This design comes from an exercise in tuning for small area, a short achievable clock period and few clock cycles on the open sky130 flow, not from production work. RTL that was checked went through simulation tests only; none was proved equivalent to the original. Some runs may be left out. An edit can pass the tests and still lose a function that they never use. For runs 4 and 5, only the layout was checked, not whether the RTL still works.

**design.v**
```verilog
`resetall
`timescale 1ns/10ps
module address_decoder(clk_i, rst_ni,paddr_i,
			Address_sel_Mat_A,Address_sel_Mat_B,Address_sel_control_reg,Address_sel_SP,Address_sel_flags_reg);
input clk_i, rst_ni;
input [2:0] paddr_i;
output reg  Address_sel_Mat_A,Address_sel_Mat_B,Address_sel_control_reg,Address_sel_SP,Address_sel_flags_reg;
always @(*) begin 
	if(!rst_ni) begin 
		Address_sel_Mat_A       =	0;
		Address_sel_Mat_B       =	0;
		Address_sel_control_reg       =	0;
		Address_sel_flags_reg	=0;
		Address_sel_SP	=	0;
	end else begin 
		if(paddr_i[0] && !paddr_i[1] && !paddr_i[2]) begin 
			Address_sel_Mat_A       =	1;
			Address_sel_Mat_B       =	0;
			Address_sel_control_reg =	0;
			Address_sel_flags_reg	= 0;
			Address_sel_SP	=	0;
		end
		else if(!paddr_i[0] && paddr_i[1] && !paddr_i[2]) begin						
			Address_sel_Mat_B      =	1;		
			Address_sel_Mat_A      =	0;
			Address_sel_control_reg       =	0;
			Address_sel_flags_reg	= 0;
			Address_sel_SP	=	0;
		end
		else if(!paddr_i[0] && !paddr_i[1] && !paddr_i[2] ) begin
			Address_sel_control_reg       =	1;
			Address_sel_Mat_A       =	0;
			Address_sel_Mat_B       =	0;
			Address_sel_flags_reg	= 0;
	        Address_sel_SP	=	0;
		end	
		else if(paddr_i[0] && paddr_i[1] && !paddr_i[2]) begin
			Address_sel_Mat_A       =	0;
			Address_sel_Mat_B       =	0;
			Address_sel_control_reg       =	0;
			Address_sel_flags_reg	=1;
			Address_sel_SP	=	0;
		end
		else if(paddr_i[2] ) begin
			Address_sel_Mat_A       =	0;
			Address_sel_Mat_B       =	0;
			Address_sel_control_reg       =	0;
			Address_sel_flags_reg	= 0;
			Address_sel_SP	=	1;
		end
		else begin 
		Address_sel_Mat_A      =	0;
		Address_sel_Mat_B       =	0;
		Address_sel_control_reg    =	0;
		Address_sel_flags_reg	= 0;
		Address_sel_SP	=	0;
		end
	end
end
endmodule
`resetall
`timescale 1ns/10ps
module control_reg(clk_i,rst_ni,done,ena_write_control_reg,start_bit,mode_bit,write_target,read_target,dataflow_type,dimension_n,dimension_k
					,dimension_m,reload_operand_a,reload_operand_b,control_register);
  input clk_i;      
  input rst_ni;
  input done;
  input ena_write_control_reg;  
  input start_bit;
  input mode_bit;
  input [1:0] write_target;
  input [1:0] read_target;
  input [1:0] dataflow_type;
  input [1:0] dimension_n;
  input [1:0] dimension_k;
  input [1:0] dimension_m;
  input reload_operand_a;
  input reload_operand_b;
  output wire [15:0] control_register;   
  reg [15:0] data_reg;
  always @(posedge clk_i ) begin
    if (!rst_ni) begin
		data_reg  <= 0;
    end 
	else if (ena_write_control_reg) begin
		data_reg [0]  <= done ? 0:start_bit;
		data_reg [1]  <= mode_bit;
		data_reg [3:2] <= write_target;
		data_reg [5:4] <= read_target;
		data_reg [7:6] <= dataflow_type;
		data_reg [9:8] <= dimension_n;  
		data_reg [11:10] <= dimension_k;  
		data_reg [13:12] <= dimension_m;  
		data_reg [14] <= reload_operand_a;  
		data_reg [15] <= reload_operand_b;  
    end
  end
  assign control_register = data_reg;
endmodule
module scratchpad#(parameter BUS_WIDTH = 16,parameter DATA_WIDTH = 8,parameter SP_NTARGETS = 2)  
			(clk_i, rst_ni,write_target,ena_write,address_i_for_op_c,sub_address_i,address_i,
			Data_i, Data_o,Mat_o);
	localparam MAX_DIM = BUS_WIDTH/DATA_WIDTH;
	input wire [BUS_WIDTH*MAX_DIM**2-1:0] Data_i;
	input wire [1:0]  write_target;
	input wire [1:0]  address_i;
	input wire [1:0]  address_i_for_op_c;
	input wire [2*$clog2(MAX_DIM)-1:0] sub_address_i;
	input wire clk_i, rst_ni,ena_write;
	output wire [BUS_WIDTH*MAX_DIM**2-1:0] Mat_o;
	output reg[BUS_WIDTH-1:0] Data_o;
	reg [BUS_WIDTH - 1:0] scratchpad_reg [SP_NTARGETS-1:0][MAX_DIM**2-1:0];
	integer i;
	wire [BUS_WIDTH-1:0] zeros = 0;
	genvar num_mat;
	generate for(num_mat = 0 ; num_mat < SP_NTARGETS ; num_mat = num_mat + 1) begin : write_block
		genvar num_element;
		for(num_element = 0; num_element < MAX_DIM**2 ; num_element = 	num_element + 1) begin : write_element
			always @(posedge clk_i) begin
				if(!rst_ni) begin 
					scratchpad_reg[num_mat][num_element]  <= zeros;
				end 
				else  if(ena_write && num_mat[1:0] == write_target[1:0]) begin 		 
					scratchpad_reg[num_mat][num_element]  <= Data_i[(num_element+1)*BUS_WIDTH - 1:num_element*BUS_WIDTH];
				end
			end
		end
	end
	endgenerate
	always @(*) begin 
		Data_o	= scratchpad_reg[address_i][sub_address_i];
	end
	genvar j;
	generate for(j=0;j<MAX_DIM**2;j=j+1) begin : read_mat_block
		assign Mat_o[BUS_WIDTH*(j+1)-1:BUS_WIDTH*j] = scratchpad_reg[address_i_for_op_c][j];
	end
	endgenerate
endmodule
`resetall
`timescale 1ns/10ps
module pe#(parameter DATA_WIDTH = 32,parameter BUS_WIDTH = 64)(
	up_i, left_i, clk_i, rst_ni,start_bit, down_o, right_o, c_i, res_o, overflow_o,start_bit_o,mode_bit,done,counter);
	localparam MAX_DIM  = BUS_WIDTH/DATA_WIDTH;
	input signed  [DATA_WIDTH-1:0] up_i, left_i;
	input signed  [BUS_WIDTH-1:0] c_i;
	output reg signed [DATA_WIDTH-1:0] down_o, right_o;
	input wire clk_i, rst_ni,start_bit,mode_bit;
	output reg start_bit_o;
	output reg overflow_o;
	output reg signed [BUS_WIDTH -1:0] res_o;
	output reg  done;
	output reg   [$clog2(3*MAX_DIM-2) -1:0] counter;
	reg  signed [BUS_WIDTH-1:0] res_temp;
	reg signed [BUS_WIDTH-1:0] A_mul_B;
	reg  signed [DATA_WIDTH-1:0] A_prev;
	reg  signed [DATA_WIDTH-1:0] B_prev;
	wire signed [BUS_WIDTH-1:0] acc_a = (counter == 0) ? (mode_bit ? c_i : {BUS_WIDTH{1'b0}}) : res_temp;
	wire signed [BUS_WIDTH-1:0] acc_sum = acc_a + A_mul_B;
	wire acc_ovf = (acc_a[BUS_WIDTH-1] == A_mul_B[BUS_WIDTH-1]) && (acc_sum[BUS_WIDTH-1] != acc_a[BUS_WIDTH-1]);
	always @(posedge clk_i) begin
	if(!rst_ni || !start_bit) begin
		down_o <= 0;
		right_o <= 0;
		overflow_o <= 0;
		start_bit_o <= 0;
		counter <=0;
		done <= 0;
		res_temp <= 0;
		A_prev <= 0;
        B_prev	<= 0;
		A_mul_B <= 0;
	end
	else if (start_bit ) begin
			A_prev <= left_i;
			B_prev	<= up_i;
			res_temp <= acc_sum;
			A_mul_B[BUS_WIDTH-1:0] <= up_i*left_i;
		if(acc_ovf) begin 
			overflow_o <= 1;
		end
		else  begin 
			overflow_o <= overflow_o ;
		end
		right_o <= left_i;
		down_o <= up_i;
		start_bit_o <= start_bit;
		if(counter[$clog2(3*MAX_DIM-2) -1:0] == 2*MAX_DIM-2) begin  
			done<=1;
		end
		else begin 
			done <= 0;
		end
		counter <= counter + 1;
		res_o <= res_temp[BUS_WIDTH -1:0];
	end
	end
endmodule
`resetall
`timescale 1ns/10ps
module matmul_calculator#(parameter BUS_WIDTH = 16,parameter DATA_WIDTH = 8)(
	 clk_i, rst_ni, A, B, C, M, flags,start_bit,mode_bit,done,counter); 
	localparam MAX_DIM  = BUS_WIDTH/DATA_WIDTH; 
	input wire [BUS_WIDTH-1:0] A, B;
	input wire [BUS_WIDTH*MAX_DIM*MAX_DIM-1:0]  C;
	output wire [BUS_WIDTH*MAX_DIM*MAX_DIM-1:0]  M;
	input wire clk_i, rst_ni,start_bit,mode_bit;
	output wire [MAX_DIM*MAX_DIM-1:0] flags;
	output wire done;
	output wire   [$clog2(3*MAX_DIM-2) -1:0] counter;
	wire [DATA_WIDTH-1:0] A_internal [MAX_DIM*MAX_DIM - 1:0] ;
	wire [DATA_WIDTH-1:0] B_internal [MAX_DIM*MAX_DIM - 1:0] ;
	wire [0:0] done_internal[MAX_DIM*MAX_DIM - 1:0], start_bit_internal[MAX_DIM*MAX_DIM - 1:0] ;
	wire [$clog2(3*MAX_DIM-2) -1:0] counter_i [MAX_DIM*MAX_DIM - 1:0] ;
	genvar row;
	generate for(row=0; row<MAX_DIM;row = row + 1) begin: GEN_DIM_X
		genvar col;
		for(col=0; col<MAX_DIM;col = col + 1) begin: GEN_DIM_Y
				wire signed [DATA_WIDTH-1:0] A_in	;
				wire signed [DATA_WIDTH-1:0] B_in	;
				wire start_bit_i ;
				if (row == 0 && col == 0) begin 
					assign A_in = A[DATA_WIDTH-1:0];
					assign B_in = B[DATA_WIDTH-1:0];
					assign start_bit_i = start_bit;
				end	
				else if (row == 0) begin 
					assign A_in = A_internal[col - 1];
					assign B_in = B[(col + 1 )*DATA_WIDTH-1:( col )*DATA_WIDTH];
					assign start_bit_i = start_bit_internal[col-1];
				end	
				else if (col == 0 ) begin 
					assign A_in = A[(row + 1 )*DATA_WIDTH-1:(row)*DATA_WIDTH];
					assign B_in = B_internal[(row-1)*MAX_DIM];
					assign start_bit_i = start_bit_internal[(row-1)*MAX_DIM];
				end	
				else  begin 
					assign A_in = A_internal[row*MAX_DIM + col - 1];
				    assign B_in = B_internal[(row-1)*MAX_DIM + col];
					assign start_bit_i = start_bit_internal[(row-1)*MAX_DIM + col];
				end	
				assign done = done_internal[MAX_DIM**2-1];
				assign counter = counter_i[0];
				pe #(.DATA_WIDTH(DATA_WIDTH),.BUS_WIDTH(BUS_WIDTH)) pe_generate_0_j (
						.up_i(B_in),
						.left_i(A_in),
						.c_i(C[(row*MAX_DIM+col+1)*BUS_WIDTH-1:(row*MAX_DIM+col)*BUS_WIDTH]),
						.clk_i(clk_i),
						.rst_ni(rst_ni),
						.down_o(B_internal[row*MAX_DIM + col]),
						.right_o(A_internal[row*MAX_DIM + col]),
						.res_o(M[(row*MAX_DIM + col+1)*BUS_WIDTH-1:(row*MAX_DIM + col)*BUS_WIDTH]),
						.overflow_o(flags[(row*MAX_DIM + col + 1 )-1:(row*MAX_DIM + col )]),
						.start_bit(start_bit_i),
						.mode_bit(mode_bit),
						.start_bit_o(start_bit_internal[(row)*MAX_DIM+col]),
						.done(done_internal[row*MAX_DIM + col])	,
						.counter(counter_i[row*MAX_DIM+col])
			    	);
		end
	end endgenerate
endmodule
`resetall
`timescale 1ns/10ps
module operand_register_a#(parameter BUS_WIDTH = 16,parameter DATA_WIDTH = 8)(
	clk_i, rst_ni,start_bit, pwdata_i,counter, addr_Mat_i,write_en_Mat_i, pstrb_i, read_data_Mat_o,addr_rd_i,buff,reload_op,n,k);
localparam MAX_DIM  = BUS_WIDTH/DATA_WIDTH;		
input wire clk_i;          
input wire rst_ni;
input wire start_bit;
input wire reload_op;            
input wire [BUS_WIDTH-1:0] pwdata_i;  
input wire [$clog2(3*MAX_DIM-2) -1:0] counter;  
input wire [$clog2(MAX_DIM)-1:0] addr_Mat_i;   
input wire [$clog2(MAX_DIM)-1:0] addr_rd_i;   
input wire [2-1:0] n,k;   
input wire write_en_Mat_i;               
input wire [MAX_DIM-1:0] pstrb_i;  
output reg [BUS_WIDTH-1:0] read_data_Mat_o;  
output reg [BUS_WIDTH-1:0] buff;  
wire [DATA_WIDTH-1:0] zeros = 0;
reg [DATA_WIDTH-1:0] matrix_Mat [0:MAX_DIM-1][0:MAX_DIM-1];
reg [DATA_WIDTH-1:0] write_data_Mat [0:MAX_DIM-1];
genvar r;
generate for(r=0;r<MAX_DIM;r=r+1) begin : generate_buffer_mult
	always @(posedge clk_i) begin 
		if(!rst_ni) begin
			buff[(r+1)*DATA_WIDTH-1:r*DATA_WIDTH] <= zeros;
		end
		else if(start_bit) begin 
			if( counter - r[$clog2(3*MAX_DIM-2) -1:0] < MAX_DIM) begin
				if(r[1:0] <= n && (counter[1:0] - r[1:0] ) <= k) begin 
					buff[(r+1)*DATA_WIDTH-1:r*DATA_WIDTH] <= matrix_Mat[r][counter-r];
				end 
				else begin 
					buff[(r+1)*DATA_WIDTH-1:r*DATA_WIDTH] <= zeros;
				end
			end
			else begin 
				buff[(r+1)*DATA_WIDTH-1:r*DATA_WIDTH] <= zeros;
			end
		end
	end
end
endgenerate
genvar c;
generate
    for (c = 0; c < MAX_DIM; c = c + 1) begin: generate_vaild_word
        always @(*) begin
			if(pstrb_i[c]) begin 
				if(c>k) begin 
					write_data_Mat[c] <= 0;
				end
				else begin
					write_data_Mat[c] <= pwdata_i[(c+1)*DATA_WIDTH-1:c*DATA_WIDTH];
				end
			end 
			else begin 
				write_data_Mat[c] <= matrix_Mat[addr_Mat_i][c];
			end
        end
    end
endgenerate
genvar u;
generate for(u = 0; u < MAX_DIM; u = u + 1) begin: generate_write_mat_row
	genvar j;
	for (j = 0; j < MAX_DIM; j = j + 1) begin: generate_write_mat_col
		always @(posedge clk_i ) begin
			if (!rst_ni) begin
				matrix_Mat[u][j] <= 0;
			end
			else if(write_en_Mat_i && u[$clog2(MAX_DIM)-1:0] == addr_Mat_i) begin
					if(u > n) begin 
						matrix_Mat[u][j] <= 0;
					end
					else begin 				
						matrix_Mat[u][j]	<=	write_data_Mat[j];
					end
			end
			else if(u > n || j > k) begin 
				matrix_Mat[u][j] <= 0;
			end
		end
	end
  end
  endgenerate
genvar w;
generate for(w=0;w<MAX_DIM;w=w+1) begin :generate_read_mat
  always @(*) begin
  	if (!rst_ni) begin
		read_data_Mat_o[(w+1)*DATA_WIDTH - 1:w*DATA_WIDTH] <= 0;
	end 
	else begin			
		read_data_Mat_o[(w+1)*DATA_WIDTH - 1:w*DATA_WIDTH] <= matrix_Mat[addr_rd_i][w];
	end
  end
 end
 endgenerate
endmodule
`resetall
`timescale 1ns/10ps
module operand_register_b#(parameter BUS_WIDTH = 16,parameter DATA_WIDTH = 8)(
	clk_i, rst_ni,start_bit, pwdata_i,counter, addr_Mat_i,write_en_Mat_i, pstrb_i, read_data_Mat_o,addr_rd_i,buff,reload_op,k,m);
localparam MAX_DIM  = BUS_WIDTH/DATA_WIDTH;		
input wire clk_i;          
input wire rst_ni;
input wire start_bit; 
input wire reload_op;                   
input wire [BUS_WIDTH-1:0] pwdata_i;  
input wire [$clog2(3*MAX_DIM-2) -1:0] counter;  
input wire [$clog2(MAX_DIM)-1:0] addr_Mat_i;   
input wire [$clog2(MAX_DIM)-1:0] addr_rd_i;   
input wire [2-1:0] k,m;   
input wire write_en_Mat_i;               
input wire [MAX_DIM-1:0] pstrb_i;  
output reg [BUS_WIDTH-1:0] read_data_Mat_o;  
output reg [BUS_WIDTH-1:0] buff;  
wire [DATA_WIDTH-1:0] zeros = 0;
reg [DATA_WIDTH-1:0] matrix_Mat [0:MAX_DIM-1][0:MAX_DIM-1];
reg [DATA_WIDTH-1:0] write_data_Mat [0:MAX_DIM-1];
genvar r;
generate for(r=0;r<MAX_DIM;r=r+1) begin  : generate_buffer_mult
	always @(posedge clk_i) begin 
		if(!rst_ni) begin
			buff[(r+1)*DATA_WIDTH-1:r*DATA_WIDTH] <= zeros;
		end
		else if(start_bit) begin 
			if(counter - r[$clog2(3*MAX_DIM-2) -1:0] < MAX_DIM) begin
				if(counter[1:0] - r[1:0] <= k && r[1:0] <= m) begin 
					buff[(r+1)*DATA_WIDTH-1:r*DATA_WIDTH] <= matrix_Mat[counter-r][r];
				end 
				else begin
					buff[(r+1)*DATA_WIDTH-1:r*DATA_WIDTH] <= zeros;
				end
			end
			else begin 
				buff[(r+1)*DATA_WIDTH-1:r*DATA_WIDTH] <= zeros;
			end
		end
	end
end
endgenerate
genvar c;
generate
    for (c = 0; c < MAX_DIM; c = c + 1) begin: generate_vaild_word
        always @(*) begin
		if(pstrb_i[c]) begin 
				if(c>m) begin 
					write_data_Mat[c] = 0;
				end
				else begin
					write_data_Mat[c] = pwdata_i[(c+1)*DATA_WIDTH-1:c*DATA_WIDTH];
				end
			end 
			else begin 
				write_data_Mat[c] = matrix_Mat[addr_Mat_i][c];
			end
        end
    end
endgenerate
genvar u;
generate for(u = 0; u < MAX_DIM; u = u + 1) begin: generate_write_mat_row
	genvar j;
	for (j = 0; j < MAX_DIM; j = j + 1) begin: generate_write_mat_col
		always @(posedge clk_i ) begin
			if (!rst_ni) begin
				matrix_Mat[u][j] <= 0;
			end
			else if(write_en_Mat_i && u[$clog2(MAX_DIM)-1:0] == addr_Mat_i) begin
					if(u > k) begin 
						matrix_Mat[u][j] <= 0;
					end
					else begin 				
						matrix_Mat[u][j]	<=	write_data_Mat[j];
					end
			end
			else if(u>k || j>m) begin 
				matrix_Mat[u][j] <= 0;
			end
		end
	end
  end
  endgenerate
genvar w;
generate for(w=0;w<MAX_DIM;w=w+1) begin :generate_read_mat
  always @(*) begin
  	if (!rst_ni) begin
		read_data_Mat_o[(w+1)*DATA_WIDTH - 1:w*DATA_WIDTH] <= 0;
	end 
	else begin			
		read_data_Mat_o[(w+1)*DATA_WIDTH - 1:w*DATA_WIDTH] <= matrix_Mat[addr_rd_i][w];
	end
  end
 end
 endgenerate
endmodule
`resetall
`timescale 1ns/10ps
module matmul#(parameter BUS_WIDTH = 16,parameter DATA_WIDTH = 4,parameter ADDR_WIDTH = 32,parameter SP_NTARGETS = 4)(clk_i, rst_ni, psel_i, penable_i,
			pwrite_i, pstrb_i, pwdata_i, paddr_i,
			pready_o, pslverr_o, prdata_o, busy_o, done_o);
    localparam MAX_DIM  = BUS_WIDTH/DATA_WIDTH;			
	input clk_i, rst_ni, psel_i, penable_i, pwrite_i;	
	input [MAX_DIM-1:0] pstrb_i;
	input [BUS_WIDTH-1:0] pwdata_i;
	input [ADDR_WIDTH-1:0] paddr_i;
	output reg  pready_o, pslverr_o;
	output reg [BUS_WIDTH-1:0] prdata_o;
	output wire busy_o,done_o;
	wire [BUS_WIDTH-1:0] read_data_Mat_A,read_data_Mat_B,read_data_SP;
	reg [BUS_WIDTH-1:0] write_data_Mat_A,write_data_Mat_B;
	reg [MAX_DIM-1:0] write_strb;  
	reg [15:0] write_data_control;
	wire [BUS_WIDTH-1:0] buffer_Mat_A,buffer_Mat_B;
	reg [BUS_WIDTH-1:0] prdata_mux;
	wire [MAX_DIM**2 - 1:0] flags_i;
	reg [MAX_DIM**2 - 1:0] flags_reg;
	wire [15:0] control_register;
	wire [BUS_WIDTH*MAX_DIM**2 - 1:0] MAT_RES,operand_C_i;
	reg [BUS_WIDTH*MAX_DIM**2 - 1:0] operand_C_o;
	wire [1:0] n;
	wire [1:0] k;
	wire [1:0] m;
	wire done;
	wire   [$clog2(3*MAX_DIM-2) -1:0] counter;
	reg [0:0] state;
	reg busy_signal,start_bit ;
	reg [5+$clog2(MAX_DIM)-1:5] sub_addressing_operand ;
	reg [5+2*$clog2(MAX_DIM)-1:5] sub_addressing_sp ;
	wire  Address_sel_Mat_A,Address_sel_Mat_B,Address_sel_control_reg,Address_sel_SP,Address_sel_flags_reg;
	reg  write_ena_Mat_A,write_ena_Mat_B,write_ena_control_reg;
	wire [1:0] write_target_sp,read_target_sp;
	assign write_target_sp = control_register[3:2];
	assign read_target_sp = write_ena_control_reg ? write_data_control[5:4] : control_register[5:4];
	  operand_register_a #(
		.DATA_WIDTH(DATA_WIDTH),
		.BUS_WIDTH(BUS_WIDTH)
	  ) operand_A_inst (
		.clk_i(clk_i),
		.rst_ni(rst_ni),
		.start_bit(control_register [0]),
		.reload_op(control_register[14]),
		.pwdata_i(write_data_Mat_A),
		.read_data_Mat_o(read_data_Mat_A),
		.addr_rd_i(paddr_i[5+$clog2(MAX_DIM)-1:5]),
		.buff(buffer_Mat_A),
		.addr_Mat_i(sub_addressing_operand),
		.write_en_Mat_i(write_ena_Mat_A),
		.pstrb_i(write_strb),
		.counter(counter),
		.n(n),
		.k(k)
	  );
	  operand_register_b #(
		.DATA_WIDTH(DATA_WIDTH),
		.BUS_WIDTH(BUS_WIDTH)
	  ) operand_B_inst (
		.clk_i(clk_i),
		.rst_ni(rst_ni),
		.start_bit(control_register [0]),
		.reload_op(control_register[15]),
		.pwdata_i(write_data_Mat_B),
		.read_data_Mat_o(read_data_Mat_B),
		.addr_rd_i(paddr_i[5+$clog2(MAX_DIM)-1:5]),
		.buff(buffer_Mat_B),
		.addr_Mat_i(sub_addressing_operand),
		.write_en_Mat_i(write_ena_Mat_B),
		.pstrb_i(write_strb),
		.counter(counter),
		.k(k),
		.m(m)
	  );
	control_reg control_register_module (        
		.clk_i(clk_i),
		.rst_ni(rst_ni),
		.done(done),
		.ena_write_control_reg(write_ena_control_reg||done),
		.start_bit(start_bit),
		.mode_bit(write_data_control[1]),
		.write_target(write_data_control[3:2]),
        .read_target(write_data_control[5:4]),
		.dataflow_type(write_data_control[7:6]),
		.dimension_n(write_data_control[9:8]),
		.dimension_k(write_data_control[11:10]),
		.dimension_m(write_data_control[13:12]),
		.reload_operand_a(write_data_control[14]),
		.reload_operand_b(write_data_control[15]),
		.control_register(control_register)
		);
	address_decoder  address_decoder_inst (
		.clk_i(clk_i),
		.rst_ni(rst_ni),
		.paddr_i(paddr_i[4:2]),
		.Address_sel_Mat_A(Address_sel_Mat_A),
		.Address_sel_Mat_B(Address_sel_Mat_B),
		.Address_sel_control_reg(Address_sel_control_reg),
		.Address_sel_SP(Address_sel_SP),
		.Address_sel_flags_reg(Address_sel_flags_reg)
	  );
	scratchpad#(.BUS_WIDTH(BUS_WIDTH),.DATA_WIDTH(DATA_WIDTH),.SP_NTARGETS(SP_NTARGETS)) scratchpad_inst
			(.clk_i(clk_i), 
			 .rst_ni(rst_ni),
			 .write_target(write_target_sp),
			 .address_i(paddr_i[3:2]),
			 .address_i_for_op_c(read_target_sp),
			 .ena_write(busy_signal && control_register[0]),
			 .sub_address_i(sub_addressing_sp),
			 .Data_i(MAT_RES),
 			 .Data_o(read_data_SP),
			 .Mat_o(operand_C_i));
    matmul_calculator#(.DATA_WIDTH(DATA_WIDTH),.BUS_WIDTH(BUS_WIDTH)) matmul_calculator_by_systolic_array (
        .A(buffer_Mat_A),
		.B(buffer_Mat_B),
		.C(operand_C_o),
		.clk_i(clk_i),
		.rst_ni(rst_ni),
		.start_bit(control_register [0]),
		.mode_bit(control_register[1]),
		.flags(flags_i),
        .M(MAT_RES),
		.done(done),
		.counter(counter)
    );
assign n = control_register[9:8];
assign k = control_register[11:10];
assign m = control_register[13:12]; 
 always	@(*) begin : mux_for_pdata_o
	if(!rst_ni) begin 
		prdata_mux <= 0;
	end
	else begin 
		if(Address_sel_Mat_A) begin 
			prdata_mux<=read_data_Mat_A;
		end 
		else if(Address_sel_Mat_B) begin 
			prdata_mux<=read_data_Mat_B;
		end
		else if(Address_sel_control_reg) begin 
			prdata_mux<=control_register;
		end
		else if(Address_sel_SP) begin 
			prdata_mux	<=	read_data_SP;
		end
		else if(Address_sel_flags_reg) begin 
			prdata_mux	<=	flags_reg;
		end
		else begin 
			prdata_mux <= 0;
		end
	end
end
always @(posedge clk_i) begin 
	if(!rst_ni) begin 
		operand_C_o <= 0;
	end
	else if(!control_register[0]) begin  
		operand_C_o <= operand_C_i;
	end
	else begin 
		operand_C_o <= operand_C_o;
	end
end
 always @(posedge clk_i)
 begin
   if(!rst_ni)
     begin
		state <= 1'b0;  
		prdata_o <= 0;
		pready_o <=0;
		busy_signal	<=	0;
		pslverr_o	<= 1'b0;	
		write_ena_control_reg <= 0;	
		write_ena_Mat_B <= 0;
		write_ena_Mat_A <= 0;
		start_bit <= 0;
		flags_reg <= 0;
     end
   else
     begin
		case (state)
		1'b0: begin 
			prdata_o <= 0;
			busy_signal <= done ? 0:busy_signal;
			start_bit <= done ?   0:start_bit;
			write_ena_control_reg <= 0;
			write_ena_Mat_A <= 0;
			write_ena_Mat_B <= 0;
			if(psel_i) begin
				pready_o <= 1'b1;
				state <= 1'b1;
				sub_addressing_sp <= paddr_i[5+2*$clog2(MAX_DIM)-1:5];
			end
			else begin
				pready_o	<= 1'b0;
				state <= 1'b0;
			end								
		end
		1'b1: begin
			if(psel_i) begin 
				pready_o <= 1'b1;
				state <= 1'b1;
				sub_addressing_sp <= paddr_i[5+2*$clog2(MAX_DIM)-1:5];
			end
			else begin 
				state <= 1'b0;
				pready_o <= 1'b0;
			end
			if(psel_i&&penable_i) begin 
				prdata_o <= prdata_mux;
				if(pwrite_i) begin
					busy_signal <= done ? 0:busy_signal;
					if(busy_signal || pstrb_i == 0) begin 
						pslverr_o	<= 1'b1;
					end
					else if(!paddr_i[2] && !paddr_i[3] && !paddr_i[4]) begin 
						write_data_control[15:1] <= pwdata_i[15:1];
						start_bit <= pwdata_i[0];
						write_data_control[0] <= pwdata_i[0];
						busy_signal <= pwdata_i[0];
						write_ena_control_reg <= 1;
						write_ena_Mat_A <= 0;
						write_ena_Mat_B <= 0;
					end
					else if(paddr_i[2] && !paddr_i[3] && !paddr_i[4]) begin 
						write_data_Mat_A <= pwdata_i;
						write_ena_Mat_A <= 1;
						write_strb <= pstrb_i;
						write_ena_Mat_B <= 0;
						write_ena_control_reg <= 0;
						sub_addressing_operand <= paddr_i[5+$clog2(MAX_DIM)-1:5];
					end
					else if(!paddr_i[2] && paddr_i[3] && !paddr_i[4]) begin 
						write_data_Mat_B <= pwdata_i;
						write_ena_Mat_B <= 1;
						write_strb <= pstrb_i;
						write_ena_Mat_A <= 0;
						write_ena_control_reg <= 0;
						sub_addressing_operand <= paddr_i[5+$clog2(MAX_DIM)-1:5];
					end
					else begin 
						write_ena_control_reg <= 0;
						write_ena_Mat_A <= 0;
						write_ena_Mat_B <= 0;
					end
				end
				else begin 
					busy_signal <= done ? 0:busy_signal;
					start_bit <= done ? 0:start_bit;
				end
			end
			else begin 
				busy_signal <= done ? 0:busy_signal;
				start_bit <= done ? 0:start_bit;	
			end
		end	
		default: begin
			state = 1'b0;
		end
		endcase
		flags_reg  <= done? flags_i:flags_reg;
	end
end
assign  busy_o = busy_signal;
assign done_o = done;
endmodule
```
**run.sh**
```bash
#!/bin/bash
# synth_recipe.tcl (not shown) runs the flow's synth.tcl, then flattens the netlist and writes it again
# the make line also repeats each setting of config.mk as NAME=value (left out here)
make -C /OpenROAD-flow-scripts/flow DESIGN_CONFIG=/design/flow/config.mk WORK_HOME=/design/flow/orfs CLKGATE_MAP_FILE= SYNTH_SCRIPT=/design/flow/synth_recipe.tcl finish
```
**config.mk**
```make
export PLATFORM = sky130hd
export DESIGN_NAME = matmul
export DESIGN_NICKNAME = matmul
export VERILOG_FILES = /design/flow/design.v
export SDC_FILE = /design/flow/constraint.sdc
export NUM_CORES = 4
export LEC_CHECK = 0
export CAP_MARGIN = 20
export CORE_MARGIN = 2
export CORE_UTILIZATION = 40
export SLEW_MARGIN = 20
```
**constraint.sdc**
```tcl
create_clock -name core_clock -period 5.0 [get_ports {clk_i}]
set_input_delay 1.0000 -clock core_clock [delete_from_list [all_inputs] [get_ports {clk_i}]]
set_output_delay 1.0000 -clock core_clock [all_outputs]
set_load 0.01 [all_outputs]
```
run_1/port_trees.png
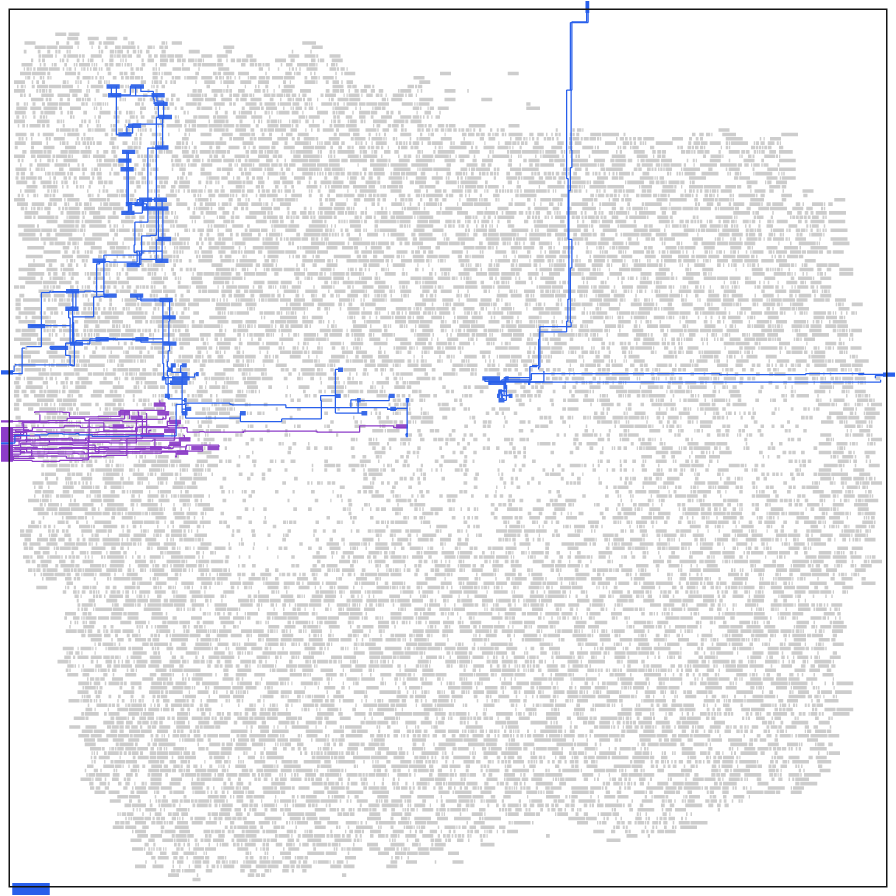
Key: purple = prdata_o [direction output, end cells 16, buffers 16, wire 2070 um]; blue = paddr_i [direction input, end cells 69, buffers 12, wire 3110 um]
# IOs: 77
port bufs: 51

run_1/m1.png
Scale bar: 200 um.
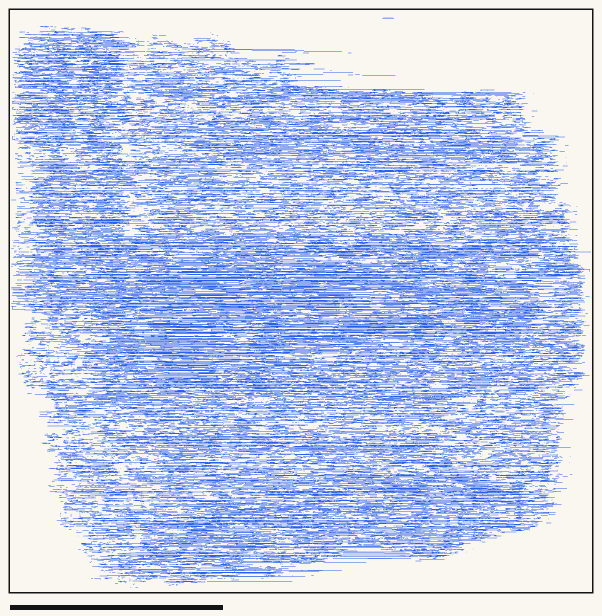
12674 nets have wire on it. The longest straight run is 144 um. The layer holds 40% of the routed length. The layer carries 207 mm of wire.
met1 Use GR: 43.9%
final WL: 520000 um
via count: 102000

==> results.py, run 1 <==
metrics = {
    "critical_path": {
        "end_kind": "flop",
        "cp.required_ns": 5.84,
        "cp_max_fo": 14,
        "reg2reg_depth": 13,
        "crit_arrival_ns": 5.14,
        "cp-start-kind": "flop",
        "path_class": "flop to flop",
    },
    "sta": {
        "rsz0062_at_grt": "no",
        "setup_viol": 0,
        "fmax_mhz": 233,
        "fin_crit_sh_pct": 86.0,
        "slew_viol_final": 0,
        "finalCriticalPeriod_ns": 4.30,
        "hold_viol_final": 0,
        "slew_headroom_pct": 19.8,
        "tightest_slew_ns": 1.20,
        "finClkSkew_ns": 0.0528,
        "finalSetupTns_ns": 0,
    },
    "routing": {
        "top_layer": "met5",
        "drt_iter0_drc": 13500,
        "dr.pass1.iters": 8,
        "wl_per_cell_um": 30.9,
        "drc_errors": 0,
        "met3_length_um": 49400,
        "avgViaCountPerCell": 6.03,
        "dr_wl_met2_um": 219000,
        "wl_met1_um": 207000,
        "ant_nets": 0,
    },
    "clock_network": {
        "cts_resized": 0,
        "holdBufCountCts": 0,
        "cts_buffer_depth": 4,
        "post_cts_buffers": 0,
        "cts_tree": "built",
        "clk_latency_ns": 0.94,
        "clock-root-buffer": "clkbuf_16",
        "htree_levels": 5,
        "numCtsBuffers": 274,
        "cts.sinks": 2375,
        "path_clk_slew_ns": 0.06,
    },
    "final_layout": {
        "drive_above_1_share_pct": 9.66,
        "final_common_cell": "nand2_1",
        "layout_common_cells": "nand2_1 (3071), dfxtp_1 (2060), a21boi_0 (1062)",
        "area_growth_syn_to_layout_pct": 12.8,
        "final_nets": 13300,
    },
    "yosys": {
        "synth_seq_area_share_pct": 43.0,
        "syn-mean-instance-area_um2": 9.22,
        "synth-async-reset-ratio_pct": 0,
        "ys.flop_type": "dfxtp_1",
        "yosysWarnings": 13,
        "syn_nets": 13500,
        "yosys_register_bits": 2375,
        "syn_inst": 12800,
        "synth_area_um2": 118000,
        "synth-edff-count": 313,
        "synth.distinct_cells": 90,
    },
    "grt": {
        "grt_max_degree": 197,
        "antenna_found_initial": 31,
        "globalRouteOverflowTotal": 0,
        "grt_use_total_pct": 33.5,
        "grt_pass1_wl_um": 721000,
        "grt_pass1_vias": 92800,
    },
    "floorplan": {
        "coreArea_um2": 294000,
        "die_h_um": 547,
        "dieWidth_um": 547,
        "num_rows": 199,
        "dieArea_um2": 299000,
        "initial_core_util_pct": 40.2,
    },
    "status": {
        "status": "complete, no violations",
    },
    "min_path": {
        "holdPathStages": 0,
        "hold_class": "flop to flop",
    },
    "placement": {
        "hpwl_um": 385000,
        "gp_congestion": 1.07,
    },
    "run": {
        "max-cap-violations": 0,
    },
}
Testbench counts for the RTL of run 1, summed over its fixed seeds: cycles 21,309.
run_1/ir_map.png
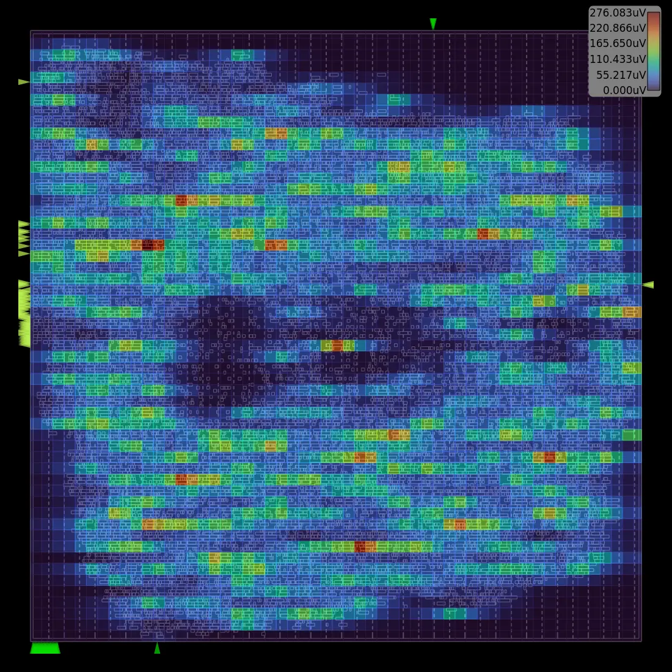

run 1: through the flow:
step | setup WS, ns | hold slack (ns) | util [%] | cell area [um^2] | instances
6_report | 0.700 | 0.411 | 45.3 | 133000 | 16800
3_3_place_gp | 0.471 | 0.409 | 42.1 | 124000 | 16300
2_1_floorplan | 1.24 | 0.408 | - | 118000 | 12800
5_1_grt | 0.508 | 0.412 | 45.3 | 133000 | 16800
4_1_cts | 0.853 | 0.408 | 45.3 | 133000 | 16800
3_5_place_dp | 0.438 | 0.412 | 42.1 | 124000 | 16300
run 1: layer usage:
metal,up-vias,track usage (%)
met5,-,0.807
met4,14,23.8
met3,1416,6.84
met2,5698,49.2
met1,49700,43.9
li1,44700,-
run 1: cells by family (layout without fill, tap and decap cells):
family	Yosys count	count (layout)	share of synthesized area (%)
DFF	2375	2375	43.0
buffers and inverters	1164	1246	3.82
xor gates and xnor gates	291	291	2.17
adders and majority gates	642	642	7.83
AOI/OAI and AO/OA	3149	3149	19.1
other	0	41	0
and+or+nand+nor	4797	4797	17.6
muxes	371	371	6.56
run 1: cells in the mapped netlist (11+ instances only):
cell type	count	area share, %
a211oi_1	65	0.41
a21boi_0	1062	6.8
a21o_1	87	0.55
a21oi_1	219	0.93
a221oi_1	29	0.22
a222oi_1	27	0.23
a22o_1	291	2.2
a22oi_1	526	3.3
a311oi_1	17	0.13
a31oi_1	69	0.37
a32oi_1	21	0.16
and2_1	235	1.2
and3_1	200	1.1
buf_1	35	0.11
buf_2	71	0.30
clkbuf_1	708	2.3
dfxtp_1	2062	35
edfxtp_1	313	8.0
fa_1	160	2.7
ha_1	482	5.1
inv_1	335	1.1
mux2_2	11	0.11
mux2i_1	40	0.34
mux4_2	320	6.1
nand2_1	3078	9.8
nand2b_1	67	0.36
nand3_1	158	0.67
nand4_1	60	0.32
nor2_1	580	1.8
nor2b_1	106	0.56
nor3_1	133	0.56
nor3b_1	23	0.15
nor4_1	37	0.20
o211a_1	13	0.11
o211ai_1	21	0.13
o21a_1	74	0.47
o21ai_0	491	2.1
o21bai_1	19	0.12
o22ai_1	14	0.074
o31ai_1	15	0.096
or2_2	14	0.074
or3_1	34	0.18
or4_1	11	0.070
xnor2_1	190	1.4
xor2_1	100	0.74
run 1: cell type report:
cell class | instances | area, um^2
repair buffers | 406 | 3840
flip-flops and latches | 2375 | 50700
clock inverters | 104 | 1140
diodes | 41 | 103
multi-input cells | 9250 | 63000
well taps | 3919 | 4900
fillers | 28100 | 161000
clock buffers | 397 | 8080
inverters | 339 | 1280
run 1: final timing paths:
kind | end | slack [ns]
min reg2reg | flop | 0.41
min | flop | 0.41
max reg2reg | flop | 0.70
max | flop | 0.70
run 1: worst max-delay path, cell delays in order (launching register included):
cell and delay, ns:
dfxtp_1 0.37, inv_1 0.06, ha_1 0.19, nand2_1 0.65, o21ai_0 0.29, ha_1 0.35, a211oi_1 0.26, nor2_1 0.13
o31a_1 0.43, a211o_1 0.41, o41ai_1 0.51, o21a_1 0.27, a31oi_1 0.09, a21oi_1 0.20
--- run 2 (changed files replaced; the others as in run 1) ---
==> design.v <==
`resetall
`timescale 1ns/10ps
module matmul #(parameter BUS_WIDTH = 16, parameter DATA_WIDTH = 4, parameter ADDR_WIDTH = 32, parameter SP_NTARGETS = 4) (
  clk_i, rst_ni, psel_i, penable_i, pwrite_i, pstrb_i, pwdata_i, paddr_i,
  pready_o, pslverr_o, prdata_o, busy_o, done_o);
  input clk_i, rst_ni, psel_i, penable_i, pwrite_i;
  input [3:0] pstrb_i;
  input [15:0] pwdata_i;
  input [31:0] paddr_i;
  output reg pready_o, pslverr_o;
  output reg [15:0] prdata_o;
  output reg busy_o, done_o;
  reg        rst_q;             
  reg [6:2]  a_q;               
  reg [3:0]  rsel_q;            
  reg [15:0] wd_q;
  reg [3:0]  st_q;
  reg        wr_q;
  reg [3:0]  ph;                
  always @(posedge clk_i) begin
    rst_q  <= ~rst_ni;
    a_q    <= paddr_i[6:2];
    rsel_q <= {paddr_i[3:2], paddr_i[8:7]} + ph + 4'd1;
    wd_q   <= pwdata_i;
    st_q   <= pstrb_i;
    wr_q   <= pwrite_i;
  end
  always @(posedge clk_i)
    if (!rst_ni) ph <= 4'd0;
    else         ph <= ph + 4'd1;
  reg [15:1] ctl;
  reg [3:0]  valid;             
  reg [3:0]  nb;                
  reg        nbacc;
  reg [15:0] flags;
  reg        pA, pB, pC;        
  reg        wr_act;            
  reg [3:0]  cnt;               
  reg [1:0]  dly;
  reg        slowop;
  wire acc     = psel_i & penable_i;
  wire wr_acc  = acc & wr_q;
  wire wr_ok   = wr_acc & (|st_q) & ~busy_o;
  wire ctl_wr  = wr_ok & (a_q[4:2] == 3'b000);
  wire start   = ctl_wr & wd_q[0];
  wire same_dims = (wd_q[13:8] == ctl[13:8]);
  wire near    = wd_q[1] & valid[wd_q[5:4]] & nb[wd_q[5:4]];
  wire [1:0] n = ctl[9:8];
  wire [1:0] k = ctl[11:10];
  wire [1:0] m = ctl[13:12];
  always @(posedge clk_i) begin
    pready_o <= psel_i & rst_ni;
    if (!rst_ni) begin
      pslverr_o <= 1'b0;
      pA <= 1'b0; pB <= 1'b0; pC <= 1'b0;
      wr_act <= 1'b0; cnt <= 4'd0; dly <= 2'd0; slowop <= 1'b0;
      busy_o <= 1'b0; done_o <= 1'b0;
    end else begin
      if (wr_acc & (~|st_q | busy_o)) pslverr_o <= 1'b1;
      pA <= wr_ok & (a_q[4:2] == 3'b001);
      pB <= wr_ok & (a_q[4:2] == 3'b010);
      pC <= ctl_wr;
      done_o <= wr_act & (cnt == 4'd14);
      if (start) busy_o <= 1'b1;
      else if (done_o) busy_o <= 1'b0;
      if (start) begin
        if (same_dims & ~near) begin wr_act <= 1'b1; cnt <= 4'd12; end
        else begin dly <= 2'd2; slowop <= near; end
      end else begin
        if (dly != 2'd0) begin
          dly <= dly - 2'd1;
          if (dly == 2'd1) begin wr_act <= 1'b1; cnt <= {~slowop, ~slowop, 2'b00}; end
        end
        if (wr_act) begin
          cnt <= cnt + 4'd1;
          if (cnt == 4'd15) wr_act <= 1'b0;
        end
      end
    end
  end
  always @(posedge clk_i)
    if (rst_q) ctl <= 15'd0;
    else if (ctl_wr) ctl <= wd_q[15:1];
  reg [63:0] Am, Bm;
  genvar gr, gj;
  generate
    for (gr = 0; gr < 4; gr = gr + 1) begin : g_row
      for (gj = 0; gj < 4; gj = gj + 1) begin : g_col
        always @(posedge clk_i) begin
          if (rst_q)
            Am[16*gr+4*gj +: 4] <= 4'd0;
          else if (pA && a_q[6:5] == gr && st_q[gj] && gr <= n && gj <= k)
            Am[16*gr+4*gj +: 4] <= wd_q[4*gj +: 4];
          else if (pC && (gr > n || gj > k))
            Am[16*gr+4*gj +: 4] <= 4'd0;
        end
        always @(posedge clk_i) begin
          if (rst_q)
            Bm[16*gr+4*gj +: 4] <= 4'd0;
          else if (pB && a_q[6:5] == gr && st_q[gj] && gr <= k && gj <= m)
            Bm[16*gr+4*gj +: 4] <= wd_q[4*gj +: 4];
          else if (pC && (gr > k || gj > m))
            Bm[16*gr+4*gj +: 4] <= 4'd0;
        end
      end
    end
  endgenerate
  reg [1:0] qn;
  always @(*) begin
    if (wr_act && cnt != 4'd15) qn = cnt[3:2] + {1'b0, &cnt[1:0]};
    else if (dly == 2'd1)       qn = {~slowop, ~slowop};
    else                        qn = 2'd3;
  end
  wire [1:0]  rn    = ~(ph[1:0] + 2'd1);    
  wire [1:0]  arsel = (a_q[4:2] == 3'b001 && !busy_o) ? a_q[6:5] : rn;
  wire [15:0] arow  = Am[16*arsel +: 16];
  wire [15:0] arm   = {arow[15:12] & {4{qn == 2'd3}}, arow[11:8] & {4{qn[1]}},
                       arow[7:4] & {4{qn != 2'd0}}, arow[3:0]};
  reg [39:0] abq;    
  genvar gc, gq, gi, gk;
  generate
    for (gc = 0; gc < 4; gc = gc + 1) begin : g_dot
      wire [63:0] pp;
      for (gq = 0; gq < 4; gq = gq + 1) begin : g_q
        wire [3:0] a = arm[4*gq +: 4];
        wire [3:0] b = Bm[16*gq+4*gc +: 4];
        assign pp[16*gq +: 16] = {
          a[3] & b[3],
          ~(a[3] & b[2]), ~(a[3] & b[1]), ~(a[3] & b[0]),
          ~(a[2] & b[3]), ~(a[1] & b[3]), ~(a[0] & b[3]),
          a[2] & b[2], a[2] & b[1], a[2] & b[0],
          a[1] & b[2], a[1] & b[1], a[1] & b[0],
          a[0] & b[2], a[0] & b[1], a[0] & b[0]};
      end
      wire [9:0] s = 10'd576
        + pp[0] + pp[16] + pp[32] + pp[48]
        + {pp[1], 1'b0} + {pp[17], 1'b0} + {pp[33], 1'b0} + {pp[49], 1'b0}
        + {pp[3], 1'b0} + {pp[19], 1'b0} + {pp[35], 1'b0} + {pp[51], 1'b0}
        + {pp[2], 2'b0} + {pp[18], 2'b0} + {pp[34], 2'b0} + {pp[50], 2'b0}
        + {pp[4], 2'b0} + {pp[20], 2'b0} + {pp[36], 2'b0} + {pp[52], 2'b0}
        + {pp[6], 2'b0} + {pp[22], 2'b0} + {pp[38], 2'b0} + {pp[54], 2'b0}
        + {pp[5], 3'b0} + {pp[21], 3'b0} + {pp[37], 3'b0} + {pp[53], 3'b0}
        + {pp[7], 3'b0} + {pp[23], 3'b0} + {pp[39], 3'b0} + {pp[55], 3'b0}
        + {pp[9], 3'b0} + {pp[25], 3'b0} + {pp[41], 3'b0} + {pp[57], 3'b0}
        + {pp[12], 3'b0} + {pp[28], 3'b0} + {pp[44], 3'b0} + {pp[60], 3'b0}
        + {pp[8], 4'b0} + {pp[24], 4'b0} + {pp[40], 4'b0} + {pp[56], 4'b0}
        + {pp[10], 4'b0} + {pp[26], 4'b0} + {pp[42], 4'b0} + {pp[58], 4'b0}
        + {pp[13], 4'b0} + {pp[29], 4'b0} + {pp[45], 4'b0} + {pp[61], 4'b0}
        + {pp[11], 5'b0} + {pp[27], 5'b0} + {pp[43], 5'b0} + {pp[59], 5'b0}
        + {pp[14], 5'b0} + {pp[30], 5'b0} + {pp[46], 5'b0} + {pp[62], 5'b0}
        + {pp[15], 6'b0} + {pp[31], 6'b0} + {pp[47], 6'b0} + {pp[63], 6'b0};
      always @(posedge clk_i) abq[10*gc +: 10] <= s;
    end
  endgenerate
  reg [1023:0] ring;    
  wire [1:0] kw  = ctl[3:2] + ph[3:2];     
  wire [1:0] kr  = ctl[5:4] + ph[3:2];     
  wire [1:0] wj  = kw + 2'd1;
  wire [1:0] rc  = ~ph[1:0];               
  wire       cen = ctl[1] & valid[ctl[5:4]];
  wire       wen = wr_act & (cnt[3:2] == 2'd3);
  wire [1:0]  g3sel = busy_o ? kr : rsel_q[3:2];
  wire [63:0] craw  = ring[64*{g3sel, 2'b11} +: 64];
  wire [63:0] res;
  wire [3:0]  ovf, nbr;
  generate
    for (gc = 0; gc < 4; gc = gc + 1) begin : g_acc
      wire [15:0] c  = cen ? craw[16*gc +: 16] : 16'd0;
      wire [9:0]  ab = abq[10*gc +: 10];
      wire [15:0] r  = c + {{6{ab[9]}}, ab};
      assign res[16*gc +: 16] = r;
      assign ovf[gc] = (c[15] == ab[9]) & (r[15] != c[15]);
      assign nbr[gc] = (r[15:8] == 8'h7f) | (r[15:8] == 8'h80);
    end
  endgenerate
  genvar gs;
  generate
    for (gs = 0; gs < 16; gs = gs + 1) begin : g_ring
      if (gs % 4 == 0) begin : g_wp
        always @(posedge clk_i)
          if (wen && wj == gs / 4) ring[64*gs +: 64] <= res;
          else ring[64*gs +: 64] <= ring[64*((gs + 15) % 16) +: 64];
      end else begin : g_sh
        always @(posedge clk_i) ring[64*gs +: 64] <= ring[64*(gs - 1) +: 64];
      end
    end
  endgenerate
  always @(posedge clk_i) begin
    if (rst_q) begin
      valid <= 4'd0;
      nb    <= 4'd0;
      nbacc <= 1'b0;
      flags <= 16'd0;
    end else begin
      if (start) flags <= 16'd0;
      else if (wr_act) flags[4*rc +: 4] <= flags[4*rc +: 4] | ovf;
      if (wen) begin
        nbacc <= (cnt[1:0] != 2'd0 && nbacc) || (|nbr);
        if (cnt[1:0] == 2'd3) begin
          valid[ctl[3:2]] <= 1'b1;
          nb[ctl[3:2]]    <= nbacc | (|nbr);
        end
      end
    end
  end
  wire [1:0]  g    = rsel_q[1:0];
  wire [63:0] rrow = (g == 2'd3) ? craw : ring[64*{rsel_q[3:2], g} +: 64];
  wire [15:0] rel  = rrow[16*a_q[6:5] +: 16];
  always @(posedge clk_i)
    case (a_q[4:2])
      3'b000:  prdata_o <= {ctl, 1'b0};
      3'b001:  prdata_o <= arow;
      3'b010:  prdata_o <= Bm[16*a_q[6:5] +: 16];
      3'b011:  prdata_o <= flags;
      default: prdata_o <= valid[a_q[3:2]] ? rel : 16'd0;
    endcase
endmodule
run_2/ir_map.png
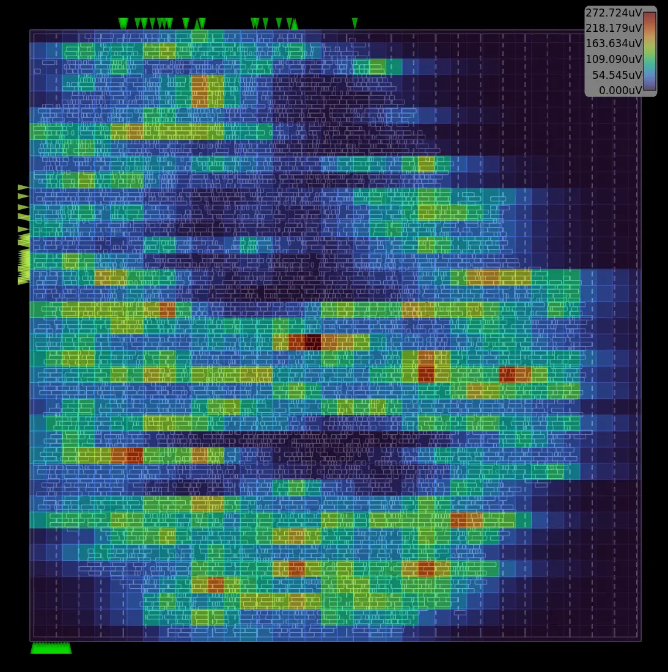

run_2/sizing.png
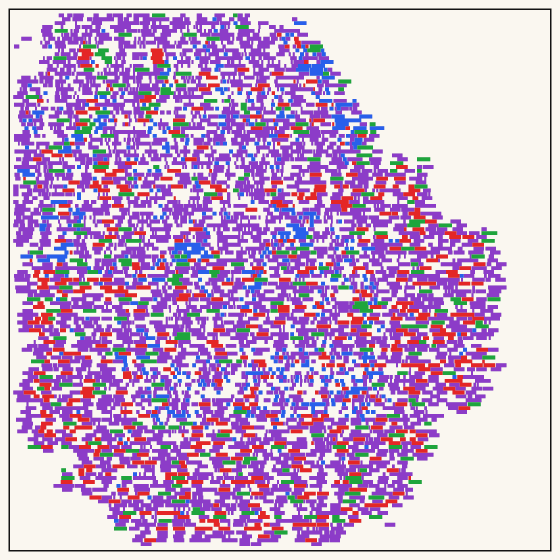
Key: red = x2 [cells 601]; green = x6 and larger [cells 263]; blue = x3 and x4 [cells 562]; purple = x1 and smaller [cells 4095]
final worst slack: -1.38 ns
Design Area, Final: 68300 um^2
Non-CTS buffers: 575

run_2/placed.png
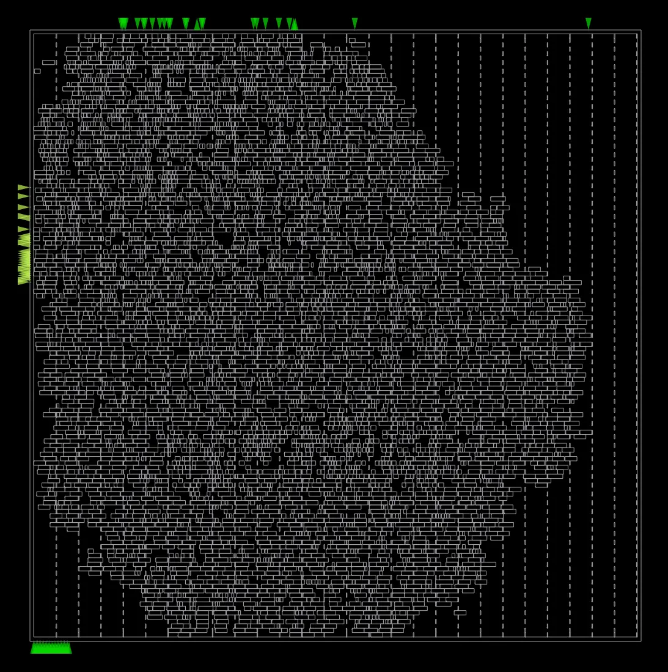
fill count: 12400
Core Region: 139000 um^2
TAP cells: 1876

run_2/m1.png
Scale bar: 100 um.
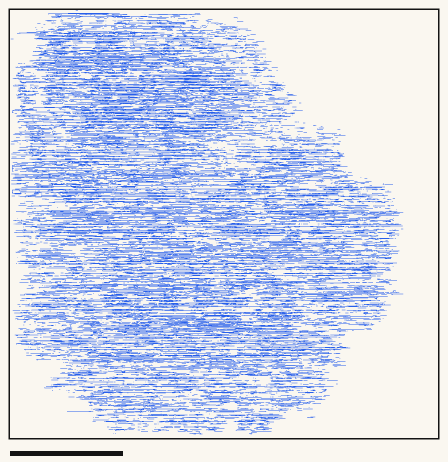
The layer carries 74.4 mm of wire. The longest straight run is 110 um. The wires run mostly horizontal. The layer holds 45% of the routed length.
via count: 39900
final WL: 167000 um
met1 Use GR: 32.5%

==> results.py, run 2 <==
metrics = {
    "final_layout": {
        "final_nets": 5864,
        "post-route-util_pct": 49.2,
        "area_growth_syn_to_layout_pct": 22.3,
        "largest_reg_flops": 1024,
        "layout_common_cells": "dfxtp_1 (1285), nand2_1 (599), buf_4 (453)",
        "final_common_cell": "dfxtp_1",
        "drive_above_1_share_pct": 25.8,
        "finalNonFillerCells": 7399,
        "top_register": "ring",
        "top_regs": "ring: 1024 flops, Am: 64 flops, Bm: 64 flops",
    },
    "critical_path": {
        "r2r_start": "a_q[3]$_DFF_P_",
        "r2r_slack_ns": -1.38,
        "path_class": "flop to flop",
        "cp-start-kind": "flop",
        "crit_start": "a_q[3]$_DFF_P_",
        "endpoint": "abq[18]$_DFF_P_",
        "reg2reg_depth": 26,
        "end_kind": "flop",
        "crit_arrival_ns": 7.07,
        "cp_max_fo": 8,
        "worstReg2RegEnd": "abq[18]$_DFF_P_",
        "cp.required_ns": 5.69,
    },
    "yosys": {
        "synth.distinct_cells": 83,
        "ys_top_cells_by_area": "dfxtp_1 (47%), mux4_2 (13%), fa_1 (7.4%)",
        "syn_inst": 4969,
        "synth_seq_area_share_pct": 46.5,
        "syn_nets": 5418,
        "synth_largest_area_cell": "dfxtp_1",
        "synth_compound_area_share_pct": 7.62,
        "synth-edff-count": 0,
        "synth-xor-area-share_pct": 1.51,
        "synth_top_family_by_area": "multiplexers",
        "ys.flop_type": "dfxtp_1",
        "syn-mean-instance-area_um2": 11.2,
        "synth-async-reset-ratio_pct": 0,
        "synth_common_cells": "dfxtp_1 (1298), nand2_1 (609), o21ai_0 (323)",
        "synthAdderAreaFrac_pct": 11.5,
        "yosysMostFrequentCell": "dfxtp_1",
        "yosysWarnings": 1,
        "yosys_register_bits": 1298,
        "synth_area_um2": 55900,
        "synthMuxAreaShare_pct": 18.3,
        "synth-simple-area-share_pct": 10.9,
        "synth_top_area_share_pct": 46.5,
    },
    "floorplan": {
        "dieArea_um2": 143000,
        "num_rows": 137,
        "initial_core_util_pct": 40.2,
        "dieWidth_um": 378,
        "die_h_um": 378,
        "io_pins": 77,
    },
    "min_path": {
        "hold_class": "flop to flop",
        "min_from": "ring[33]$_DFF_P_",
    },
    "placement": {
        "io_buffer_count": 51,
        "gp_congestion": 0.906,
        "post-place-ws_ns": -1.44,
        "hpwl_um": 118000,
        "dp_cells": 7086,
    },
    "sta": {
        "hold-worst-slack_ns": 0.318,
        "rsz0062_at_grt": "yes",
        "fin_crit_sh_pct": 128,
        "slew_headroom_pct": 23.2,
        "setup_ws_ns": -1.38,
        "slew_viol_final": 0,
        "finalCriticalPeriod_ns": 6.38,
        "finClkSkew_ns": 0.0646,
        "setup_viol": 33,
        "hold_viol_final": 0,
        "fmax_mhz": 157,
        "tightest_slew_ns": 1.15,
    },
    "status": {
        "status": "complete, but fails checks",
        "so_faults": "negative setup slack",
    },
    "run": {
        "max-cap-violations": 0,
    },
    "clock_network": {
        "clk_latency_ns": 0.80,
        "clock-root-buffer": "clkbuf_16",
        "path_clk_slew_ns": 0.06,
        "cts_buffer_depth": 3,
        "numCtsBuffers": 136,
        "cts.sinks": 1298,
        "holdBufCountCts": 0,
        "cts_tree": "built",
        "htree_levels": 4,
    },
    "routing": {
        "ant_nets": 0,
        "dr.pass1.iters": 6,
        "drc_errors": 0,
        "avgViaCountPerCell": 5.39,
        "drt_iter0_drc": 3357,
        "wl_per_cell_um": 22.6,
    },
    "grt": {
        "grt_pass1_wl_um": 251000,
        "grt_use_total_pct": 23.4,
        "globalRouteOverflowTotal": 0,
        "grt_max_degree": 85,
        "grt_pass1_vias": 40100,
        "antenna_found_initial": 4,
    },
}
Testbench counts for the RTL of run 2, summed over its fixed seeds: cycles 17,085.
[run 2: cell types whose count changed after synthesis, moves of 296 or more]
| cell | delta |
|---|---|
| nand2_1 | -2469 |
| a21boi_0 | -1057 |
| dfxtp_1 | -764 |
| clkbuf_1 | -501 |
| a22oi_1 | -498 |
| nor2_1 | -362 |
| edfxtp_1 | -313 |
| ha_1 | -296 |
[run 2: final cells by class]
class,count,area (um^2),area share [%]
diodes,2,5.00,0.00732
clock buffers,185,3840,5.62
clock inverters,59,908,1.33
inverters,252,946,1.38
multi-input cells,3152,29200,42.8
flip-flops and latches,1298,26000,38.1
well taps,1876,2350,3.43
repair buffers,575,5050,7.39
[run 2: worst max-delay path, stage by stage (launching register included)]
cell,delay (ns)
dfxtp_2,0.33
nor3b_4,0.19
and2b_2,0.25
nand2_2,0.08
o21ai_4,0.07
buf_12,0.14
buf_12,0.12
mux4_2,0.51
nor2b_4,0.21
buf_6,0.14
and2_4,0.15
fa_1,0.49
fa_1,0.50
inv_1,0.05
fa_1,0.46
fa_1,0.49
inv_1,0.05
fa_1,0.47
inv_1,0.05
fa_1,0.51
ha_4,0.22
nor2b_4,0.12
o21a_1,0.20
o21ai_1,0.13
nand2b_1,0.08
a21oi_2,0.13
xnor2_1,0.11
[run 2: cell families (layout without fill, tap and decap cells)]
kind of cell | Yosys count | count (layout)
and+or+nand+nor | 1328 | 1328
DFF | 1298 | 1298
AOI/OAI and AO/OA | 732 | 732
muxes | 606 | 608
buffers and inverters | 521 | 1071
adders and majority gates | 392 | 392
xor gates and xnor gates | 92 | 92
other | 0 | 2
[run 2: repair_timing]
action	4_1_cts	5_1_grt
buffers inserted	41	28
endpoints found under the setup margin	38	38
gates cloned	5	0
pin swaps	75	72
resized for setup	146	104
[run 2: stage by stage]
| stage | instance area [um^2] | TNS, ns |
|---|---|---|
| 2_1_floorplan | 56200 | -29.39 |
| 3_3_place_gp | 61800 | -32.26 |
| 3_5_place_dp | 61900 | -34.54 |
| 4_1_cts | 67800 | -31.76 |
| 5_1_grt | 68300 | -37.18 |
| 6_report | 68300 | -31.72 |
[run 2: per-layer routing]
metal / vias to the layer above / wire [um] / GRT usage, %
met5: - / 34 / 0
met4: 6 / 6110 / 9.00
met3: 297 / 11900 / 4.58
met2: 1441 / 74500 / 35.9
met1: 19900 / 74400 / 32.5
li1: 18200 / - / -
[run 2: worst min path at each step]
| stage | to | slack, ns | cells after the start |
|---|---|---|---|
| after floorplan | ring[1000]$_DFF_P_ | 0.33 | 0 |
| after global placement | ring[449]$_DFF_P_ | 0.33 | 0 |
| after detailed placement | ring[474]$_DFF_P_ | 0.33 | 0 |
| after CTS | ring[849]$_DFF_P_ | 0.32 | 0 |
| after global routing | ring[369]$_DFF_P_ | 0.32 | 0 |
| final | ring[97]$_DFF_P_ | 0.32 | 0 |
--- run 3 (changed files replaced; the others as in run 2) ---
==> design.v <==
`resetall
`timescale 1ns/10ps
module pe (clk_i, bc, ns, bcol, c, x, y);
  input clk_i;
  input [23:0] bc;      
  input [4:0] ns;       
  input [15:0] bcol;    
  input [15:0] c;       
  output reg [15:0] x, y;
  wire w1 = (bc[0] & bcol[0]) ^ bc[2];
  wire w2 = ((bc[0] & bcol[1]) | (bc[1] & bcol[0])) ^ bc[2];
  wire w3 = ((bc[0] & bcol[2]) | (bc[1] & bcol[1])) ^ bc[2];
  wire w4 = ((bc[0] & bcol[3]) | (bc[1] & bcol[2])) ^ bc[2];
  wire w5 = ((bc[0] | bc[1]) & bcol[3]) ^ bc[2];
  wire w6 = ~w5;
  wire w7 = (bc[3] & bcol[0]) ^ bc[5];
  wire w8 = ((bc[3] & bcol[1]) | (bc[4] & bcol[0])) ^ bc[5];
  wire w9 = ((bc[3] & bcol[2]) | (bc[4] & bcol[1])) ^ bc[5];
  wire w10 = ((bc[3] & bcol[3]) | (bc[4] & bcol[2])) ^ bc[5];
  wire w11 = ((bc[3] | bc[4]) & bcol[3]) ^ bc[5];
  wire w12 = ~w11;
  wire w13 = (bc[6] & bcol[4]) ^ bc[8];
  wire w14 = ((bc[6] & bcol[5]) | (bc[7] & bcol[4])) ^ bc[8];
  wire w15 = ((bc[6] & bcol[6]) | (bc[7] & bcol[5])) ^ bc[8];
  wire w16 = ((bc[6] & bcol[7]) | (bc[7] & bcol[6])) ^ bc[8];
  wire w17 = ((bc[6] | bc[7]) & bcol[7]) ^ bc[8];
  wire w18 = ~w17;
  wire w19 = (bc[9] & bcol[4]) ^ bc[11];
  wire w20 = ((bc[9] & bcol[5]) | (bc[10] & bcol[4])) ^ bc[11];
  wire w21 = ((bc[9] & bcol[6]) | (bc[10] & bcol[5])) ^ bc[11];
  wire w22 = ((bc[9] & bcol[7]) | (bc[10] & bcol[6])) ^ bc[11];
  wire w23 = ((bc[9] | bc[10]) & bcol[7]) ^ bc[11];
  wire w24 = ~w23;
  wire w25 = (bc[12] & bcol[8]) ^ bc[14];
  wire w26 = ((bc[12] & bcol[9]) | (bc[13] & bcol[8])) ^ bc[14];
  wire w27 = ((bc[12] & bcol[10]) | (bc[13] & bcol[9])) ^ bc[14];
  wire w28 = ((bc[12] & bcol[11]) | (bc[13] & bcol[10])) ^ bc[14];
  wire w29 = ((bc[12] | bc[13]) & bcol[11]) ^ bc[14];
  wire w30 = ~w29;
  wire w31 = (bc[15] & bcol[8]) ^ bc[17];
  wire w32 = ((bc[15] & bcol[9]) | (bc[16] & bcol[8])) ^ bc[17];
  wire w33 = ((bc[15] & bcol[10]) | (bc[16] & bcol[9])) ^ bc[17];
  wire w34 = ((bc[15] & bcol[11]) | (bc[16] & bcol[10])) ^ bc[17];
  wire w35 = ((bc[15] | bc[16]) & bcol[11]) ^ bc[17];
  wire w36 = ~w35;
  wire w37 = (bc[18] & bcol[12]) ^ bc[20];
  wire w38 = ((bc[18] & bcol[13]) | (bc[19] & bcol[12])) ^ bc[20];
  wire w39 = ((bc[18] & bcol[14]) | (bc[19] & bcol[13])) ^ bc[20];
  wire w40 = ((bc[18] & bcol[15]) | (bc[19] & bcol[14])) ^ bc[20];
  wire w41 = ((bc[18] | bc[19]) & bcol[15]) ^ bc[20];
  wire w42 = ~w41;
  wire w43 = (bc[21] & bcol[12]) ^ bc[23];
  wire w44 = ((bc[21] & bcol[13]) | (bc[22] & bcol[12])) ^ bc[23];
  wire w45 = ((bc[21] & bcol[14]) | (bc[22] & bcol[13])) ^ bc[23];
  wire w46 = ((bc[21] & bcol[15]) | (bc[22] & bcol[14])) ^ bc[23];
  wire w47 = ((bc[21] | bc[22]) & bcol[15]) ^ bc[23];
  wire w48 = ~w47;
  wire w49 = w3 ^ w7 ^ w15;
  wire w50 = (w3 & w7) | (w3 & w15) | (w7 & w15);
  wire w51 = w19 ^ w27;
  wire w52 = w19 & w27;
  wire w53 = w4 ^ w8 ^ w16;
  wire w54 = (w4 & w8) | (w4 & w16) | (w8 & w16);
  wire w55 = w20 ^ w28 ^ w32;
  wire w56 = (w20 & w28) | (w20 & w32) | (w28 & w32);
  wire w57 = w40 ^ w44;
  wire w58 = w40 & w44;
  wire w59 = w5 ^ w9 ^ w17;
  wire w60 = (w5 & w9) | (w5 & w17) | (w9 & w17);
  wire w61 = w21 ^ w29 ^ w33;
  wire w62 = (w21 & w29) | (w21 & w33) | (w29 & w33);
  wire w63 = w41 ^ w45 ^ ns[4];
  wire w64 = (w41 & w45) | (w41 & ns[4]) | (w45 & ns[4]);
  wire w65 = w6 ^ w10 ^ w18;
  wire w66 = (w6 & w10) | (w6 & w18) | (w10 & w18);
  wire w67 = w22 ^ w30 ^ w34;
  wire w68 = (w22 & w30) | (w22 & w34) | (w30 & w34);
  wire w69 = w42 ^ w46;
  wire w70 = w42 & w46;
  wire w71 = w11 ^ w23;
  wire w72 = w11 & w23;
  wire w73 = w1 ^ w13;
  wire w74 = w1 & w13;
  wire w75 = w2 ^ w14 ^ w26;
  wire w76 = (w2 & w14) | (w2 & w26) | (w14 & w26);
  wire w77 = w49 ^ w51 ^ w31;
  wire w78 = (w49 & w51) | (w49 & w31) | (w51 & w31);
  wire w79 = w39 ^ w43;
  wire w80 = w39 & w43;
  wire w81 = w53 ^ w55 ^ w57;
  wire w82 = (w53 & w55) | (w53 & w57) | (w55 & w57);
  wire w83 = ns[3] ^ w50 ^ w52;
  wire w84 = (ns[3] & w50) | (ns[3] & w52) | (w50 & w52);
  wire w85 = w59 ^ w61 ^ w63;
  wire w86 = (w59 & w61) | (w59 & w63) | (w61 & w63);
  wire w87 = w54 ^ w56 ^ w58;
  wire w88 = (w54 & w56) | (w54 & w58) | (w56 & w58);
  wire w89 = w65 ^ w67 ^ w69;
  wire w90 = (w65 & w67) | (w65 & w69) | (w67 & w69);
  wire w91 = w60 ^ w62 ^ w64;
  wire w92 = (w60 & w62) | (w60 & w64) | (w62 & w64);
  wire w93 = w71 ^ w35 ^ w47;
  wire w94 = (w71 & w35) | (w71 & w47) | (w35 & w47);
  wire w95 = w66 ^ w68 ^ w70;
  wire w96 = (w66 & w68) | (w66 & w70) | (w68 & w70);
  wire w97 = w12 ^ w24 ^ w36;
  wire w98 = (w12 & w24) | (w12 & w36) | (w24 & w36);
  wire w99 = ~(w48 ^ w72);
  wire w100 = w48 | w72;
  reg m0;
  reg m1;
  reg m2;
  reg m3;
  reg m4;
  reg m5;
  reg m6;
  reg m7;
  reg m8;
  reg m9;
  reg m10;
  reg m11;
  reg m12;
  reg m13;
  reg m14;
  reg m15;
  reg m16;
  reg m17;
  reg m18;
  reg m19;
  reg m20;
  reg m21;
  reg m22;
  reg m23;
  reg m24;
  reg m25;
  reg m26;
  reg m27;
  reg m28;
  reg m29;
  reg m30;
  reg m31;
  reg m32;
  reg m33;
  always @(posedge clk_i) begin
    m0 <= w73;
    m1 <= w25;
    m2 <= w37;
    m3 <= ns[0];
    m4 <= w75;
    m5 <= w38;
    m6 <= ns[1];
    m7 <= w74;
    m8 <= w77;
    m9 <= w79;
    m10 <= ns[2];
    m11 <= w76;
    m12 <= w81;
    m13 <= w83;
    m14 <= w78;
    m15 <= w80;
    m16 <= w85;
    m17 <= w87;
    m18 <= w82;
    m19 <= w84;
    m20 <= w89;
    m21 <= w91;
    m22 <= w86;
    m23 <= w88;
    m24 <= w93;
    m25 <= w95;
    m26 <= w90;
    m27 <= w92;
    m28 <= w97;
    m29 <= w99;
    m30 <= w94;
    m31 <= w96;
    m32 <= w98;
    m33 <= w100;
  end
  wire w101 = m0 ^ m1;
  wire w102 = m0 & m1;
  wire w103 = m4 ^ m5 ^ m6;
  wire w104 = (m4 & m5) | (m4 & m6) | (m5 & m6);
  wire w105 = m8 ^ m9 ^ m10;
  wire w106 = (m8 & m9) | (m8 & m10) | (m9 & m10);
  wire w107 = m12 ^ m13 ^ m14;
  wire w108 = (m12 & m13) | (m12 & m14) | (m13 & m14);
  wire w109 = m16 ^ m17 ^ m18;
  wire w110 = (m16 & m17) | (m16 & m18) | (m17 & m18);
  wire w111 = m20 ^ m21 ^ m22;
  wire w112 = (m20 & m21) | (m20 & m22) | (m21 & m22);
  wire w113 = m24 ^ m25 ^ m26;
  wire w114 = (m24 & m25) | (m24 & m26) | (m25 & m26);
  wire w115 = m28 ^ m29 ^ m30;
  wire w116 = (m28 & m29) | (m28 & m30) | (m29 & m30);
  wire w117 = ~m32;
  wire w118 = w101 ^ m2;
  wire w119 = w101 & m2;
  wire w120 = w103 ^ m7 ^ w102;
  wire w121 = (w103 & m7) | (w103 & w102) | (m7 & w102);
  wire w122 = w105 ^ m11 ^ w104;
  wire w123 = (w105 & m11) | (w105 & w104) | (m11 & w104);
  wire w124 = w107 ^ m15 ^ w106;
  wire w125 = (w107 & m15) | (w107 & w106) | (m15 & w106);
  wire w126 = w109 ^ m19 ^ w108;
  wire w127 = (w109 & m19) | (w109 & w108) | (m19 & w108);
  wire w128 = w111 ^ m23 ^ w110;
  wire w129 = (w111 & m23) | (w111 & w110) | (m23 & w110);
  wire w130 = w113 ^ m27 ^ w112;
  wire w131 = (w113 & m27) | (w113 & w112) | (m27 & w112);
  wire w132 = w115 ^ m31 ^ w114;
  wire w133 = (w115 & m31) | (w115 & w114) | (m31 & w114);
  wire w134 = w117 ^ m33 ^ w116;
  wire w135 = (w117 & m33) | (w117 & w116) | (m33 & w116);
  wire w136 = w118 ^ m3 ^ c[0];
  wire w137 = (w118 & m3) | (w118 & c[0]) | (m3 & c[0]);
  wire w138 = w120 ^ w119 ^ c[1];
  wire w139 = (w120 & w119) | (w120 & c[1]) | (w119 & c[1]);
  wire w140 = w122 ^ w121 ^ c[2];
  wire w141 = (w122 & w121) | (w122 & c[2]) | (w121 & c[2]);
  wire w142 = w124 ^ w123 ^ c[3];
  wire w143 = (w124 & w123) | (w124 & c[3]) | (w123 & c[3]);
  wire w144 = w126 ^ w125 ^ c[4];
  wire w145 = (w126 & w125) | (w126 & c[4]) | (w125 & c[4]);
  wire w146 = w128 ^ w127 ^ c[5];
  wire w147 = (w128 & w127) | (w128 & c[5]) | (w127 & c[5]);
  wire w148 = w130 ^ w129 ^ c[6];
  wire w149 = (w130 & w129) | (w130 & c[6]) | (w129 & c[6]);
  wire w150 = w132 ^ w131 ^ c[7];
  wire w151 = (w132 & w131) | (w132 & c[7]) | (w131 & c[7]);
  wire w152 = w134 ^ w133 ^ c[8];
  wire w153 = (w134 & w133) | (w134 & c[8]) | (w133 & c[8]);
  wire w154 = m32 ^ w135 ^ c[9];
  wire w155 = (m32 & w135) | (m32 & c[9]) | (w135 & c[9]);
  wire w156 = ~c[10];
  wire w157 = ~c[11];
  wire w158 = ~c[12];
  wire w159 = ~c[13];
  wire w160 = ~c[14];
  wire w161 = ~c[15];
  always @(posedge clk_i) begin
    x <= {w161, w160, w159, w158, w157, w156, w154, w152, w150, w148, w146, w144, w142, w140, w138, w136};
    y <= {c[14], c[13], c[12], c[11], c[10], w155, w153, w151, w149, w147, w145, w143, w141, w139, w137, 1'b0};
  end
endmodule
`resetall
`timescale 1ns/10ps
module matmul #(parameter BUS_WIDTH = 16, parameter DATA_WIDTH = 4, parameter ADDR_WIDTH = 32, parameter SP_NTARGETS = 4) (
  clk_i, rst_ni, psel_i, penable_i, pwrite_i, pstrb_i, pwdata_i, paddr_i,
  pready_o, pslverr_o, prdata_o, busy_o, done_o);
  input clk_i, rst_ni, psel_i, penable_i, pwrite_i;
  input [3:0] pstrb_i;
  input [15:0] pwdata_i;
  input [31:0] paddr_i;
  output reg pready_o, pslverr_o;
  output reg [15:0] prdata_o;
  output reg busy_o, done_o;
  reg        rst_q;             
  reg [6:2]  a_q;
  reg [4:0]  typ;               
  reg [15:0] rs_oh;             
  reg [3:0]  col_oh;            
  reg [3:0]  brow;              
  reg [3:0]  arp;               
  reg [3:0]  awp;               
  reg [15:0] wd_q;
  reg [3:0]  st_q;
  reg        wr_q;
  reg [3:0]  ph;                
  wire [3:0] rsn = {paddr_i[3:2], paddr_i[8:7]} + ph + 4'd1;
  wire [1:0] ph0 = ph[1:0];
  always @(posedge clk_i) begin
    rst_q  <= ~rst_ni;
    a_q    <= paddr_i[6:2];
    typ    <= paddr_i[4] ? 5'b10000 : (5'b00001 << paddr_i[3:2]);
    rs_oh  <= 16'd1 << rsn;
    col_oh <= 4'd1 << paddr_i[6:5];
    brow   <= 4'd1 << paddr_i[6:5];
    arp    <= 4'd1 << (paddr_i[6:5] + ph0 + 2'd1);
    awp    <= 4'd1 << (paddr_i[6:5] + ph0 + 2'd2);
    wd_q   <= pwdata_i;
    st_q   <= pstrb_i;
    wr_q   <= pwrite_i;
  end
  always @(posedge clk_i)
    if (!rst_ni) ph <= 4'd0;
    else         ph <= ph + 4'd1;
  reg [15:1] ctl;
  reg [3:0]  valid;             
  reg [3:0]  nb;                
  reg        nbacc;             
  reg [15:0] flags;
  reg        wr_act;            
  reg [3:0]  cnt;               
  reg [1:0]  dly;
  reg        slowop;
  wire acc     = psel_i & penable_i;
  wire wr_acc  = acc & wr_q;
  wire wr_ok   = wr_acc & (|st_q) & ~busy_o;
  wire ctl_wr  = wr_ok & typ[0];
  wire a_wr    = wr_ok & typ[1];
  wire b_wr    = wr_ok & typ[2];
  wire start   = ctl_wr & wd_q[0];
  wire same_dims = (wd_q[13:8] == ctl[13:8]);
  wire near    = wd_q[1] & valid[wd_q[5:4]] & nb[wd_q[5:4]];
  wire [1:0] n = ctl[9:8];
  wire [1:0] k = ctl[11:10];
  wire [1:0] m = ctl[13:12];
  wire [1:0] nn = wd_q[9:8];       
  wire [1:0] kn = wd_q[11:10];
  wire [1:0] mn = wd_q[13:12];
  always @(posedge clk_i) begin
    pready_o <= psel_i & rst_ni;
    if (!rst_ni) begin
      pslverr_o <= 1'b0;
      wr_act <= 1'b0; cnt <= 4'd0; dly <= 2'd0; slowop <= 1'b0;
      busy_o <= 1'b0; done_o <= 1'b0;
    end else begin
      if (wr_acc & (~|st_q | busy_o)) pslverr_o <= 1'b1;
      done_o <= wr_act & (cnt == 4'd14);
      if (start) busy_o <= 1'b1;
      else if (done_o) busy_o <= 1'b0;
      if (start) begin
        if (same_dims & ~near) begin wr_act <= 1'b1; cnt <= 4'd12; end
        else begin dly <= 2'd3; slowop <= near; end
      end else begin
        if (dly != 2'd0) begin
          dly <= dly - 2'd1;
          if (dly == 2'd1) begin wr_act <= 1'b1; cnt <= {~slowop, ~slowop, 2'b00}; end
        end
        if (wr_act) begin
          cnt <= cnt + 4'd1;
          if (cnt == 4'd15) wr_act <= 1'b0;
        end
      end
    end
  end
  always @(posedge clk_i)
    if (rst_q) ctl <= 15'd0;
    else if (ctl_wr) ctl <= wd_q[15:1];
  reg [63:0] Ar, Bm;
  genvar gr, gj;
  generate
    for (gr = 0; gr < 4; gr = gr + 1) begin : g_row
      wire [1:0] rin = gr - 1 - ph0;    
      for (gj = 0; gj < 4; gj = gj + 1) begin : g_col
        always @(posedge clk_i) begin
          if (rst_q)
            Ar[16*gr+4*gj +: 4] <= 4'd0;
          else if (a_wr && awp[gr] && st_q[gj] && a_q[6:5] <= n && gj <= k)
            Ar[16*gr+4*gj +: 4] <= wd_q[4*gj +: 4];
          else if (ctl_wr && (rin > nn || gj > kn))
            Ar[16*gr+4*gj +: 4] <= 4'd0;
          else
            Ar[16*gr+4*gj +: 4] <= Ar[16*((gr+3)%4)+4*gj +: 4];
        end
        always @(posedge clk_i) begin
          if (rst_q)
            Bm[16*gr+4*gj +: 4] <= 4'd0;
          else if (b_wr && brow[gr] && st_q[gj] && gr <= k && gj <= m)
            Bm[16*gr+4*gj +: 4] <= wd_q[4*gj +: 4];
          else if (ctl_wr && (gr > kn || gj > mn))
            Bm[16*gr+4*gj +: 4] <= 4'd0;
        end
      end
    end
  endgenerate
  reg [1:0] q3;
  always @(posedge clk_i) begin
    if (!rst_ni)          q3 <= 2'd3;
    else if (start)       q3 <= {~near, ~near};
    else if (wr_act)      q3 <= (cnt <= 4'd11) ? cnt[3:2] + 2'd1 : 2'd3;
    else if (dly != 2'd0) q3 <= {~slowop, ~slowop};
    else                  q3 <= 2'd3;
  end
  wire [15:0] arow = Ar[15:0];
  wire [15:0] arm  = {arow[15:12] & {4{q3 == 2'd3}}, arow[11:8] & {4{q3[1]}},
                      arow[7:4] & {4{q3 != 2'd0}}, arow[3:0]};
  reg [23:0] bc;     
  reg [4:0]  ns;     
  wire [23:0] bcn;
  genvar gq, gk;
  generate
    for (gq = 0; gq < 4; gq = gq + 1) begin : g_enc
      wire [4:0] x = {arm[4*gq +: 4], 1'b0};
      for (gk = 0; gk < 2; gk = gk + 1) begin : g_dig
        wire b0 = x[2*gk], b1 = x[2*gk+1], b2 = x[2*gk+2];
        assign bcn[6*gq+3*gk]   = b1 ^ b0;                                
        assign bcn[6*gq+3*gk+1] = (b2 & ~b1 & ~b0) | (~b2 & b1 & b0);     
        assign bcn[6*gq+3*gk+2] = b2 & ~(b1 & b0);                        
      end
    end
  endgenerate
  wire [2:0] n0 = bcn[2] + bcn[8] + bcn[14] + bcn[20];
  wire [2:0] n1 = bcn[5] + bcn[11] + bcn[17] + bcn[23];
  always @(posedge clk_i) begin
    bc <= bcn;
    ns <= {n1, 2'b00} + {2'b00, n0};
  end
  reg [1023:0] ring;    
  wire [1:0] kw  = ctl[3:2] + ph[3:2];     
  wire [1:0] wj  = kw + 2'd1;
  wire [1:0] rc  = ~ph[1:0];               
  wire       wen = wr_act & (cnt[3:2] == 2'd3);
  wire [1:0] rt_s  = ctl_wr ? wd_q[5:4] : (busy_o & ~done_o) ? ctl[5:4] : pwdata_i[5:4];
  wire       md_s  = ctl_wr ? wd_q[1]   : (busy_o & ~done_o) ? ctl[1]   : pwdata_i[1];
  wire [3:0] ph2   = ph + 4'd2;
  wire       lastw = wen & (cnt[1:0] == 2'd3);        
  wire [3:0] vnx   = valid | ({3'd0, lastw} << ctl[3:2]);
  reg  [3:0] cse;                                     
  always @(posedge clk_i)
    cse <= (4'b0001 << (rt_s + ph2[3:2])) & {4{md_s & vnx[rt_s] & ~rst_q}};
  wire [63:0] cin = (ring[64*2 +: 64] & {64{cse[0]}}) | (ring[64*6 +: 64] & {64{cse[1]}}) |
                    (ring[64*10 +: 64] & {64{cse[2]}}) | (ring[64*14 +: 64] & {64{cse[3]}});
  wire [63:0] xs, ys;
  reg  [7:0]  cs;    
  genvar gc;
  generate
    for (gc = 0; gc < 4; gc = gc + 1) begin : g_dot
      pe u_pe (.clk_i(clk_i), .bc(bc), .ns(ns),
               .bcol({Bm[48+4*gc +: 4], Bm[32+4*gc +: 4], Bm[16+4*gc +: 4], Bm[4*gc +: 4]}),
               .c(cin[16*gc +: 16]), .x(xs[16*gc +: 16]), .y(ys[16*gc +: 16]));
      always @(posedge clk_i)
        cs[2*gc +: 2] <= {cin[16*gc+15], cin[16*gc+15] ^ cin[16*gc+14]};
    end
  endgenerate
  wire [63:0] res;
  wire [3:0]  ovf;
  generate
    for (gc = 0; gc < 4; gc = gc + 1) begin : g_acc
      wire [15:0] r = xs[16*gc +: 16] + ys[16*gc +: 16];
      assign res[16*gc +: 16] = r;
      assign ovf[gc] = (cs[2*gc+1] ^ r[15]) & cs[2*gc];
    end
  endgenerate
  genvar gs;
  generate
    for (gs = 0; gs < 16; gs = gs + 1) begin : g_ring
      if (gs % 4 == 0) begin : g_wp
        always @(posedge clk_i)
          if (wen && wj == gs / 4) ring[64*gs +: 64] <= res;
          else ring[64*gs +: 64] <= ring[64*((gs + 15) % 16) +: 64];
      end else begin : g_sh
        always @(posedge clk_i) ring[64*gs +: 64] <= ring[64*(gs - 1) +: 64];
      end
    end
  endgenerate
  reg [3:0]  ovq;
  reg [3:0]  ovrow;              
  wire [15:0] ovf16 = {{4{ovrow[3]}} & ovq, {4{ovrow[2]}} & ovq, {4{ovrow[1]}} & ovq, {4{ovrow[0]}} & ovq};
  wire       nbr = cs[0] | cs[2] | cs[4] | cs[6];
  always @(posedge clk_i) begin
    ovq   <= ovf;
    ovrow <= wr_act ? 4'b0001 << rc : 4'b0000;
    if (rst_q) begin
      valid <= 4'd0;
      nb    <= 4'd0;
      nbacc <= 1'b0;
      flags <= 16'd0;
      ovrow <= 4'b0000;
    end else begin
      if (start) flags <= 16'd0;
      else flags <= flags | ovf16;
      if (wen) nbacc <= (cnt[1:0] != 2'd0 && nbacc) || nbr;
      if (lastw) begin
        valid[ctl[3:2]] <= 1'b1;
        nb[ctl[3:2]]    <= nbacc | nbr;
      end
    end
  end
  reg [15:0] rel;
  integer is, ic;
  always @(*) begin
    rel = 16'd0;
    for (is = 0; is < 16; is = is + 1)
      for (ic = 0; ic < 4; ic = ic + 1)
        rel = rel | (ring[64*is+16*ic +: 16] & {16{rs_oh[is] & col_oh[ic]}});
  end
  wire [15:0] ard = (Ar[15:0] & {16{arp[0]}}) | (Ar[31:16] & {16{arp[1]}}) |
                    (Ar[47:32] & {16{arp[2]}}) | (Ar[63:48] & {16{arp[3]}});
  wire [15:0] brd = (Bm[15:0] & {16{brow[0]}}) | (Bm[31:16] & {16{brow[1]}}) |
                    (Bm[47:32] & {16{brow[2]}}) | (Bm[63:48] & {16{brow[3]}});
  always @(posedge clk_i)
    prdata_o <= ({ctl, 1'b0} & {16{typ[0]}}) | (ard & {16{typ[1]}}) | (brd & {16{typ[2]}}) |
                ((flags | ovf16) & {16{typ[3]}}) | (rel & {16{typ[4] & valid[a_q[3:2]]}});
endmodule
==> config.mk <==
export PLATFORM = sky130hd
export DESIGN_NAME = matmul
export DESIGN_NICKNAME = matmul
export VERILOG_FILES = /design/flow/design.v
export SDC_FILE = /design/flow/constraint.sdc
export NUM_CORES = 4
export LEC_CHECK = 0
export CAP_MARGIN = 20
export CORE_MARGIN = 2
export CORE_UTILIZATION = 60
export CTS_CLUSTER_DIAMETER = 80
export CTS_CLUSTER_SIZE = 30
export SETUP_SLACK_MARGIN = 2.55
export SLEW_MARGIN = 20
run_3/ff_map.png
Scale bar: 100 um. Other sequential cells in the stronger gray, the rest of the logic in the fainter gray.
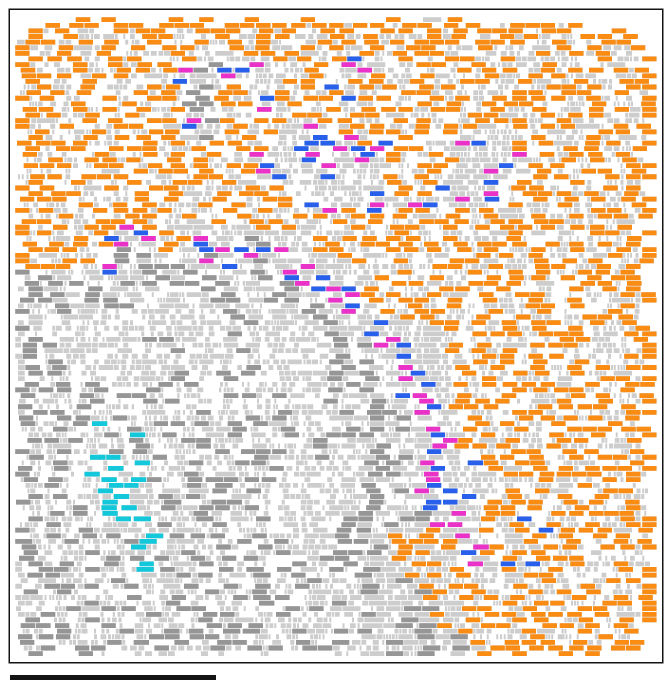
Key: blue = g_dot.u_pe.x [placed flops 64]; magenta = g_dot.u_pe.y [placed flops 60]; cyan = bc [placed flops 24, where lower left]; orange = ring [placed flops 1024, where spread over the die]
final core occ: 67.8%
FF/Latch Area: 31900 um^2

run_3/m1.png
Scale bar: 100 um.
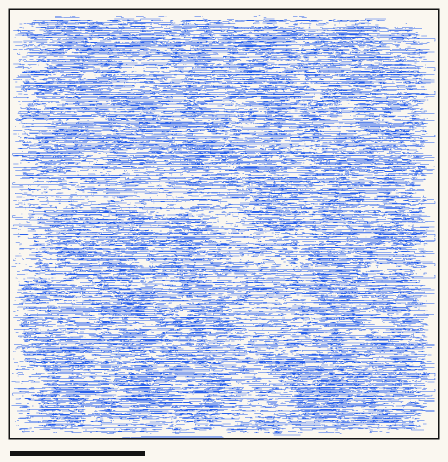
The layer holds 39% of the routed length. The longest straight run is 115 um. The wires run mostly horizontal. 5701 nets have wire on it.
final WL: 208000 um
met1 Use GR: 54.8%
via count: 45400

run_3/sizing.png
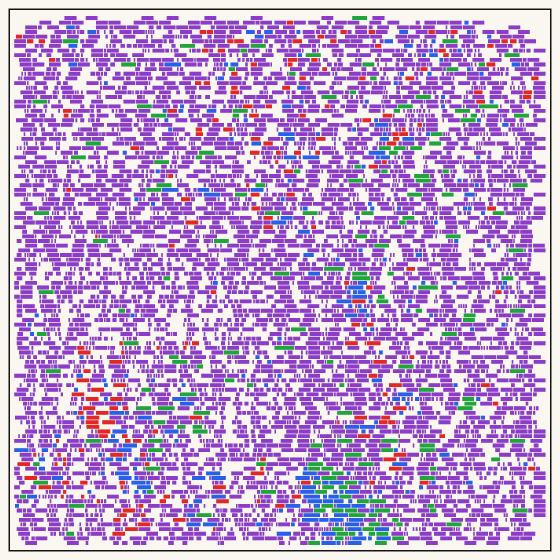
Key: green = x6 and larger [cells 176]; blue = x3 and x4 [cells 271]; red = x2 [cells 199]; purple = x1 and smaller [cells 5021]
Non-CTS buffers: 289
Design Area, Final: 65500 um^2
final worst slack: 2.36 ns
P&R area growth vs syn: 12.0%

run_3/port_trees.png
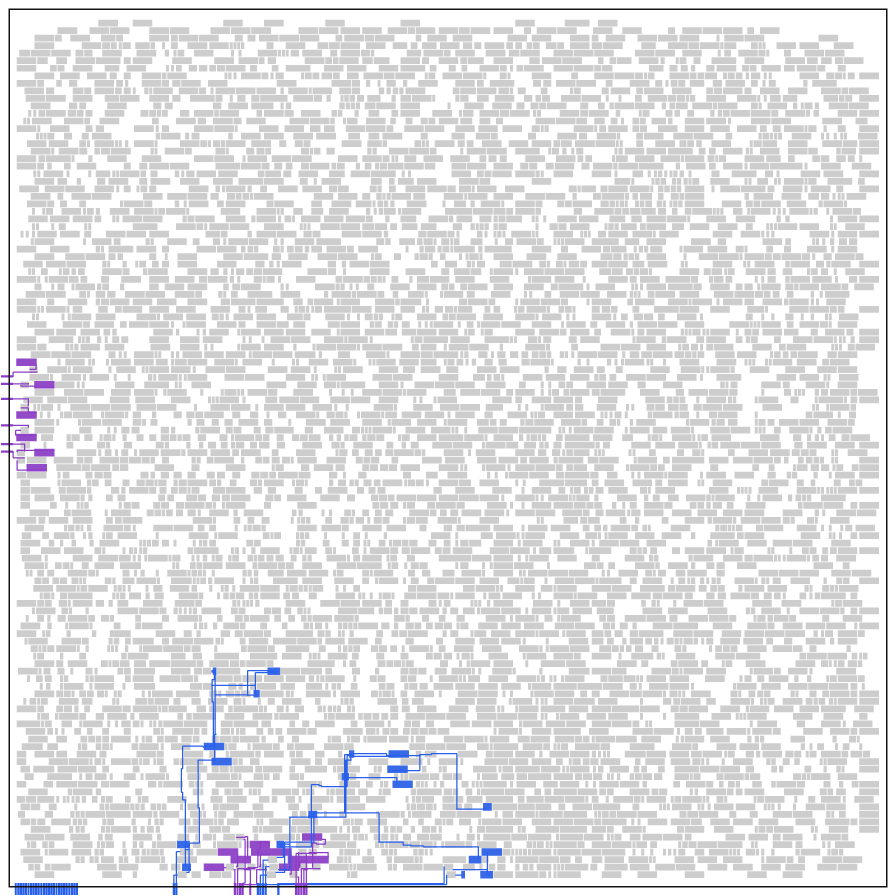
Key: blue = paddr_i [direction input, end cells 20, buffers 7, wire 845 um]; purple = prdata_o [direction output, end cells 16, buffers 16, wire 311 um]

==> results.py, run 3 <==
metrics = {
    "status": {
        "status": "complete, no violations",
    },
    "yosys": {
        "ys_top_cells_by_area": "dfxtp_1 (54%), a22oi_1 (7.8%), fa_1 (6.3%)",
        "syn-mean-instance-area_um2": 10.4,
        "synth-async-reset-ratio_pct": 0,
        "syn_nets": 5997,
        "yosysMostFrequentCell": "dfxtp_1",
        "synth.distinct_cells": 77,
        "yosys_register_bits": 1585,
        "synth_seq_area_share_pct": 54.3,
        "synth-edff-count": 0,
        "synth_top_area_share_pct": 54.3,
        "synth_largest_area_cell": "dfxtp_1",
        "synth_area_um2": 58500,
        "yosysWarnings": 2,
        "syn_inst": 5632,
        "ys.flop_type": "dfxtp_1",
    },
    "clock_network": {
        "clock-root-buffer": "clkbuf_16",
        "holdBufCountCts": 0,
        "numCtsBuffers": 66,
        "path_clk_slew_ns": 0.11,
        "htree_levels": 3,
        "clk_latency_ns": 0.70,
        "cts.sinks": 1585,
        "cts_tree": "built",
        "cts_buffer_depth": 3,
    },
    "placement": {
        "hpwl_um": 127000,
        "gp_congestion": 0.930,
        "io_buffer_count": 51,
        "post-place-ws_ns": 1.22,
    },
    "min_path": {
        "min_from": "ns[2]$_DFF_P_",
        "hold_class": "flop to flop",
        "holdPathStages": 0,
        "min_to": "g_dot[3].u_pe.m10$_DFF_P_",
    },
    "critical_path": {
        "cp.required_ns": 5.57,
        "r2r_start": "g_dot[3].u_pe.y[1]$_DFF_P_",
        "cp-start-kind": "flop",
        "crit_start": "g_dot[3].u_pe.y[1]$_DFF_P_",
        "cp_max_fo": 4,
        "path_class": "flop to flop",
        "r2r_slack_ns": 2.36,
    },
    "sta": {
        "fmax_mhz": 379,
        "slew_headroom_pct": 21.4,
        "rsz0062_at_grt": "yes",
        "hold_viol_final": 0,
        "finalCriticalPeriod_ns": 2.64,
        "fin_crit_sh_pct": 52.7,
        "tightest_slew_ns": 1.18,
        "slew_viol_final": 0,
        "setup_viol": 0,
        "finClkSkew_ns": 0.0428,
    },
    "floorplan": {
        "coreArea_um2": 96600,
        "io_pins": 77,
        "die_h_um": 316,
        "num_rows": 114,
        "initial_core_util_pct": 60.5,
        "dieArea_um2": 99900,
        "dieWidth_um": 316,
    },
    "routing": {
        "ant_nets": 0,
        "wl_per_cell_um": 30.0,
        "drt_iter0_drc": 7010,
        "drc_errors": 0,
        "avgViaCountPerCell": 6.54,
    },
    "final_layout": {
        "top_register": "ring",
        "drive_above_1_share_pct": 11.4,
        "largest_reg_flops": 1024,
        "layout_common_cells": "dfxtp_1 (1515), nand2_1 (781), a22oi_1 (603)",
        "final_common_cell": "dfxtp_1",
    },
    "grt": {
        "grt_use_total_pct": 40.3,
        "antenna_found_initial": 9,
        "grt_max_degree": 89,
        "grt_pass1_wl_um": 293000,
        "grt_pass1_vias": 43400,
    },
    "run": {
        "max-cap-violations": 0,
    },
}
Testbench counts for the RTL of run 3, summed over its fixed seeds: cycles 17,085.
-- run 3: changes by cell type in the layout (fill, tap and decap cells not counted), moves of 63 or more --
cell / before / now
o21ai_0: 311 / 146
xnor2_1: 58 / 157
buf_4: 453 / 148
mux2i_1: 177 / 10
and2_1: 115 / 20
mux4_2: 322 / 1
a222oi_1: 0 / 63
inv_1: 235 / 298
mux2_2: 102 / 33
dfxtp_1: 1285 / 1515
clkbuf_16: 137 / 73
nand2_1: 599 / 781
a22o_1: 1 / 152
a22oi_1: 28 / 603
-- run 3: metal layers --
metal / share of wire, % / vias to the layer above / track usage [%]
met5: 0.027 / - / 0
met4: 6.6 / 8 / 22.3
met3: 13 / 647 / 9.47
met2: 42 / 3103 / 59.4
met1: 39 / 22000 / 54.8
li1: - / 19600 / -
-- run 3: worst max-delay path: stages, from the launching register on --
cell and delay, ns:
dfxtp_2 0.36, ha_4 0.18, inv_2 0.06, fa_2 0.21, nor2b_2 0.05, o31a_1 0.31, o221a_4 0.27, o31ai_4 0.32
mux2i_2 0.27, buf_6 0.16, xor2_4 0.23, o21ai_1 0.09
-- run 3: worst max-delay path by stage --
stage | to | slack (ns) | depth (start not counted)
6_report | ring[63]$_DFF_P_ | 2.36 | 11
5_1_grt | ring[63]$_DFF_P_ | 2.36 | 11
4_1_cts | ring[63]$_DFF_P_ | 2.33 | 11
3_5_place_dp | cse[0]$_DFF_P_ | 1.22 | 10
3_3_place_gp | cse[0]$_DFF_P_ | 1.24 | 10
2_1_floorplan | cse[2]$_DFF_P_ | 2.04 | 10
-- run 3: cell families after synthesis --
family,count (synthesis),synth area share [%]
muxes,62,1.21
buffers and inverters,647,4.22
AOI/OAI and AO/OA,1356,16.9
adders and majority gates,308,8.94
xor gates and xnor gates,247,3.74
DFF,1585,54.3
and+or+nand+nor,1427,10.7
-- run 3: area by class of cell --
type / instances / area, um^2
flip-flops and latches: 1585 / 31900
inverters: 301 / 1130
well taps: 1276 / 1600
clock inverters: 15 / 203
multi-input cells: 3402 / 25600
repair buffers: 289 / 3220
diodes: 1 / 2.50
fillers: 7427 / 31100
clock buffers: 75 / 1790
-- run 3: timing repair --
action | CTS | global route
gates cloned | 6 | 3
setup buffers | 93 | 52
gates resized for setup | 246 | 147
pin swaps | 58 | 70
setup endpoints to repair | 505 | 340
-- run 3: stage by stage --
| stage | util, % | cell area, um^2 | cells |
|---|---|---|---|
| after detailed placement | 62.3 | 60200 | 6699 |
| after global routing | 67.8 | 65500 | 6943 |
| after CTS | 66.5 | 64300 | 6888 |
| after floorplan | - | 58500 | 5632 |
| final | 67.8 | 65500 | 6944 |
| after global placement | 62.3 | 60200 | 6699 |
==> run 3 -> run 4 <==
--- a/design.v
+++ b/design.v
@@ -256,32 +256,20 @@
   output reg [15:0] prdata_o;
   output reg busy_o, done_o;
   reg        rst_q;             
-  reg [6:2]  a_q;
   reg [4:0]  typ;               
   reg [15:0] rs_oh;             
   reg [3:0]  col_oh;            
-  reg [3:0]  brow;              
   reg [3:0]  arp;               
   reg [3:0]  awp;               
+  reg        arok, brok;        
+  reg [3:0]  alane, blane;      
+  reg [3:1]  hit;               
   reg [15:0] wd_q;
   reg [3:0]  st_q;
   reg        wr_q;
   reg [3:0]  ph;                
   wire [3:0] rsn = {paddr_i[3:2], paddr_i[8:7]} + ph + 4'd1;
   wire [1:0] ph0 = ph[1:0];
-  always @(posedge clk_i) begin
-    rst_q  <= ~rst_ni;
-    a_q    <= paddr_i[6:2];
-    typ    <= paddr_i[4] ? 5'b10000 : (5'b00001 << paddr_i[3:2]);
-    rs_oh  <= 16'd1 << rsn;
-    col_oh <= 4'd1 << paddr_i[6:5];
-    brow   <= 4'd1 << paddr_i[6:5];
-    arp    <= 4'd1 << (paddr_i[6:5] + ph0 + 2'd1);
-    awp    <= 4'd1 << (paddr_i[6:5] + ph0 + 2'd2);
-    wd_q   <= pwdata_i;
-    st_q   <= pstrb_i;
-    wr_q   <= pwrite_i;
-  end
   always @(posedge clk_i)
     if (!rst_ni) ph <= 4'd0;
     else         ph <= ph + 4'd1;
@@ -294,6 +282,23 @@
   reg [3:0]  cnt;               
   reg [1:0]  dly;
   reg        slowop;
+  wire       lastw = wr_act & (cnt == 4'd15);         
+  wire [3:0] vnx   = valid | ({3'd0, lastw} << ctl[3:2]);
+  always @(posedge clk_i) begin
+    rst_q  <= ~rst_ni;
+    typ    <= paddr_i[4] ? 5'b10000 : (5'b00001 << paddr_i[3:2]);
+    rs_oh  <= (16'd1 << rsn) & {16{paddr_i[4] & vnx[paddr_i[3:2]]}};    
+    col_oh <= 4'd1 << paddr_i[6:5];
+    arp    <= 4'd1 << (paddr_i[6:5] + ph0 + 2'd1);
+    awp    <= 4'd1 << (paddr_i[6:5] + ph0 + 2'd2);
+    arok   <= paddr_i[6:5] <= ctl[9:8];
+    brok   <= paddr_i[6:5] <= ctl[11:10];
+    alane  <= pstrb_i & {ctl[11:10] == 2'd3, ctl[11:10] >= 2'd2, ctl[11:10] != 2'd0, 1'b1};
+    blane  <= pstrb_i & {ctl[13:12] == 2'd3, ctl[13:12] >= 2'd2, ctl[13:12] != 2'd0, 1'b1};
+    wd_q   <= pwdata_i;
+    st_q   <= pstrb_i;
+    wr_q   <= pwrite_i;
+  end
   wire acc     = psel_i & penable_i;
   wire wr_acc  = acc & wr_q;
   wire wr_ok   = wr_acc & (|st_q) & ~busy_o;
@@ -303,6 +308,9 @@
   wire start   = ctl_wr & wd_q[0];
   wire same_dims = (wd_q[13:8] == ctl[13:8]);
   wire near    = wd_q[1] & valid[wd_q[5:4]] & nb[wd_q[5:4]];
+  wire czero   = ~(wd_q[1] & valid[wd_q[5:4]]);
+  wire start_f = start & same_dims & ~near & czero & ~hit[3];    
+  wire start_g = start & same_dims & ~near & ~(czero & ~hit[3]);  
   wire [1:0] n = ctl[9:8];
   wire [1:0] k = ctl[11:10];
   wire [1:0] m = ctl[13:12];
@@ -321,7 +329,8 @@
       if (start) busy_o <= 1'b1;
       else if (done_o) busy_o <= 1'b0;
       if (start) begin
-        if (same_dims & ~near) begin wr_act <= 1'b1; cnt <= 4'd12; end
+        if (start_f) begin wr_act <= 1'b1; cnt <= 4'd13; end
+        else if (start_g) begin wr_act <= 1'b1; cnt <= 4'd12; end
         else begin dly <= 2'd3; slowop <= near; end
       end else begin
         if (dly != 2'd0) begin
@@ -347,7 +356,7 @@
         always @(posedge clk_i) begin
           if (rst_q)
             Ar[16*gr+4*gj +: 4] <= 4'd0;
-          else if (a_wr && awp[gr] && st_q[gj] && a_q[6:5] <= n && gj <= k)
+          else if (a_wr && awp[gr] && alane[gj] && arok)
             Ar[16*gr+4*gj +: 4] <= wd_q[4*gj +: 4];
           else if (ctl_wr && (rin > nn || gj > kn))
             Ar[16*gr+4*gj +: 4] <= 4'd0;
@@ -357,7 +366,7 @@
         always @(posedge clk_i) begin
           if (rst_q)
             Bm[16*gr+4*gj +: 4] <= 4'd0;
-          else if (b_wr && brow[gr] && st_q[gj] && gr <= k && gj <= m)
+          else if (b_wr && col_oh[gr] && blane[gj] && brok)
             Bm[16*gr+4*gj +: 4] <= wd_q[4*gj +: 4];
           else if (ctl_wr && (gr > kn || gj > mn))
             Bm[16*gr+4*gj +: 4] <= 4'd0;
@@ -397,19 +406,24 @@
     bc <= bcn;
     ns <= {n1, 2'b00} + {2'b00, n0};
   end
+  always @(posedge clk_i)
+    hit <= {hit[2:1], a_wr & awp[1] & arok & (|alane)};
   reg [1023:0] ring;    
-  wire [1:0] kw  = ctl[3:2] + ph[3:2];     
-  wire [1:0] wj  = kw + 2'd1;
+  wire [1:0] wt_s = ctl_wr ? wd_q[3:2] : (busy_o & ~done_o) ? ctl[3:2] : pwdata_i[3:2];
+  wire [3:0] ph1 = ph + 4'd1;
+  reg  [3:0] wpo;
+  always @(posedge clk_i)
+    wpo <= 4'b0001 << (wt_s + ph1[3:2] + 2'd1);
   wire [1:0] rc  = ~ph[1:0];               
-  wire       wen = wr_act & (cnt[3:2] == 2'd3);
+  wire       wen = (wr_act & (cnt[3:2] == 2'd3)) | start_f;
   wire [1:0] rt_s  = ctl_wr ? wd_q[5:4] : (busy_o & ~done_o) ? ctl[5:4] : pwdata_i[5:4];
-  wire       md_s  = ctl_wr ? wd_q[1]   : (busy_o & ~done_o) ? ctl[1]   : pwdata_i[1];
+  wire       md_s  = ctl_wr ? wd_q[1]   : (busy_o & ~done_o) ? ctl[1]   :
+                     pwdata_i[1] & psel_i & ~penable_i;
   wire [3:0] ph2   = ph + 4'd2;
-  wire       lastw = wen & (cnt[1:0] == 2'd3);        
-  wire [3:0] vnx   = valid | ({3'd0, lastw} << ctl[3:2]);
-  reg  [3:0] cse;                                     
+  reg  [3:0] cseq;                                    
   always @(posedge clk_i)
-    cse <= (4'b0001 << (rt_s + ph2[3:2])) & {4{md_s & vnx[rt_s] & ~rst_q}};
+    cseq <= (4'b0001 << (rt_s + ph2[3:2])) & {4{md_s & vnx[rt_s] & ~rst_q}};
+  wire [3:0] cse   = cseq;
   wire [63:0] cin = (ring[64*2 +: 64] & {64{cse[0]}}) | (ring[64*6 +: 64] & {64{cse[1]}}) |
                     (ring[64*10 +: 64] & {64{cse[2]}}) | (ring[64*14 +: 64] & {64{cse[3]}});
   wire [63:0] xs, ys;
@@ -428,7 +442,8 @@
   wire [3:0]  ovf;
   generate
     for (gc = 0; gc < 4; gc = gc + 1) begin : g_acc
-      wire [15:0] r = xs[16*gc +: 16] + ys[16*gc +: 16];
+      wire [15:0] r;
+      add16 u_add (.a(xs[16*gc +: 16]), .b(ys[16*gc +: 16]), .s(r));
       assign res[16*gc +: 16] = r;
       assign ovf[gc] = (cs[2*gc+1] ^ r[15]) & cs[2*gc];
     end
@@ -438,7 +453,7 @@
     for (gs = 0; gs < 16; gs = gs + 1) begin : g_ring
       if (gs % 4 == 0) begin : g_wp
         always @(posedge clk_i)
-          if (wen && wj == gs / 4) ring[64*gs +: 64] <= res;
+          if (wen && wpo[gs / 4]) ring[64*gs +: 64] <= res;
           else ring[64*gs +: 64] <= ring[64*((gs + 15) % 16) +: 64];
       end else begin : g_sh
         always @(posedge clk_i) ring[64*gs +: 64] <= ring[64*(gs - 1) +: 64];
@@ -451,7 +466,7 @@
   wire       nbr = cs[0] | cs[2] | cs[4] | cs[6];
   always @(posedge clk_i) begin
     ovq   <= ovf;
-    ovrow <= wr_act ? 4'b0001 << rc : 4'b0000;
+    ovrow <= (wr_act | start_f) ? 4'b0001 << rc : 4'b0000;
     if (rst_q) begin
       valid <= 4'd0;
       nb    <= 4'd0;
@@ -461,7 +476,8 @@
     end else begin
       if (start) flags <= 16'd0;
       else flags <= flags | ovf16;
-      if (wen) nbacc <= (cnt[1:0] != 2'd0 && nbacc) || nbr;
+      if (start_f) nbacc <= nbr;
+      else if (wen) nbacc <= (cnt[1:0] != 2'd0 && nbacc) || nbr;
       if (lastw) begin
         valid[ctl[3:2]] <= 1'b1;
         nb[ctl[3:2]]    <= nbacc | nbr;
@@ -478,9 +494,50 @@
   end
   wire [15:0] ard = (Ar[15:0] & {16{arp[0]}}) | (Ar[31:16] & {16{arp[1]}}) |
                     (Ar[47:32] & {16{arp[2]}}) | (Ar[63:48] & {16{arp[3]}});
-  wire [15:0] brd = (Bm[15:0] & {16{brow[0]}}) | (Bm[31:16] & {16{brow[1]}}) |
-                    (Bm[47:32] & {16{brow[2]}}) | (Bm[63:48] & {16{brow[3]}});
+  wire [15:0] brd = (Bm[15:0] & {16{col_oh[0]}}) | (Bm[31:16] & {16{col_oh[1]}}) |
+                    (Bm[47:32] & {16{col_oh[2]}}) | (Bm[63:48] & {16{col_oh[3]}});
   always @(posedge clk_i)
     prdata_o <= ({ctl, 1'b0} & {16{typ[0]}}) | (ard & {16{typ[1]}}) | (brd & {16{typ[2]}}) |
-                ((flags | ovf16) & {16{typ[3]}}) | (rel & {16{typ[4] & valid[a_q[3:2]]}});
+                ((flags | ovf16) & {16{typ[3]}}) | rel;
+endmodule
+module add16 (a, b, s);
+  input  [15:0] a, b;
+  output [15:0] s;
+  wire [15:0] g0 = a & b;
+  wire [15:0] p0 = a ^ b;
+  wire [15:0] g1, p1, g2, p2, g3, p3, g4, p4;
+  genvar i;
+  generate
+    for (i = 0; i < 16; i = i + 1) begin : g_l
+      if (i % 2 == 1) begin : g_a1
+        assign g1[i] = g0[i] | (p0[i] & g0[i-1]);
+        assign p1[i] = p0[i] & p0[i-1];
+      end else begin : g_b1
+        assign g1[i] = g0[i];
+        assign p1[i] = p0[i];
+      end
+      if (i % 4 >= 2) begin : g_a2
+        assign g2[i] = g1[i] | (p1[i] & g1[i - i % 4 + 1]);
+        assign p2[i] = p1[i] & p1[i - i % 4 + 1];
+      end else begin : g_b2
+        assign g2[i] = g1[i];
+        assign p2[i] = p1[i];
+      end
+      if (i % 8 >= 4) begin : g_a3
+        assign g3[i] = g2[i] | (p2[i] & g2[i - i % 8 + 3]);
+        assign p3[i] = p2[i] & p2[i - i % 8 + 3];
+      end else begin : g_b3
+        assign g3[i] = g2[i];
+        assign p3[i] = p2[i];
+      end
+      if (i % 16 >= 8) begin : g_a4
+        assign g4[i] = g3[i] | (p3[i] & g3[7]);
+        assign p4[i] = p3[i] & p3[7];
+      end else begin : g_b4
+        assign g4[i] = g3[i];
+        assign p4[i] = p3[i];
+      end
+    end
+  endgenerate
+  assign s = p0 ^ {g4[14:0], 1'b0};
 endmodule
run_4/m1.png
Scale bar: 100 um.
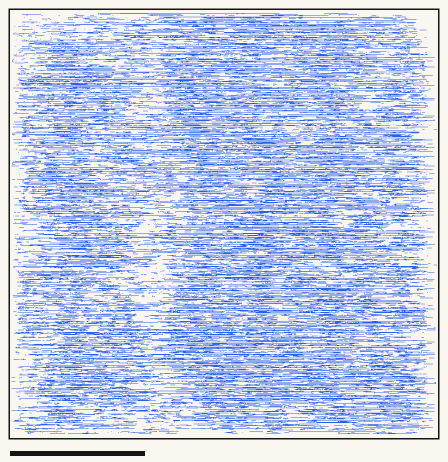
The wires run mostly horizontal. The longest straight run is 179 um.
met1 Use GR: 57.2%
via count: 45100
final WL: 223000 um

run_4/ff_map.png
Scale bar: 100 um. Other sequential cells in the stronger gray, the rest of the logic in the fainter gray.
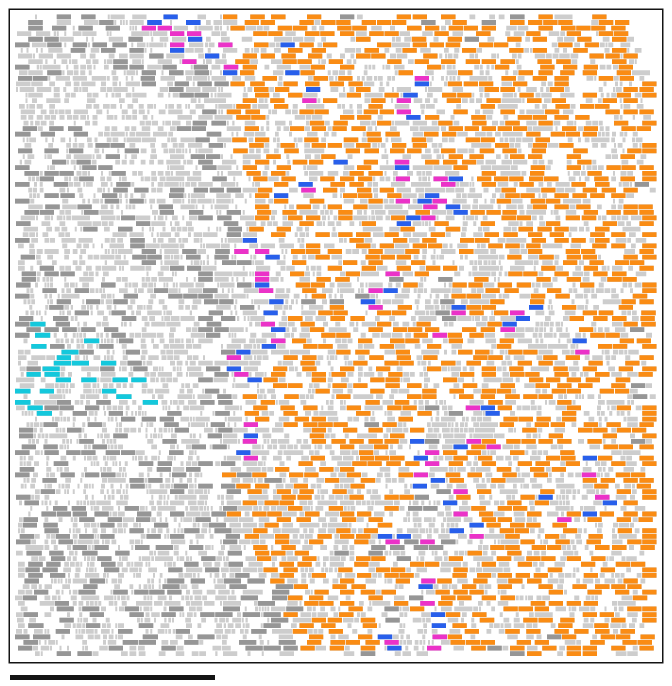
Key: blue = g_dot.u_pe.x [placed flops 64]; magenta = g_dot.u_pe.y [placed flops 60]; cyan = bc [placed flops 24, where middle left]; orange = ring [placed flops 1024]
Seq area share: 48.3%
FF/Latch Area: 32100 um^2
final core occ: 68.0%

run_4/placed.png
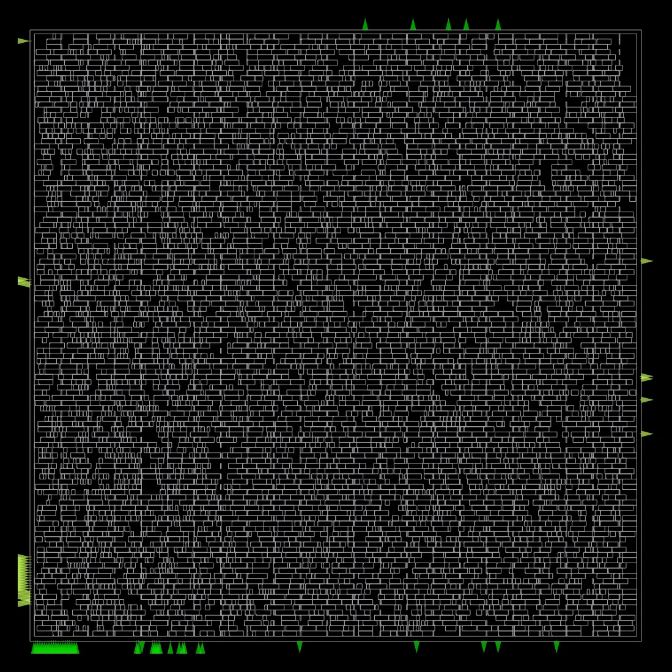
Core Region: 97800 um^2
Cell Rows: 115

run_4/port_trees.png
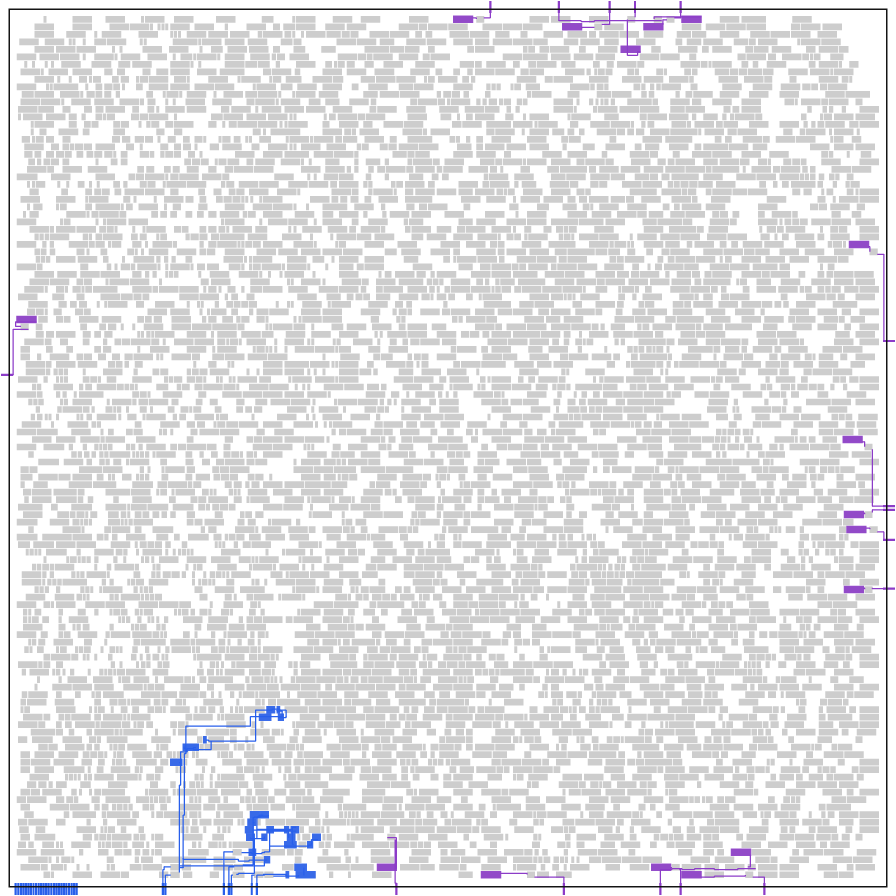
Key: blue = paddr_i [direction input, end cells 26, buffers 7, wire 495 um]; purple = prdata_o [direction output, end cells 16, buffers 16, wire 356 um]

==> results.py, run 4 <==
metrics = {
    "status": {
        "status": "complete, no violations",
    },
    "sta": {
        "finClkSkew_ns": 0.0406,
        "finalSetupTns_ns": 0,
        "slew_viol_final": 0,
        "tightest_slew_ns": 1.21,
        "hold_viol_final": 0,
        "finalCriticalPeriod_ns": 2.59,
        "fin_crit_sh_pct": 51.8,
        "fmax_mhz": 386,
        "slew_headroom_pct": 18.8,
        "setup_viol": 0,
        "rsz0062_at_grt": "yes",
        "setup_ws_ns": 2.41,
    },
    "yosys": {
        "synth.distinct_cells": 69,
        "syn_nets": 5683,
        "yosysMostFrequentCell": "dfxtp_1",
        "yosysWarnings": 2,
        "synth-async-reset-ratio_pct": 0,
        "synth_seq_area_share_pct": 54.1,
        "synth_common_cells": "dfxtp_1 (1595), a22oi_1 (580), inv_1 (334)",
        "synth_largest_area_cell": "dfxtp_1",
        "syn_inst": 5308,
        "synth-edff-count": 0,
        "ys_top_cells_by_area": "dfxtp_1 (54%), a22oi_1 (7.4%), fa_1 (6.5%)",
        "yosys_register_bits": 1595,
        "ys.flop_type": "dfxtp_1",
        "syn-mean-instance-area_um2": 11.1,
        "synth_area_um2": 59000,
        "synth_top_area_share_pct": 54.1,
    },
    "grt": {
        "grt_max_degree": 94,
        "use_met2_pct": 63.1,
        "antenna_found_initial": 12,
        "grt_pass1_wl_um": 311000,
        "globalRouteOverflowTotal": 0,
        "grtUsageMet3_pct": 11.9,
        "gr-max-usage-layer": "met2",
        "grt_pass1_vias": 43200,
        "grt_use_total_pct": 42.8,
    },
    "critical_path": {
        "max_stage_delay_ns": 0.42,
        "crit_path_frequent_cell": "buf_12",
        "cp_slowest_cell": "or4_4",
        "cp_max_fo": 6,
        "path_buf_inv": 4,
        "end_kind": "flop",
        "crit_arrival_ns": 3.24,
        "cp_cell_sequence": "buf_12 > or4_4 > and4_4 > and2_4 > and4b_4 > o21ai_4 > buf_12 > buf_12 > buf_16 > mux2_1",
        "crit_family": "simple AND/OR/NAND/NOR gates",
        "cp.required_ns": 5.64,
        "path_class": "flop to flop",
        "cp-start-kind": "flop",
    },
    "final_layout": {
        "multi_input_area_um2": 25900,
        "area_growth_syn_to_layout_pct": 12.8,
        "final_nets": 5708,
        "final_common_cell": "dfxtp_1",
        "drive_above_1_share_pct": 14.1,
        "layout_common_cells": "dfxtp_1 (1527), a22oi_1 (580), inv_1 (328)",
        "largest_reg_flops": 1024,
        "finalNonFillerCells": 6648,
        "top_register": "ring",
        "n_fill_cell": 7518,
        "finalInstanceArea_um2": 66500,
    },
    "clock_network": {
        "clock-root-buffer": "clkbuf_16",
        "cts_tree": "built",
        "clk_latency_ns": 0.77,
        "path_clk_slew_ns": 0.12,
        "htree_levels": 2,
        "cts_buffer_depth": 3,
        "numCtsBuffers": 61,
        "holdBufCountCts": 0,
        "cts.sinks": 1595,
    },
    "floorplan": {
        "io_pins": 77,
        "dieWidth_um": 318,
        "initial_core_util_pct": 60.3,
        "die_h_um": 318,
        "dieArea_um2": 101000,
    },
    "placement": {
        "hpwl_um": 141000,
        "postPlaceCellArea_um2": 61000,
        "io_buffer_count": 51,
        "post-place-ws_ns": 1.06,
        "dp_cells": 6414,
        "gp_congestion": 0.951,
    },
    "routing": {
        "drt_iter0_drc": 6846,
        "avgViaCountPerCell": 6.78,
        "drc_errors": 0,
        "dr.pass1.iters": 9,
        "ant_nets": 0,
        "wl_per_cell_um": 33.6,
    },
    "min_path": {
        "hold_class": "flop to flop",
    },
    "run": {
        "max-cap-violations": 0,
    },
}
==> run 4: cell count changes in the layout (fill, tap and decap cells not counted), sizes merged, moves of 32 or more <==
cell,delta
a21oi,+59
a221oi,-32
a22o,-84
a31oi,+35
a32oi,+51
mux2,+194
nand2,-537
nor3,+51
o21ai,-71
==> run 4: logic make-up (layout without fill, tap and decap cells) <==
logic type      after synthesis  in the layout  share of synthesized area [%]
mux                         275            275                           5.22
simple gates                930            930                           7.60
fa+ha+maj                   318            318                           9.18
flops                      1595           1595                           54.1
buf+inv                     661            703                           4.53
xor+xnor                    225            225                           3.34
compound gates             1304           1304                           16.0
other cells                   0             11                              0
==> run 4: path summary, 6_finish.rpt <==
| path | slack, ns | to | depth (start not counted) | start |
|---|---|---|---|---|
| worst max-delay path | 2.41 | ring[1]$_DFF_P_ | 10 | st_q[0]$_DFF_P_ |
| worst min-delay path | 0.33 | ring[917]$_DFF_P_ | 0 | ring[853]$_DFF_P_ |
| worst max register to register | 2.41 | ring[1]$_DFF_P_ | 10 | st_q[0]$_DFF_P_ |
| worst min register to register | 0.33 | ring[917]$_DFF_P_ | 0 | ring[853]$_DFF_P_ |
==> run 4: worst register-to-register path, delay by kind of cell (launching register included) <==
| kind | cells | cell delay (ns) |
|---|---|---|
| AOI/OAI and AO/OA | 1 | 0.22 |
| buffers and inverters | 4 | 0.60 |
| DFF | 1 | 0.34 |
| muxes | 1 | 0.34 |
| and+or+nand+nor | 4 | 1.00 |
==> run 4: final cells by class <==
| class | instances | share of cell area, % |
|---|---|---|
| Antenna cell | 11 | 0.0414 |
| Sequential cell | 1595 | 48.3 |
| Timing Repair Buffer | 289 | 5.76 |
| Tap cell | 1287 | 2.42 |
| Multi-Input combinational cell | 3052 | 38.9 |
| Clock buffer | 67 | 2.38 |
| Clock inverter | 13 | 0.286 |
| Inverter | 334 | 1.92 |
==> run 4: metal layers <==
layer	wire, um	share of wire [%]
met1	86100	39
met2	93500	42
met3	28900	13
met4	14700	6.6
met5	62	0.028
==> run 4: metrics by stage <==
| step | hold WS, ns |
|---|---|
| final | 0.334 |
| after global routing | 0.342 |
| after CTS | 0.334 |
| after detailed placement | 0.314 |
| after global placement | 0.312 |
| after floorplan | 0.310 |
==> run 4: timing repair <==
item | CTS | global route
cloned | 29 | 3
endpoints found under the setup margin | 519 | 349
setup buffers | 72 | 38
pin swaps | 28 | 27
resized for setup | 309 | 151
==> run 4 -> run 5 <==
--- a/config.mk
+++ b/config.mk
@@ -10,5 +10,5 @@
 export CORE_UTILIZATION = 60
 export CTS_CLUSTER_DIAMETER = 80
 export CTS_CLUSTER_SIZE = 30
-export SETUP_SLACK_MARGIN = 2.55
+export SETUP_SLACK_MARGIN = 2.75
 export SLEW_MARGIN = 20
run_5/port_trees.png
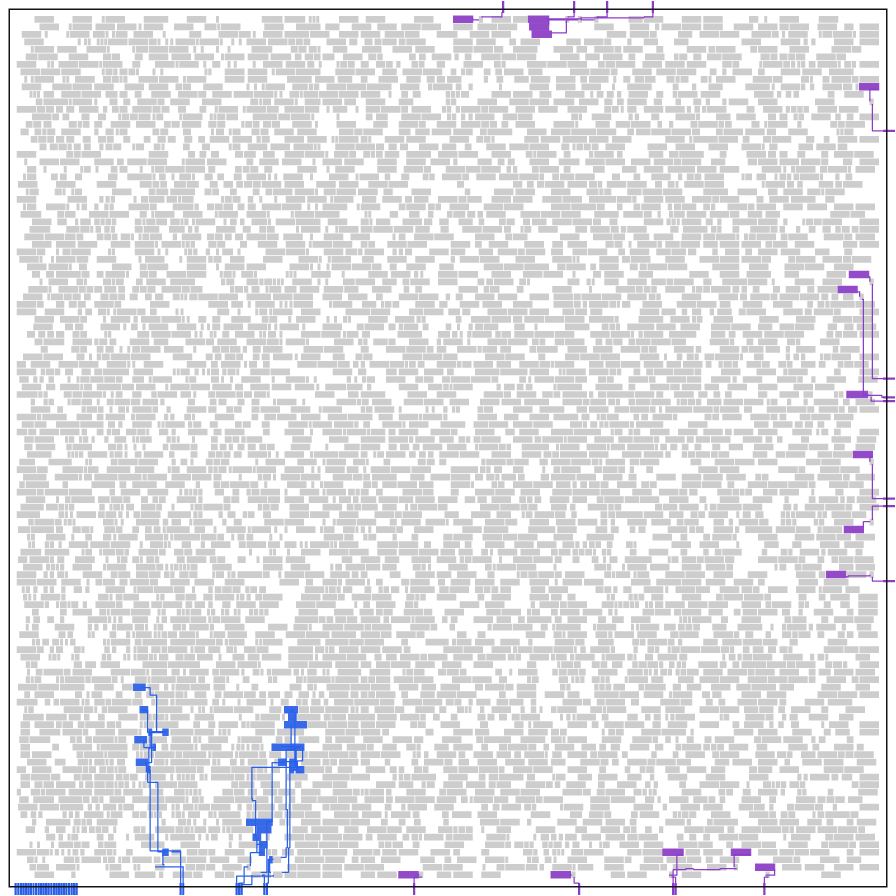
Key: purple = prdata_o [direction output, end cells 16, buffers 16, wire 336 um]; blue = paddr_i [direction input, end cells 26, buffers 7, wire 522 um]

run_5/ff_map.png
Scale bar: 100 um. Other sequential cells in the stronger gray, the rest of the logic in the fainter gray.
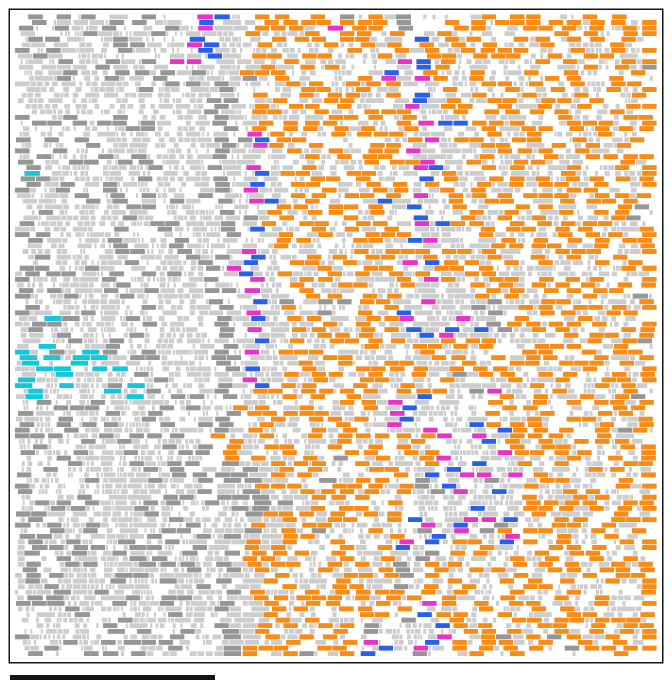
Key: orange = ring [placed flops 1024]; magenta = g_dot.u_pe.y [placed flops 60]; blue = g_dot.u_pe.x [placed flops 64]; cyan = bc [placed flops 24, where middle left]
Another 423 sequential cells are not colored.
final core occ: 69.9%
FF/Latch Area: 32200 um^2

run_5/sizing.png
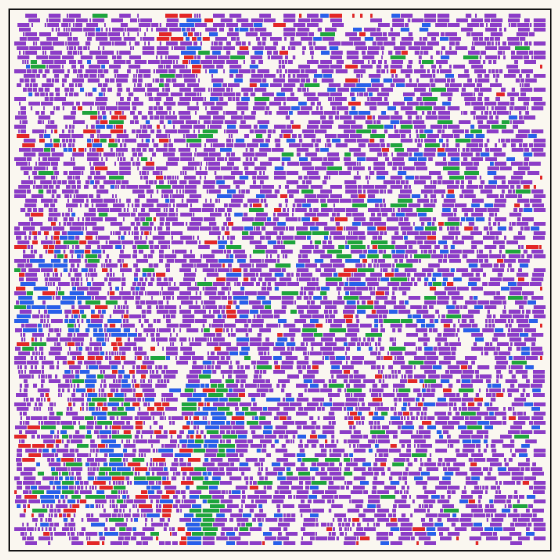
Key: green = x6 and larger [cells 233]; blue = x3 and x4 [cells 532]; red = x2 [cells 282]; purple = x1 and smaller [cells 4378]
P&R area growth vs syn: 16.0%
Design Area, Final: 68400 um^2
Non-CTS buffers: 354

run_5/m1.png
Scale bar: 100 um.
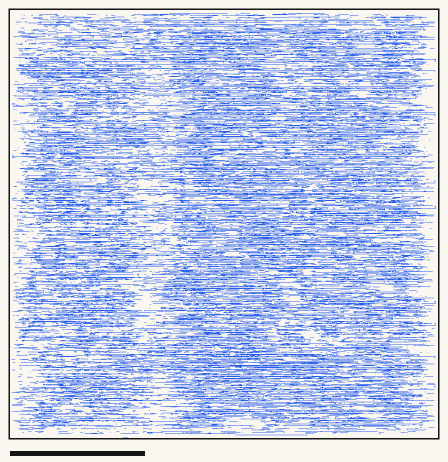
The longest straight run is 170 um. 5500 nets have wire on it.
final WL: 230000 um
via count: 46000
met1 Use GR: 57.3%

==> results.py, run 5 <==
metrics = {
    "critical_path": {
        "crit_arrival_ns": 3.19,
        "end_kind": "flop",
        "cp.required_ns": 5.58,
        "r2r_start": "wd_q[5]$_DFF_P_",
        "cp-start-kind": "flop",
    },
    "floorplan": {
        "io_pins": 77,
        "dieWidth_um": 318,
        "coreArea_um2": 97800,
        "num_rows": 115,
        "die_h_um": 318,
        "dieArea_um2": 101000,
    },
    "final_layout": {
        "multi_input_area_um2": 27000,
        "n_fill_cell": 7232,
        "final_nets": 5778,
        "final_common_cell": "dfxtp_1",
        "largest_reg_flops": 1024,
        "top_register": "ring",
    },
    "routing": {
        "ant_nets": 0,
        "drt_iter0_drc": 7019,
    },
    "clock_network": {
        "clk_latency_ns": 0.72,
        "cts_buffer_depth": 3,
        "htree_levels": 3,
        "path_clk_slew_ns": 0.11,
        "numCtsBuffers": 66,
        "holdBufCountCts": 0,
        "cts.sinks": 1595,
        "cts_tree": "built",
        "clock-root-buffer": "clkbuf_16",
    },
    "status": {
        "status": "complete, no violations",
    },
    "yosys": {
        "syn-mean-instance-area_um2": 11.1,
        "ys.flop_type": "dfxtp_1",
        "synth_largest_area_cell": "dfxtp_1",
        "yosysWarnings": 2,
        "ys_top_cells_by_area": "dfxtp_1 (54%), a22oi_1 (7.4%), fa_1 (6.5%)",
        "synth_common_cells": "dfxtp_1 (1595), a22oi_1 (580), inv_1 (334)",
        "synth-async-reset-ratio_pct": 0,
        "syn_nets": 5683,
        "synth_seq_area_share_pct": 54.1,
    },
    "sta": {
        "fmax_mhz": 384,
        "fin_crit_sh_pct": 52.0,
        "finalSetupTns_ns": 0,
        "finalCriticalPeriod_ns": 2.60,
        "rsz0062_at_grt": "yes",
        "hold-worst-slack_ns": 0.335,
        "hold_viol_final": 0,
        "setup_ws_ns": 2.40,
    },
    "grt": {
        "grt_use_total_pct": 43.4,
        "globalRouteOverflowTotal": 0,
        "antenna_found_initial": 17,
        "grt_pass1_vias": 43400,
        "grt_max_degree": 93,
    },
    "placement": {
        "io_buffer_count": 51,
        "dp_cells": 6423,
        "gp_congestion": 0.956,
    },
    "min_path": {
        "min_from": "ring[49]$_DFF_P_",
    },
}
[run 5: cell type report]
| cell class | count | share of cell area, % |
|---|---|---|
| diodes | 9 | 0.0329 |
| repair buffers | 354 | 6.38 |
| well taps | 1287 | 2.35 |
| flip-flops and latches | 1595 | 47.0 |
| inverters | 334 | 1.90 |
| clock buffers | 75 | 2.63 |
| clock inverters | 15 | 0.210 |
| multi-input cells | 3052 | 39.5 |
[run 5: critical path: stages, from the launching register on]
cell and delay, ns:
dfxtp_2 0.66, mux4_2 0.44, nand2_1 0.10, and4b_4 0.39
o21ai_4 0.08, buf_12 0.18, buf_12 0.14, buf_16 0.17
mux2_4 0.31
[run 5: repair_timing]
action | in CTS | in global routing
buffers inserted | 102 | 68
resized for setup | 445 | 328
gates cloned | 19 | 10
pin swaps | 71 | 113
endpoints found under the setup margin | 577 | 446
[run 5: path summary, 6_finish.rpt]
path,to,slack [ns],cells after the start
max reg2reg,ring[822]$_DFF_P_,2.40,8
min reg2reg,ring[113]$_DFF_P_,0.33,0
min,ring[113]$_DFF_P_,0.33,0
max,ring[822]$_DFF_P_,2.40,8
[run 5: routing by layer]
| layer | GRT usage (%) | vias up | wire length, um |
|---|---|---|---|
| met3 | 12.1 | 831 | 30200 |
| met4 | 25.5 | 14 | 17600 |
| met5 | 0 | - | 103 |
| met1 | 57.3 | 22700 | 86100 |
| li1 | - | 19100 | - |
| met2 | 64.1 | 3409 | 95800 |
[run 5: cell families after synthesis]
| logic type | count (synthesis) | share of synthesized area [%] |
|---|---|---|
| buffers and inverters | 661 | 4.53 |
| xor gates and xnor gates | 225 | 3.34 |
| and+or+nand+nor | 930 | 7.60 |
| muxes | 275 | 5.22 |
| adders and majority gates | 318 | 9.18 |
| DFF | 1595 | 54.1 |
| AOI/OAI and AO/OA | 1304 | 16.0 |
[run 5: stage by stage]
stage	cell area [um^2]	utilization (%)
2_1_floorplan	59700	-
3_3_place_gp	61300	62.6
3_5_place_dp	61300	62.6
4_1_cts	66200	67.6
5_1_grt	68400	69.9
6_report	68400	69.9

-- what the ideal ports hide --
The results above use ideal ports. As a check the final layouts listed here were re-extracted and re-timed, cells and wires unchanged.
Step 1 sets driving cells, clkbuf_16 on the clock port and buf_2 on the other inputs (assumed; they add their load-dependent delay and slew).
Step 2 also shifts input and output timing later by t, the mid clock arrival at the registers, as if the neighbouring blocks saw the same clock.
Three values: no drivers, after step 1, after step 2; two values: the first two.
| run | t, ns | slack for setup (ns) | worst register clock-pin slew, ns |
|---|---|---|---|
| run 1 | 1.023 | 0.700 / 0.700 / 0.065 | 0.07 / 0.07 |
| run 2 | 0.851 | -1.383 / -1.383 / -1.383 | 0.07 / 0.07 |
| run 3 | 0.746 | 2.365 / 2.365 / 1.967 | 0.12 / 0.12 |
| run 4 | 0.823 | 2.409 / 2.409 / 1.673 | 0.12 / 0.12 |
| run 5 | 0.767 | 2.399 / 2.399 / 1.935 | 0.12 / 0.12 |
The setup slack of run 4, which loses most, moves by 0.000 ns with the drivers and by -0.736 ns with both steps.
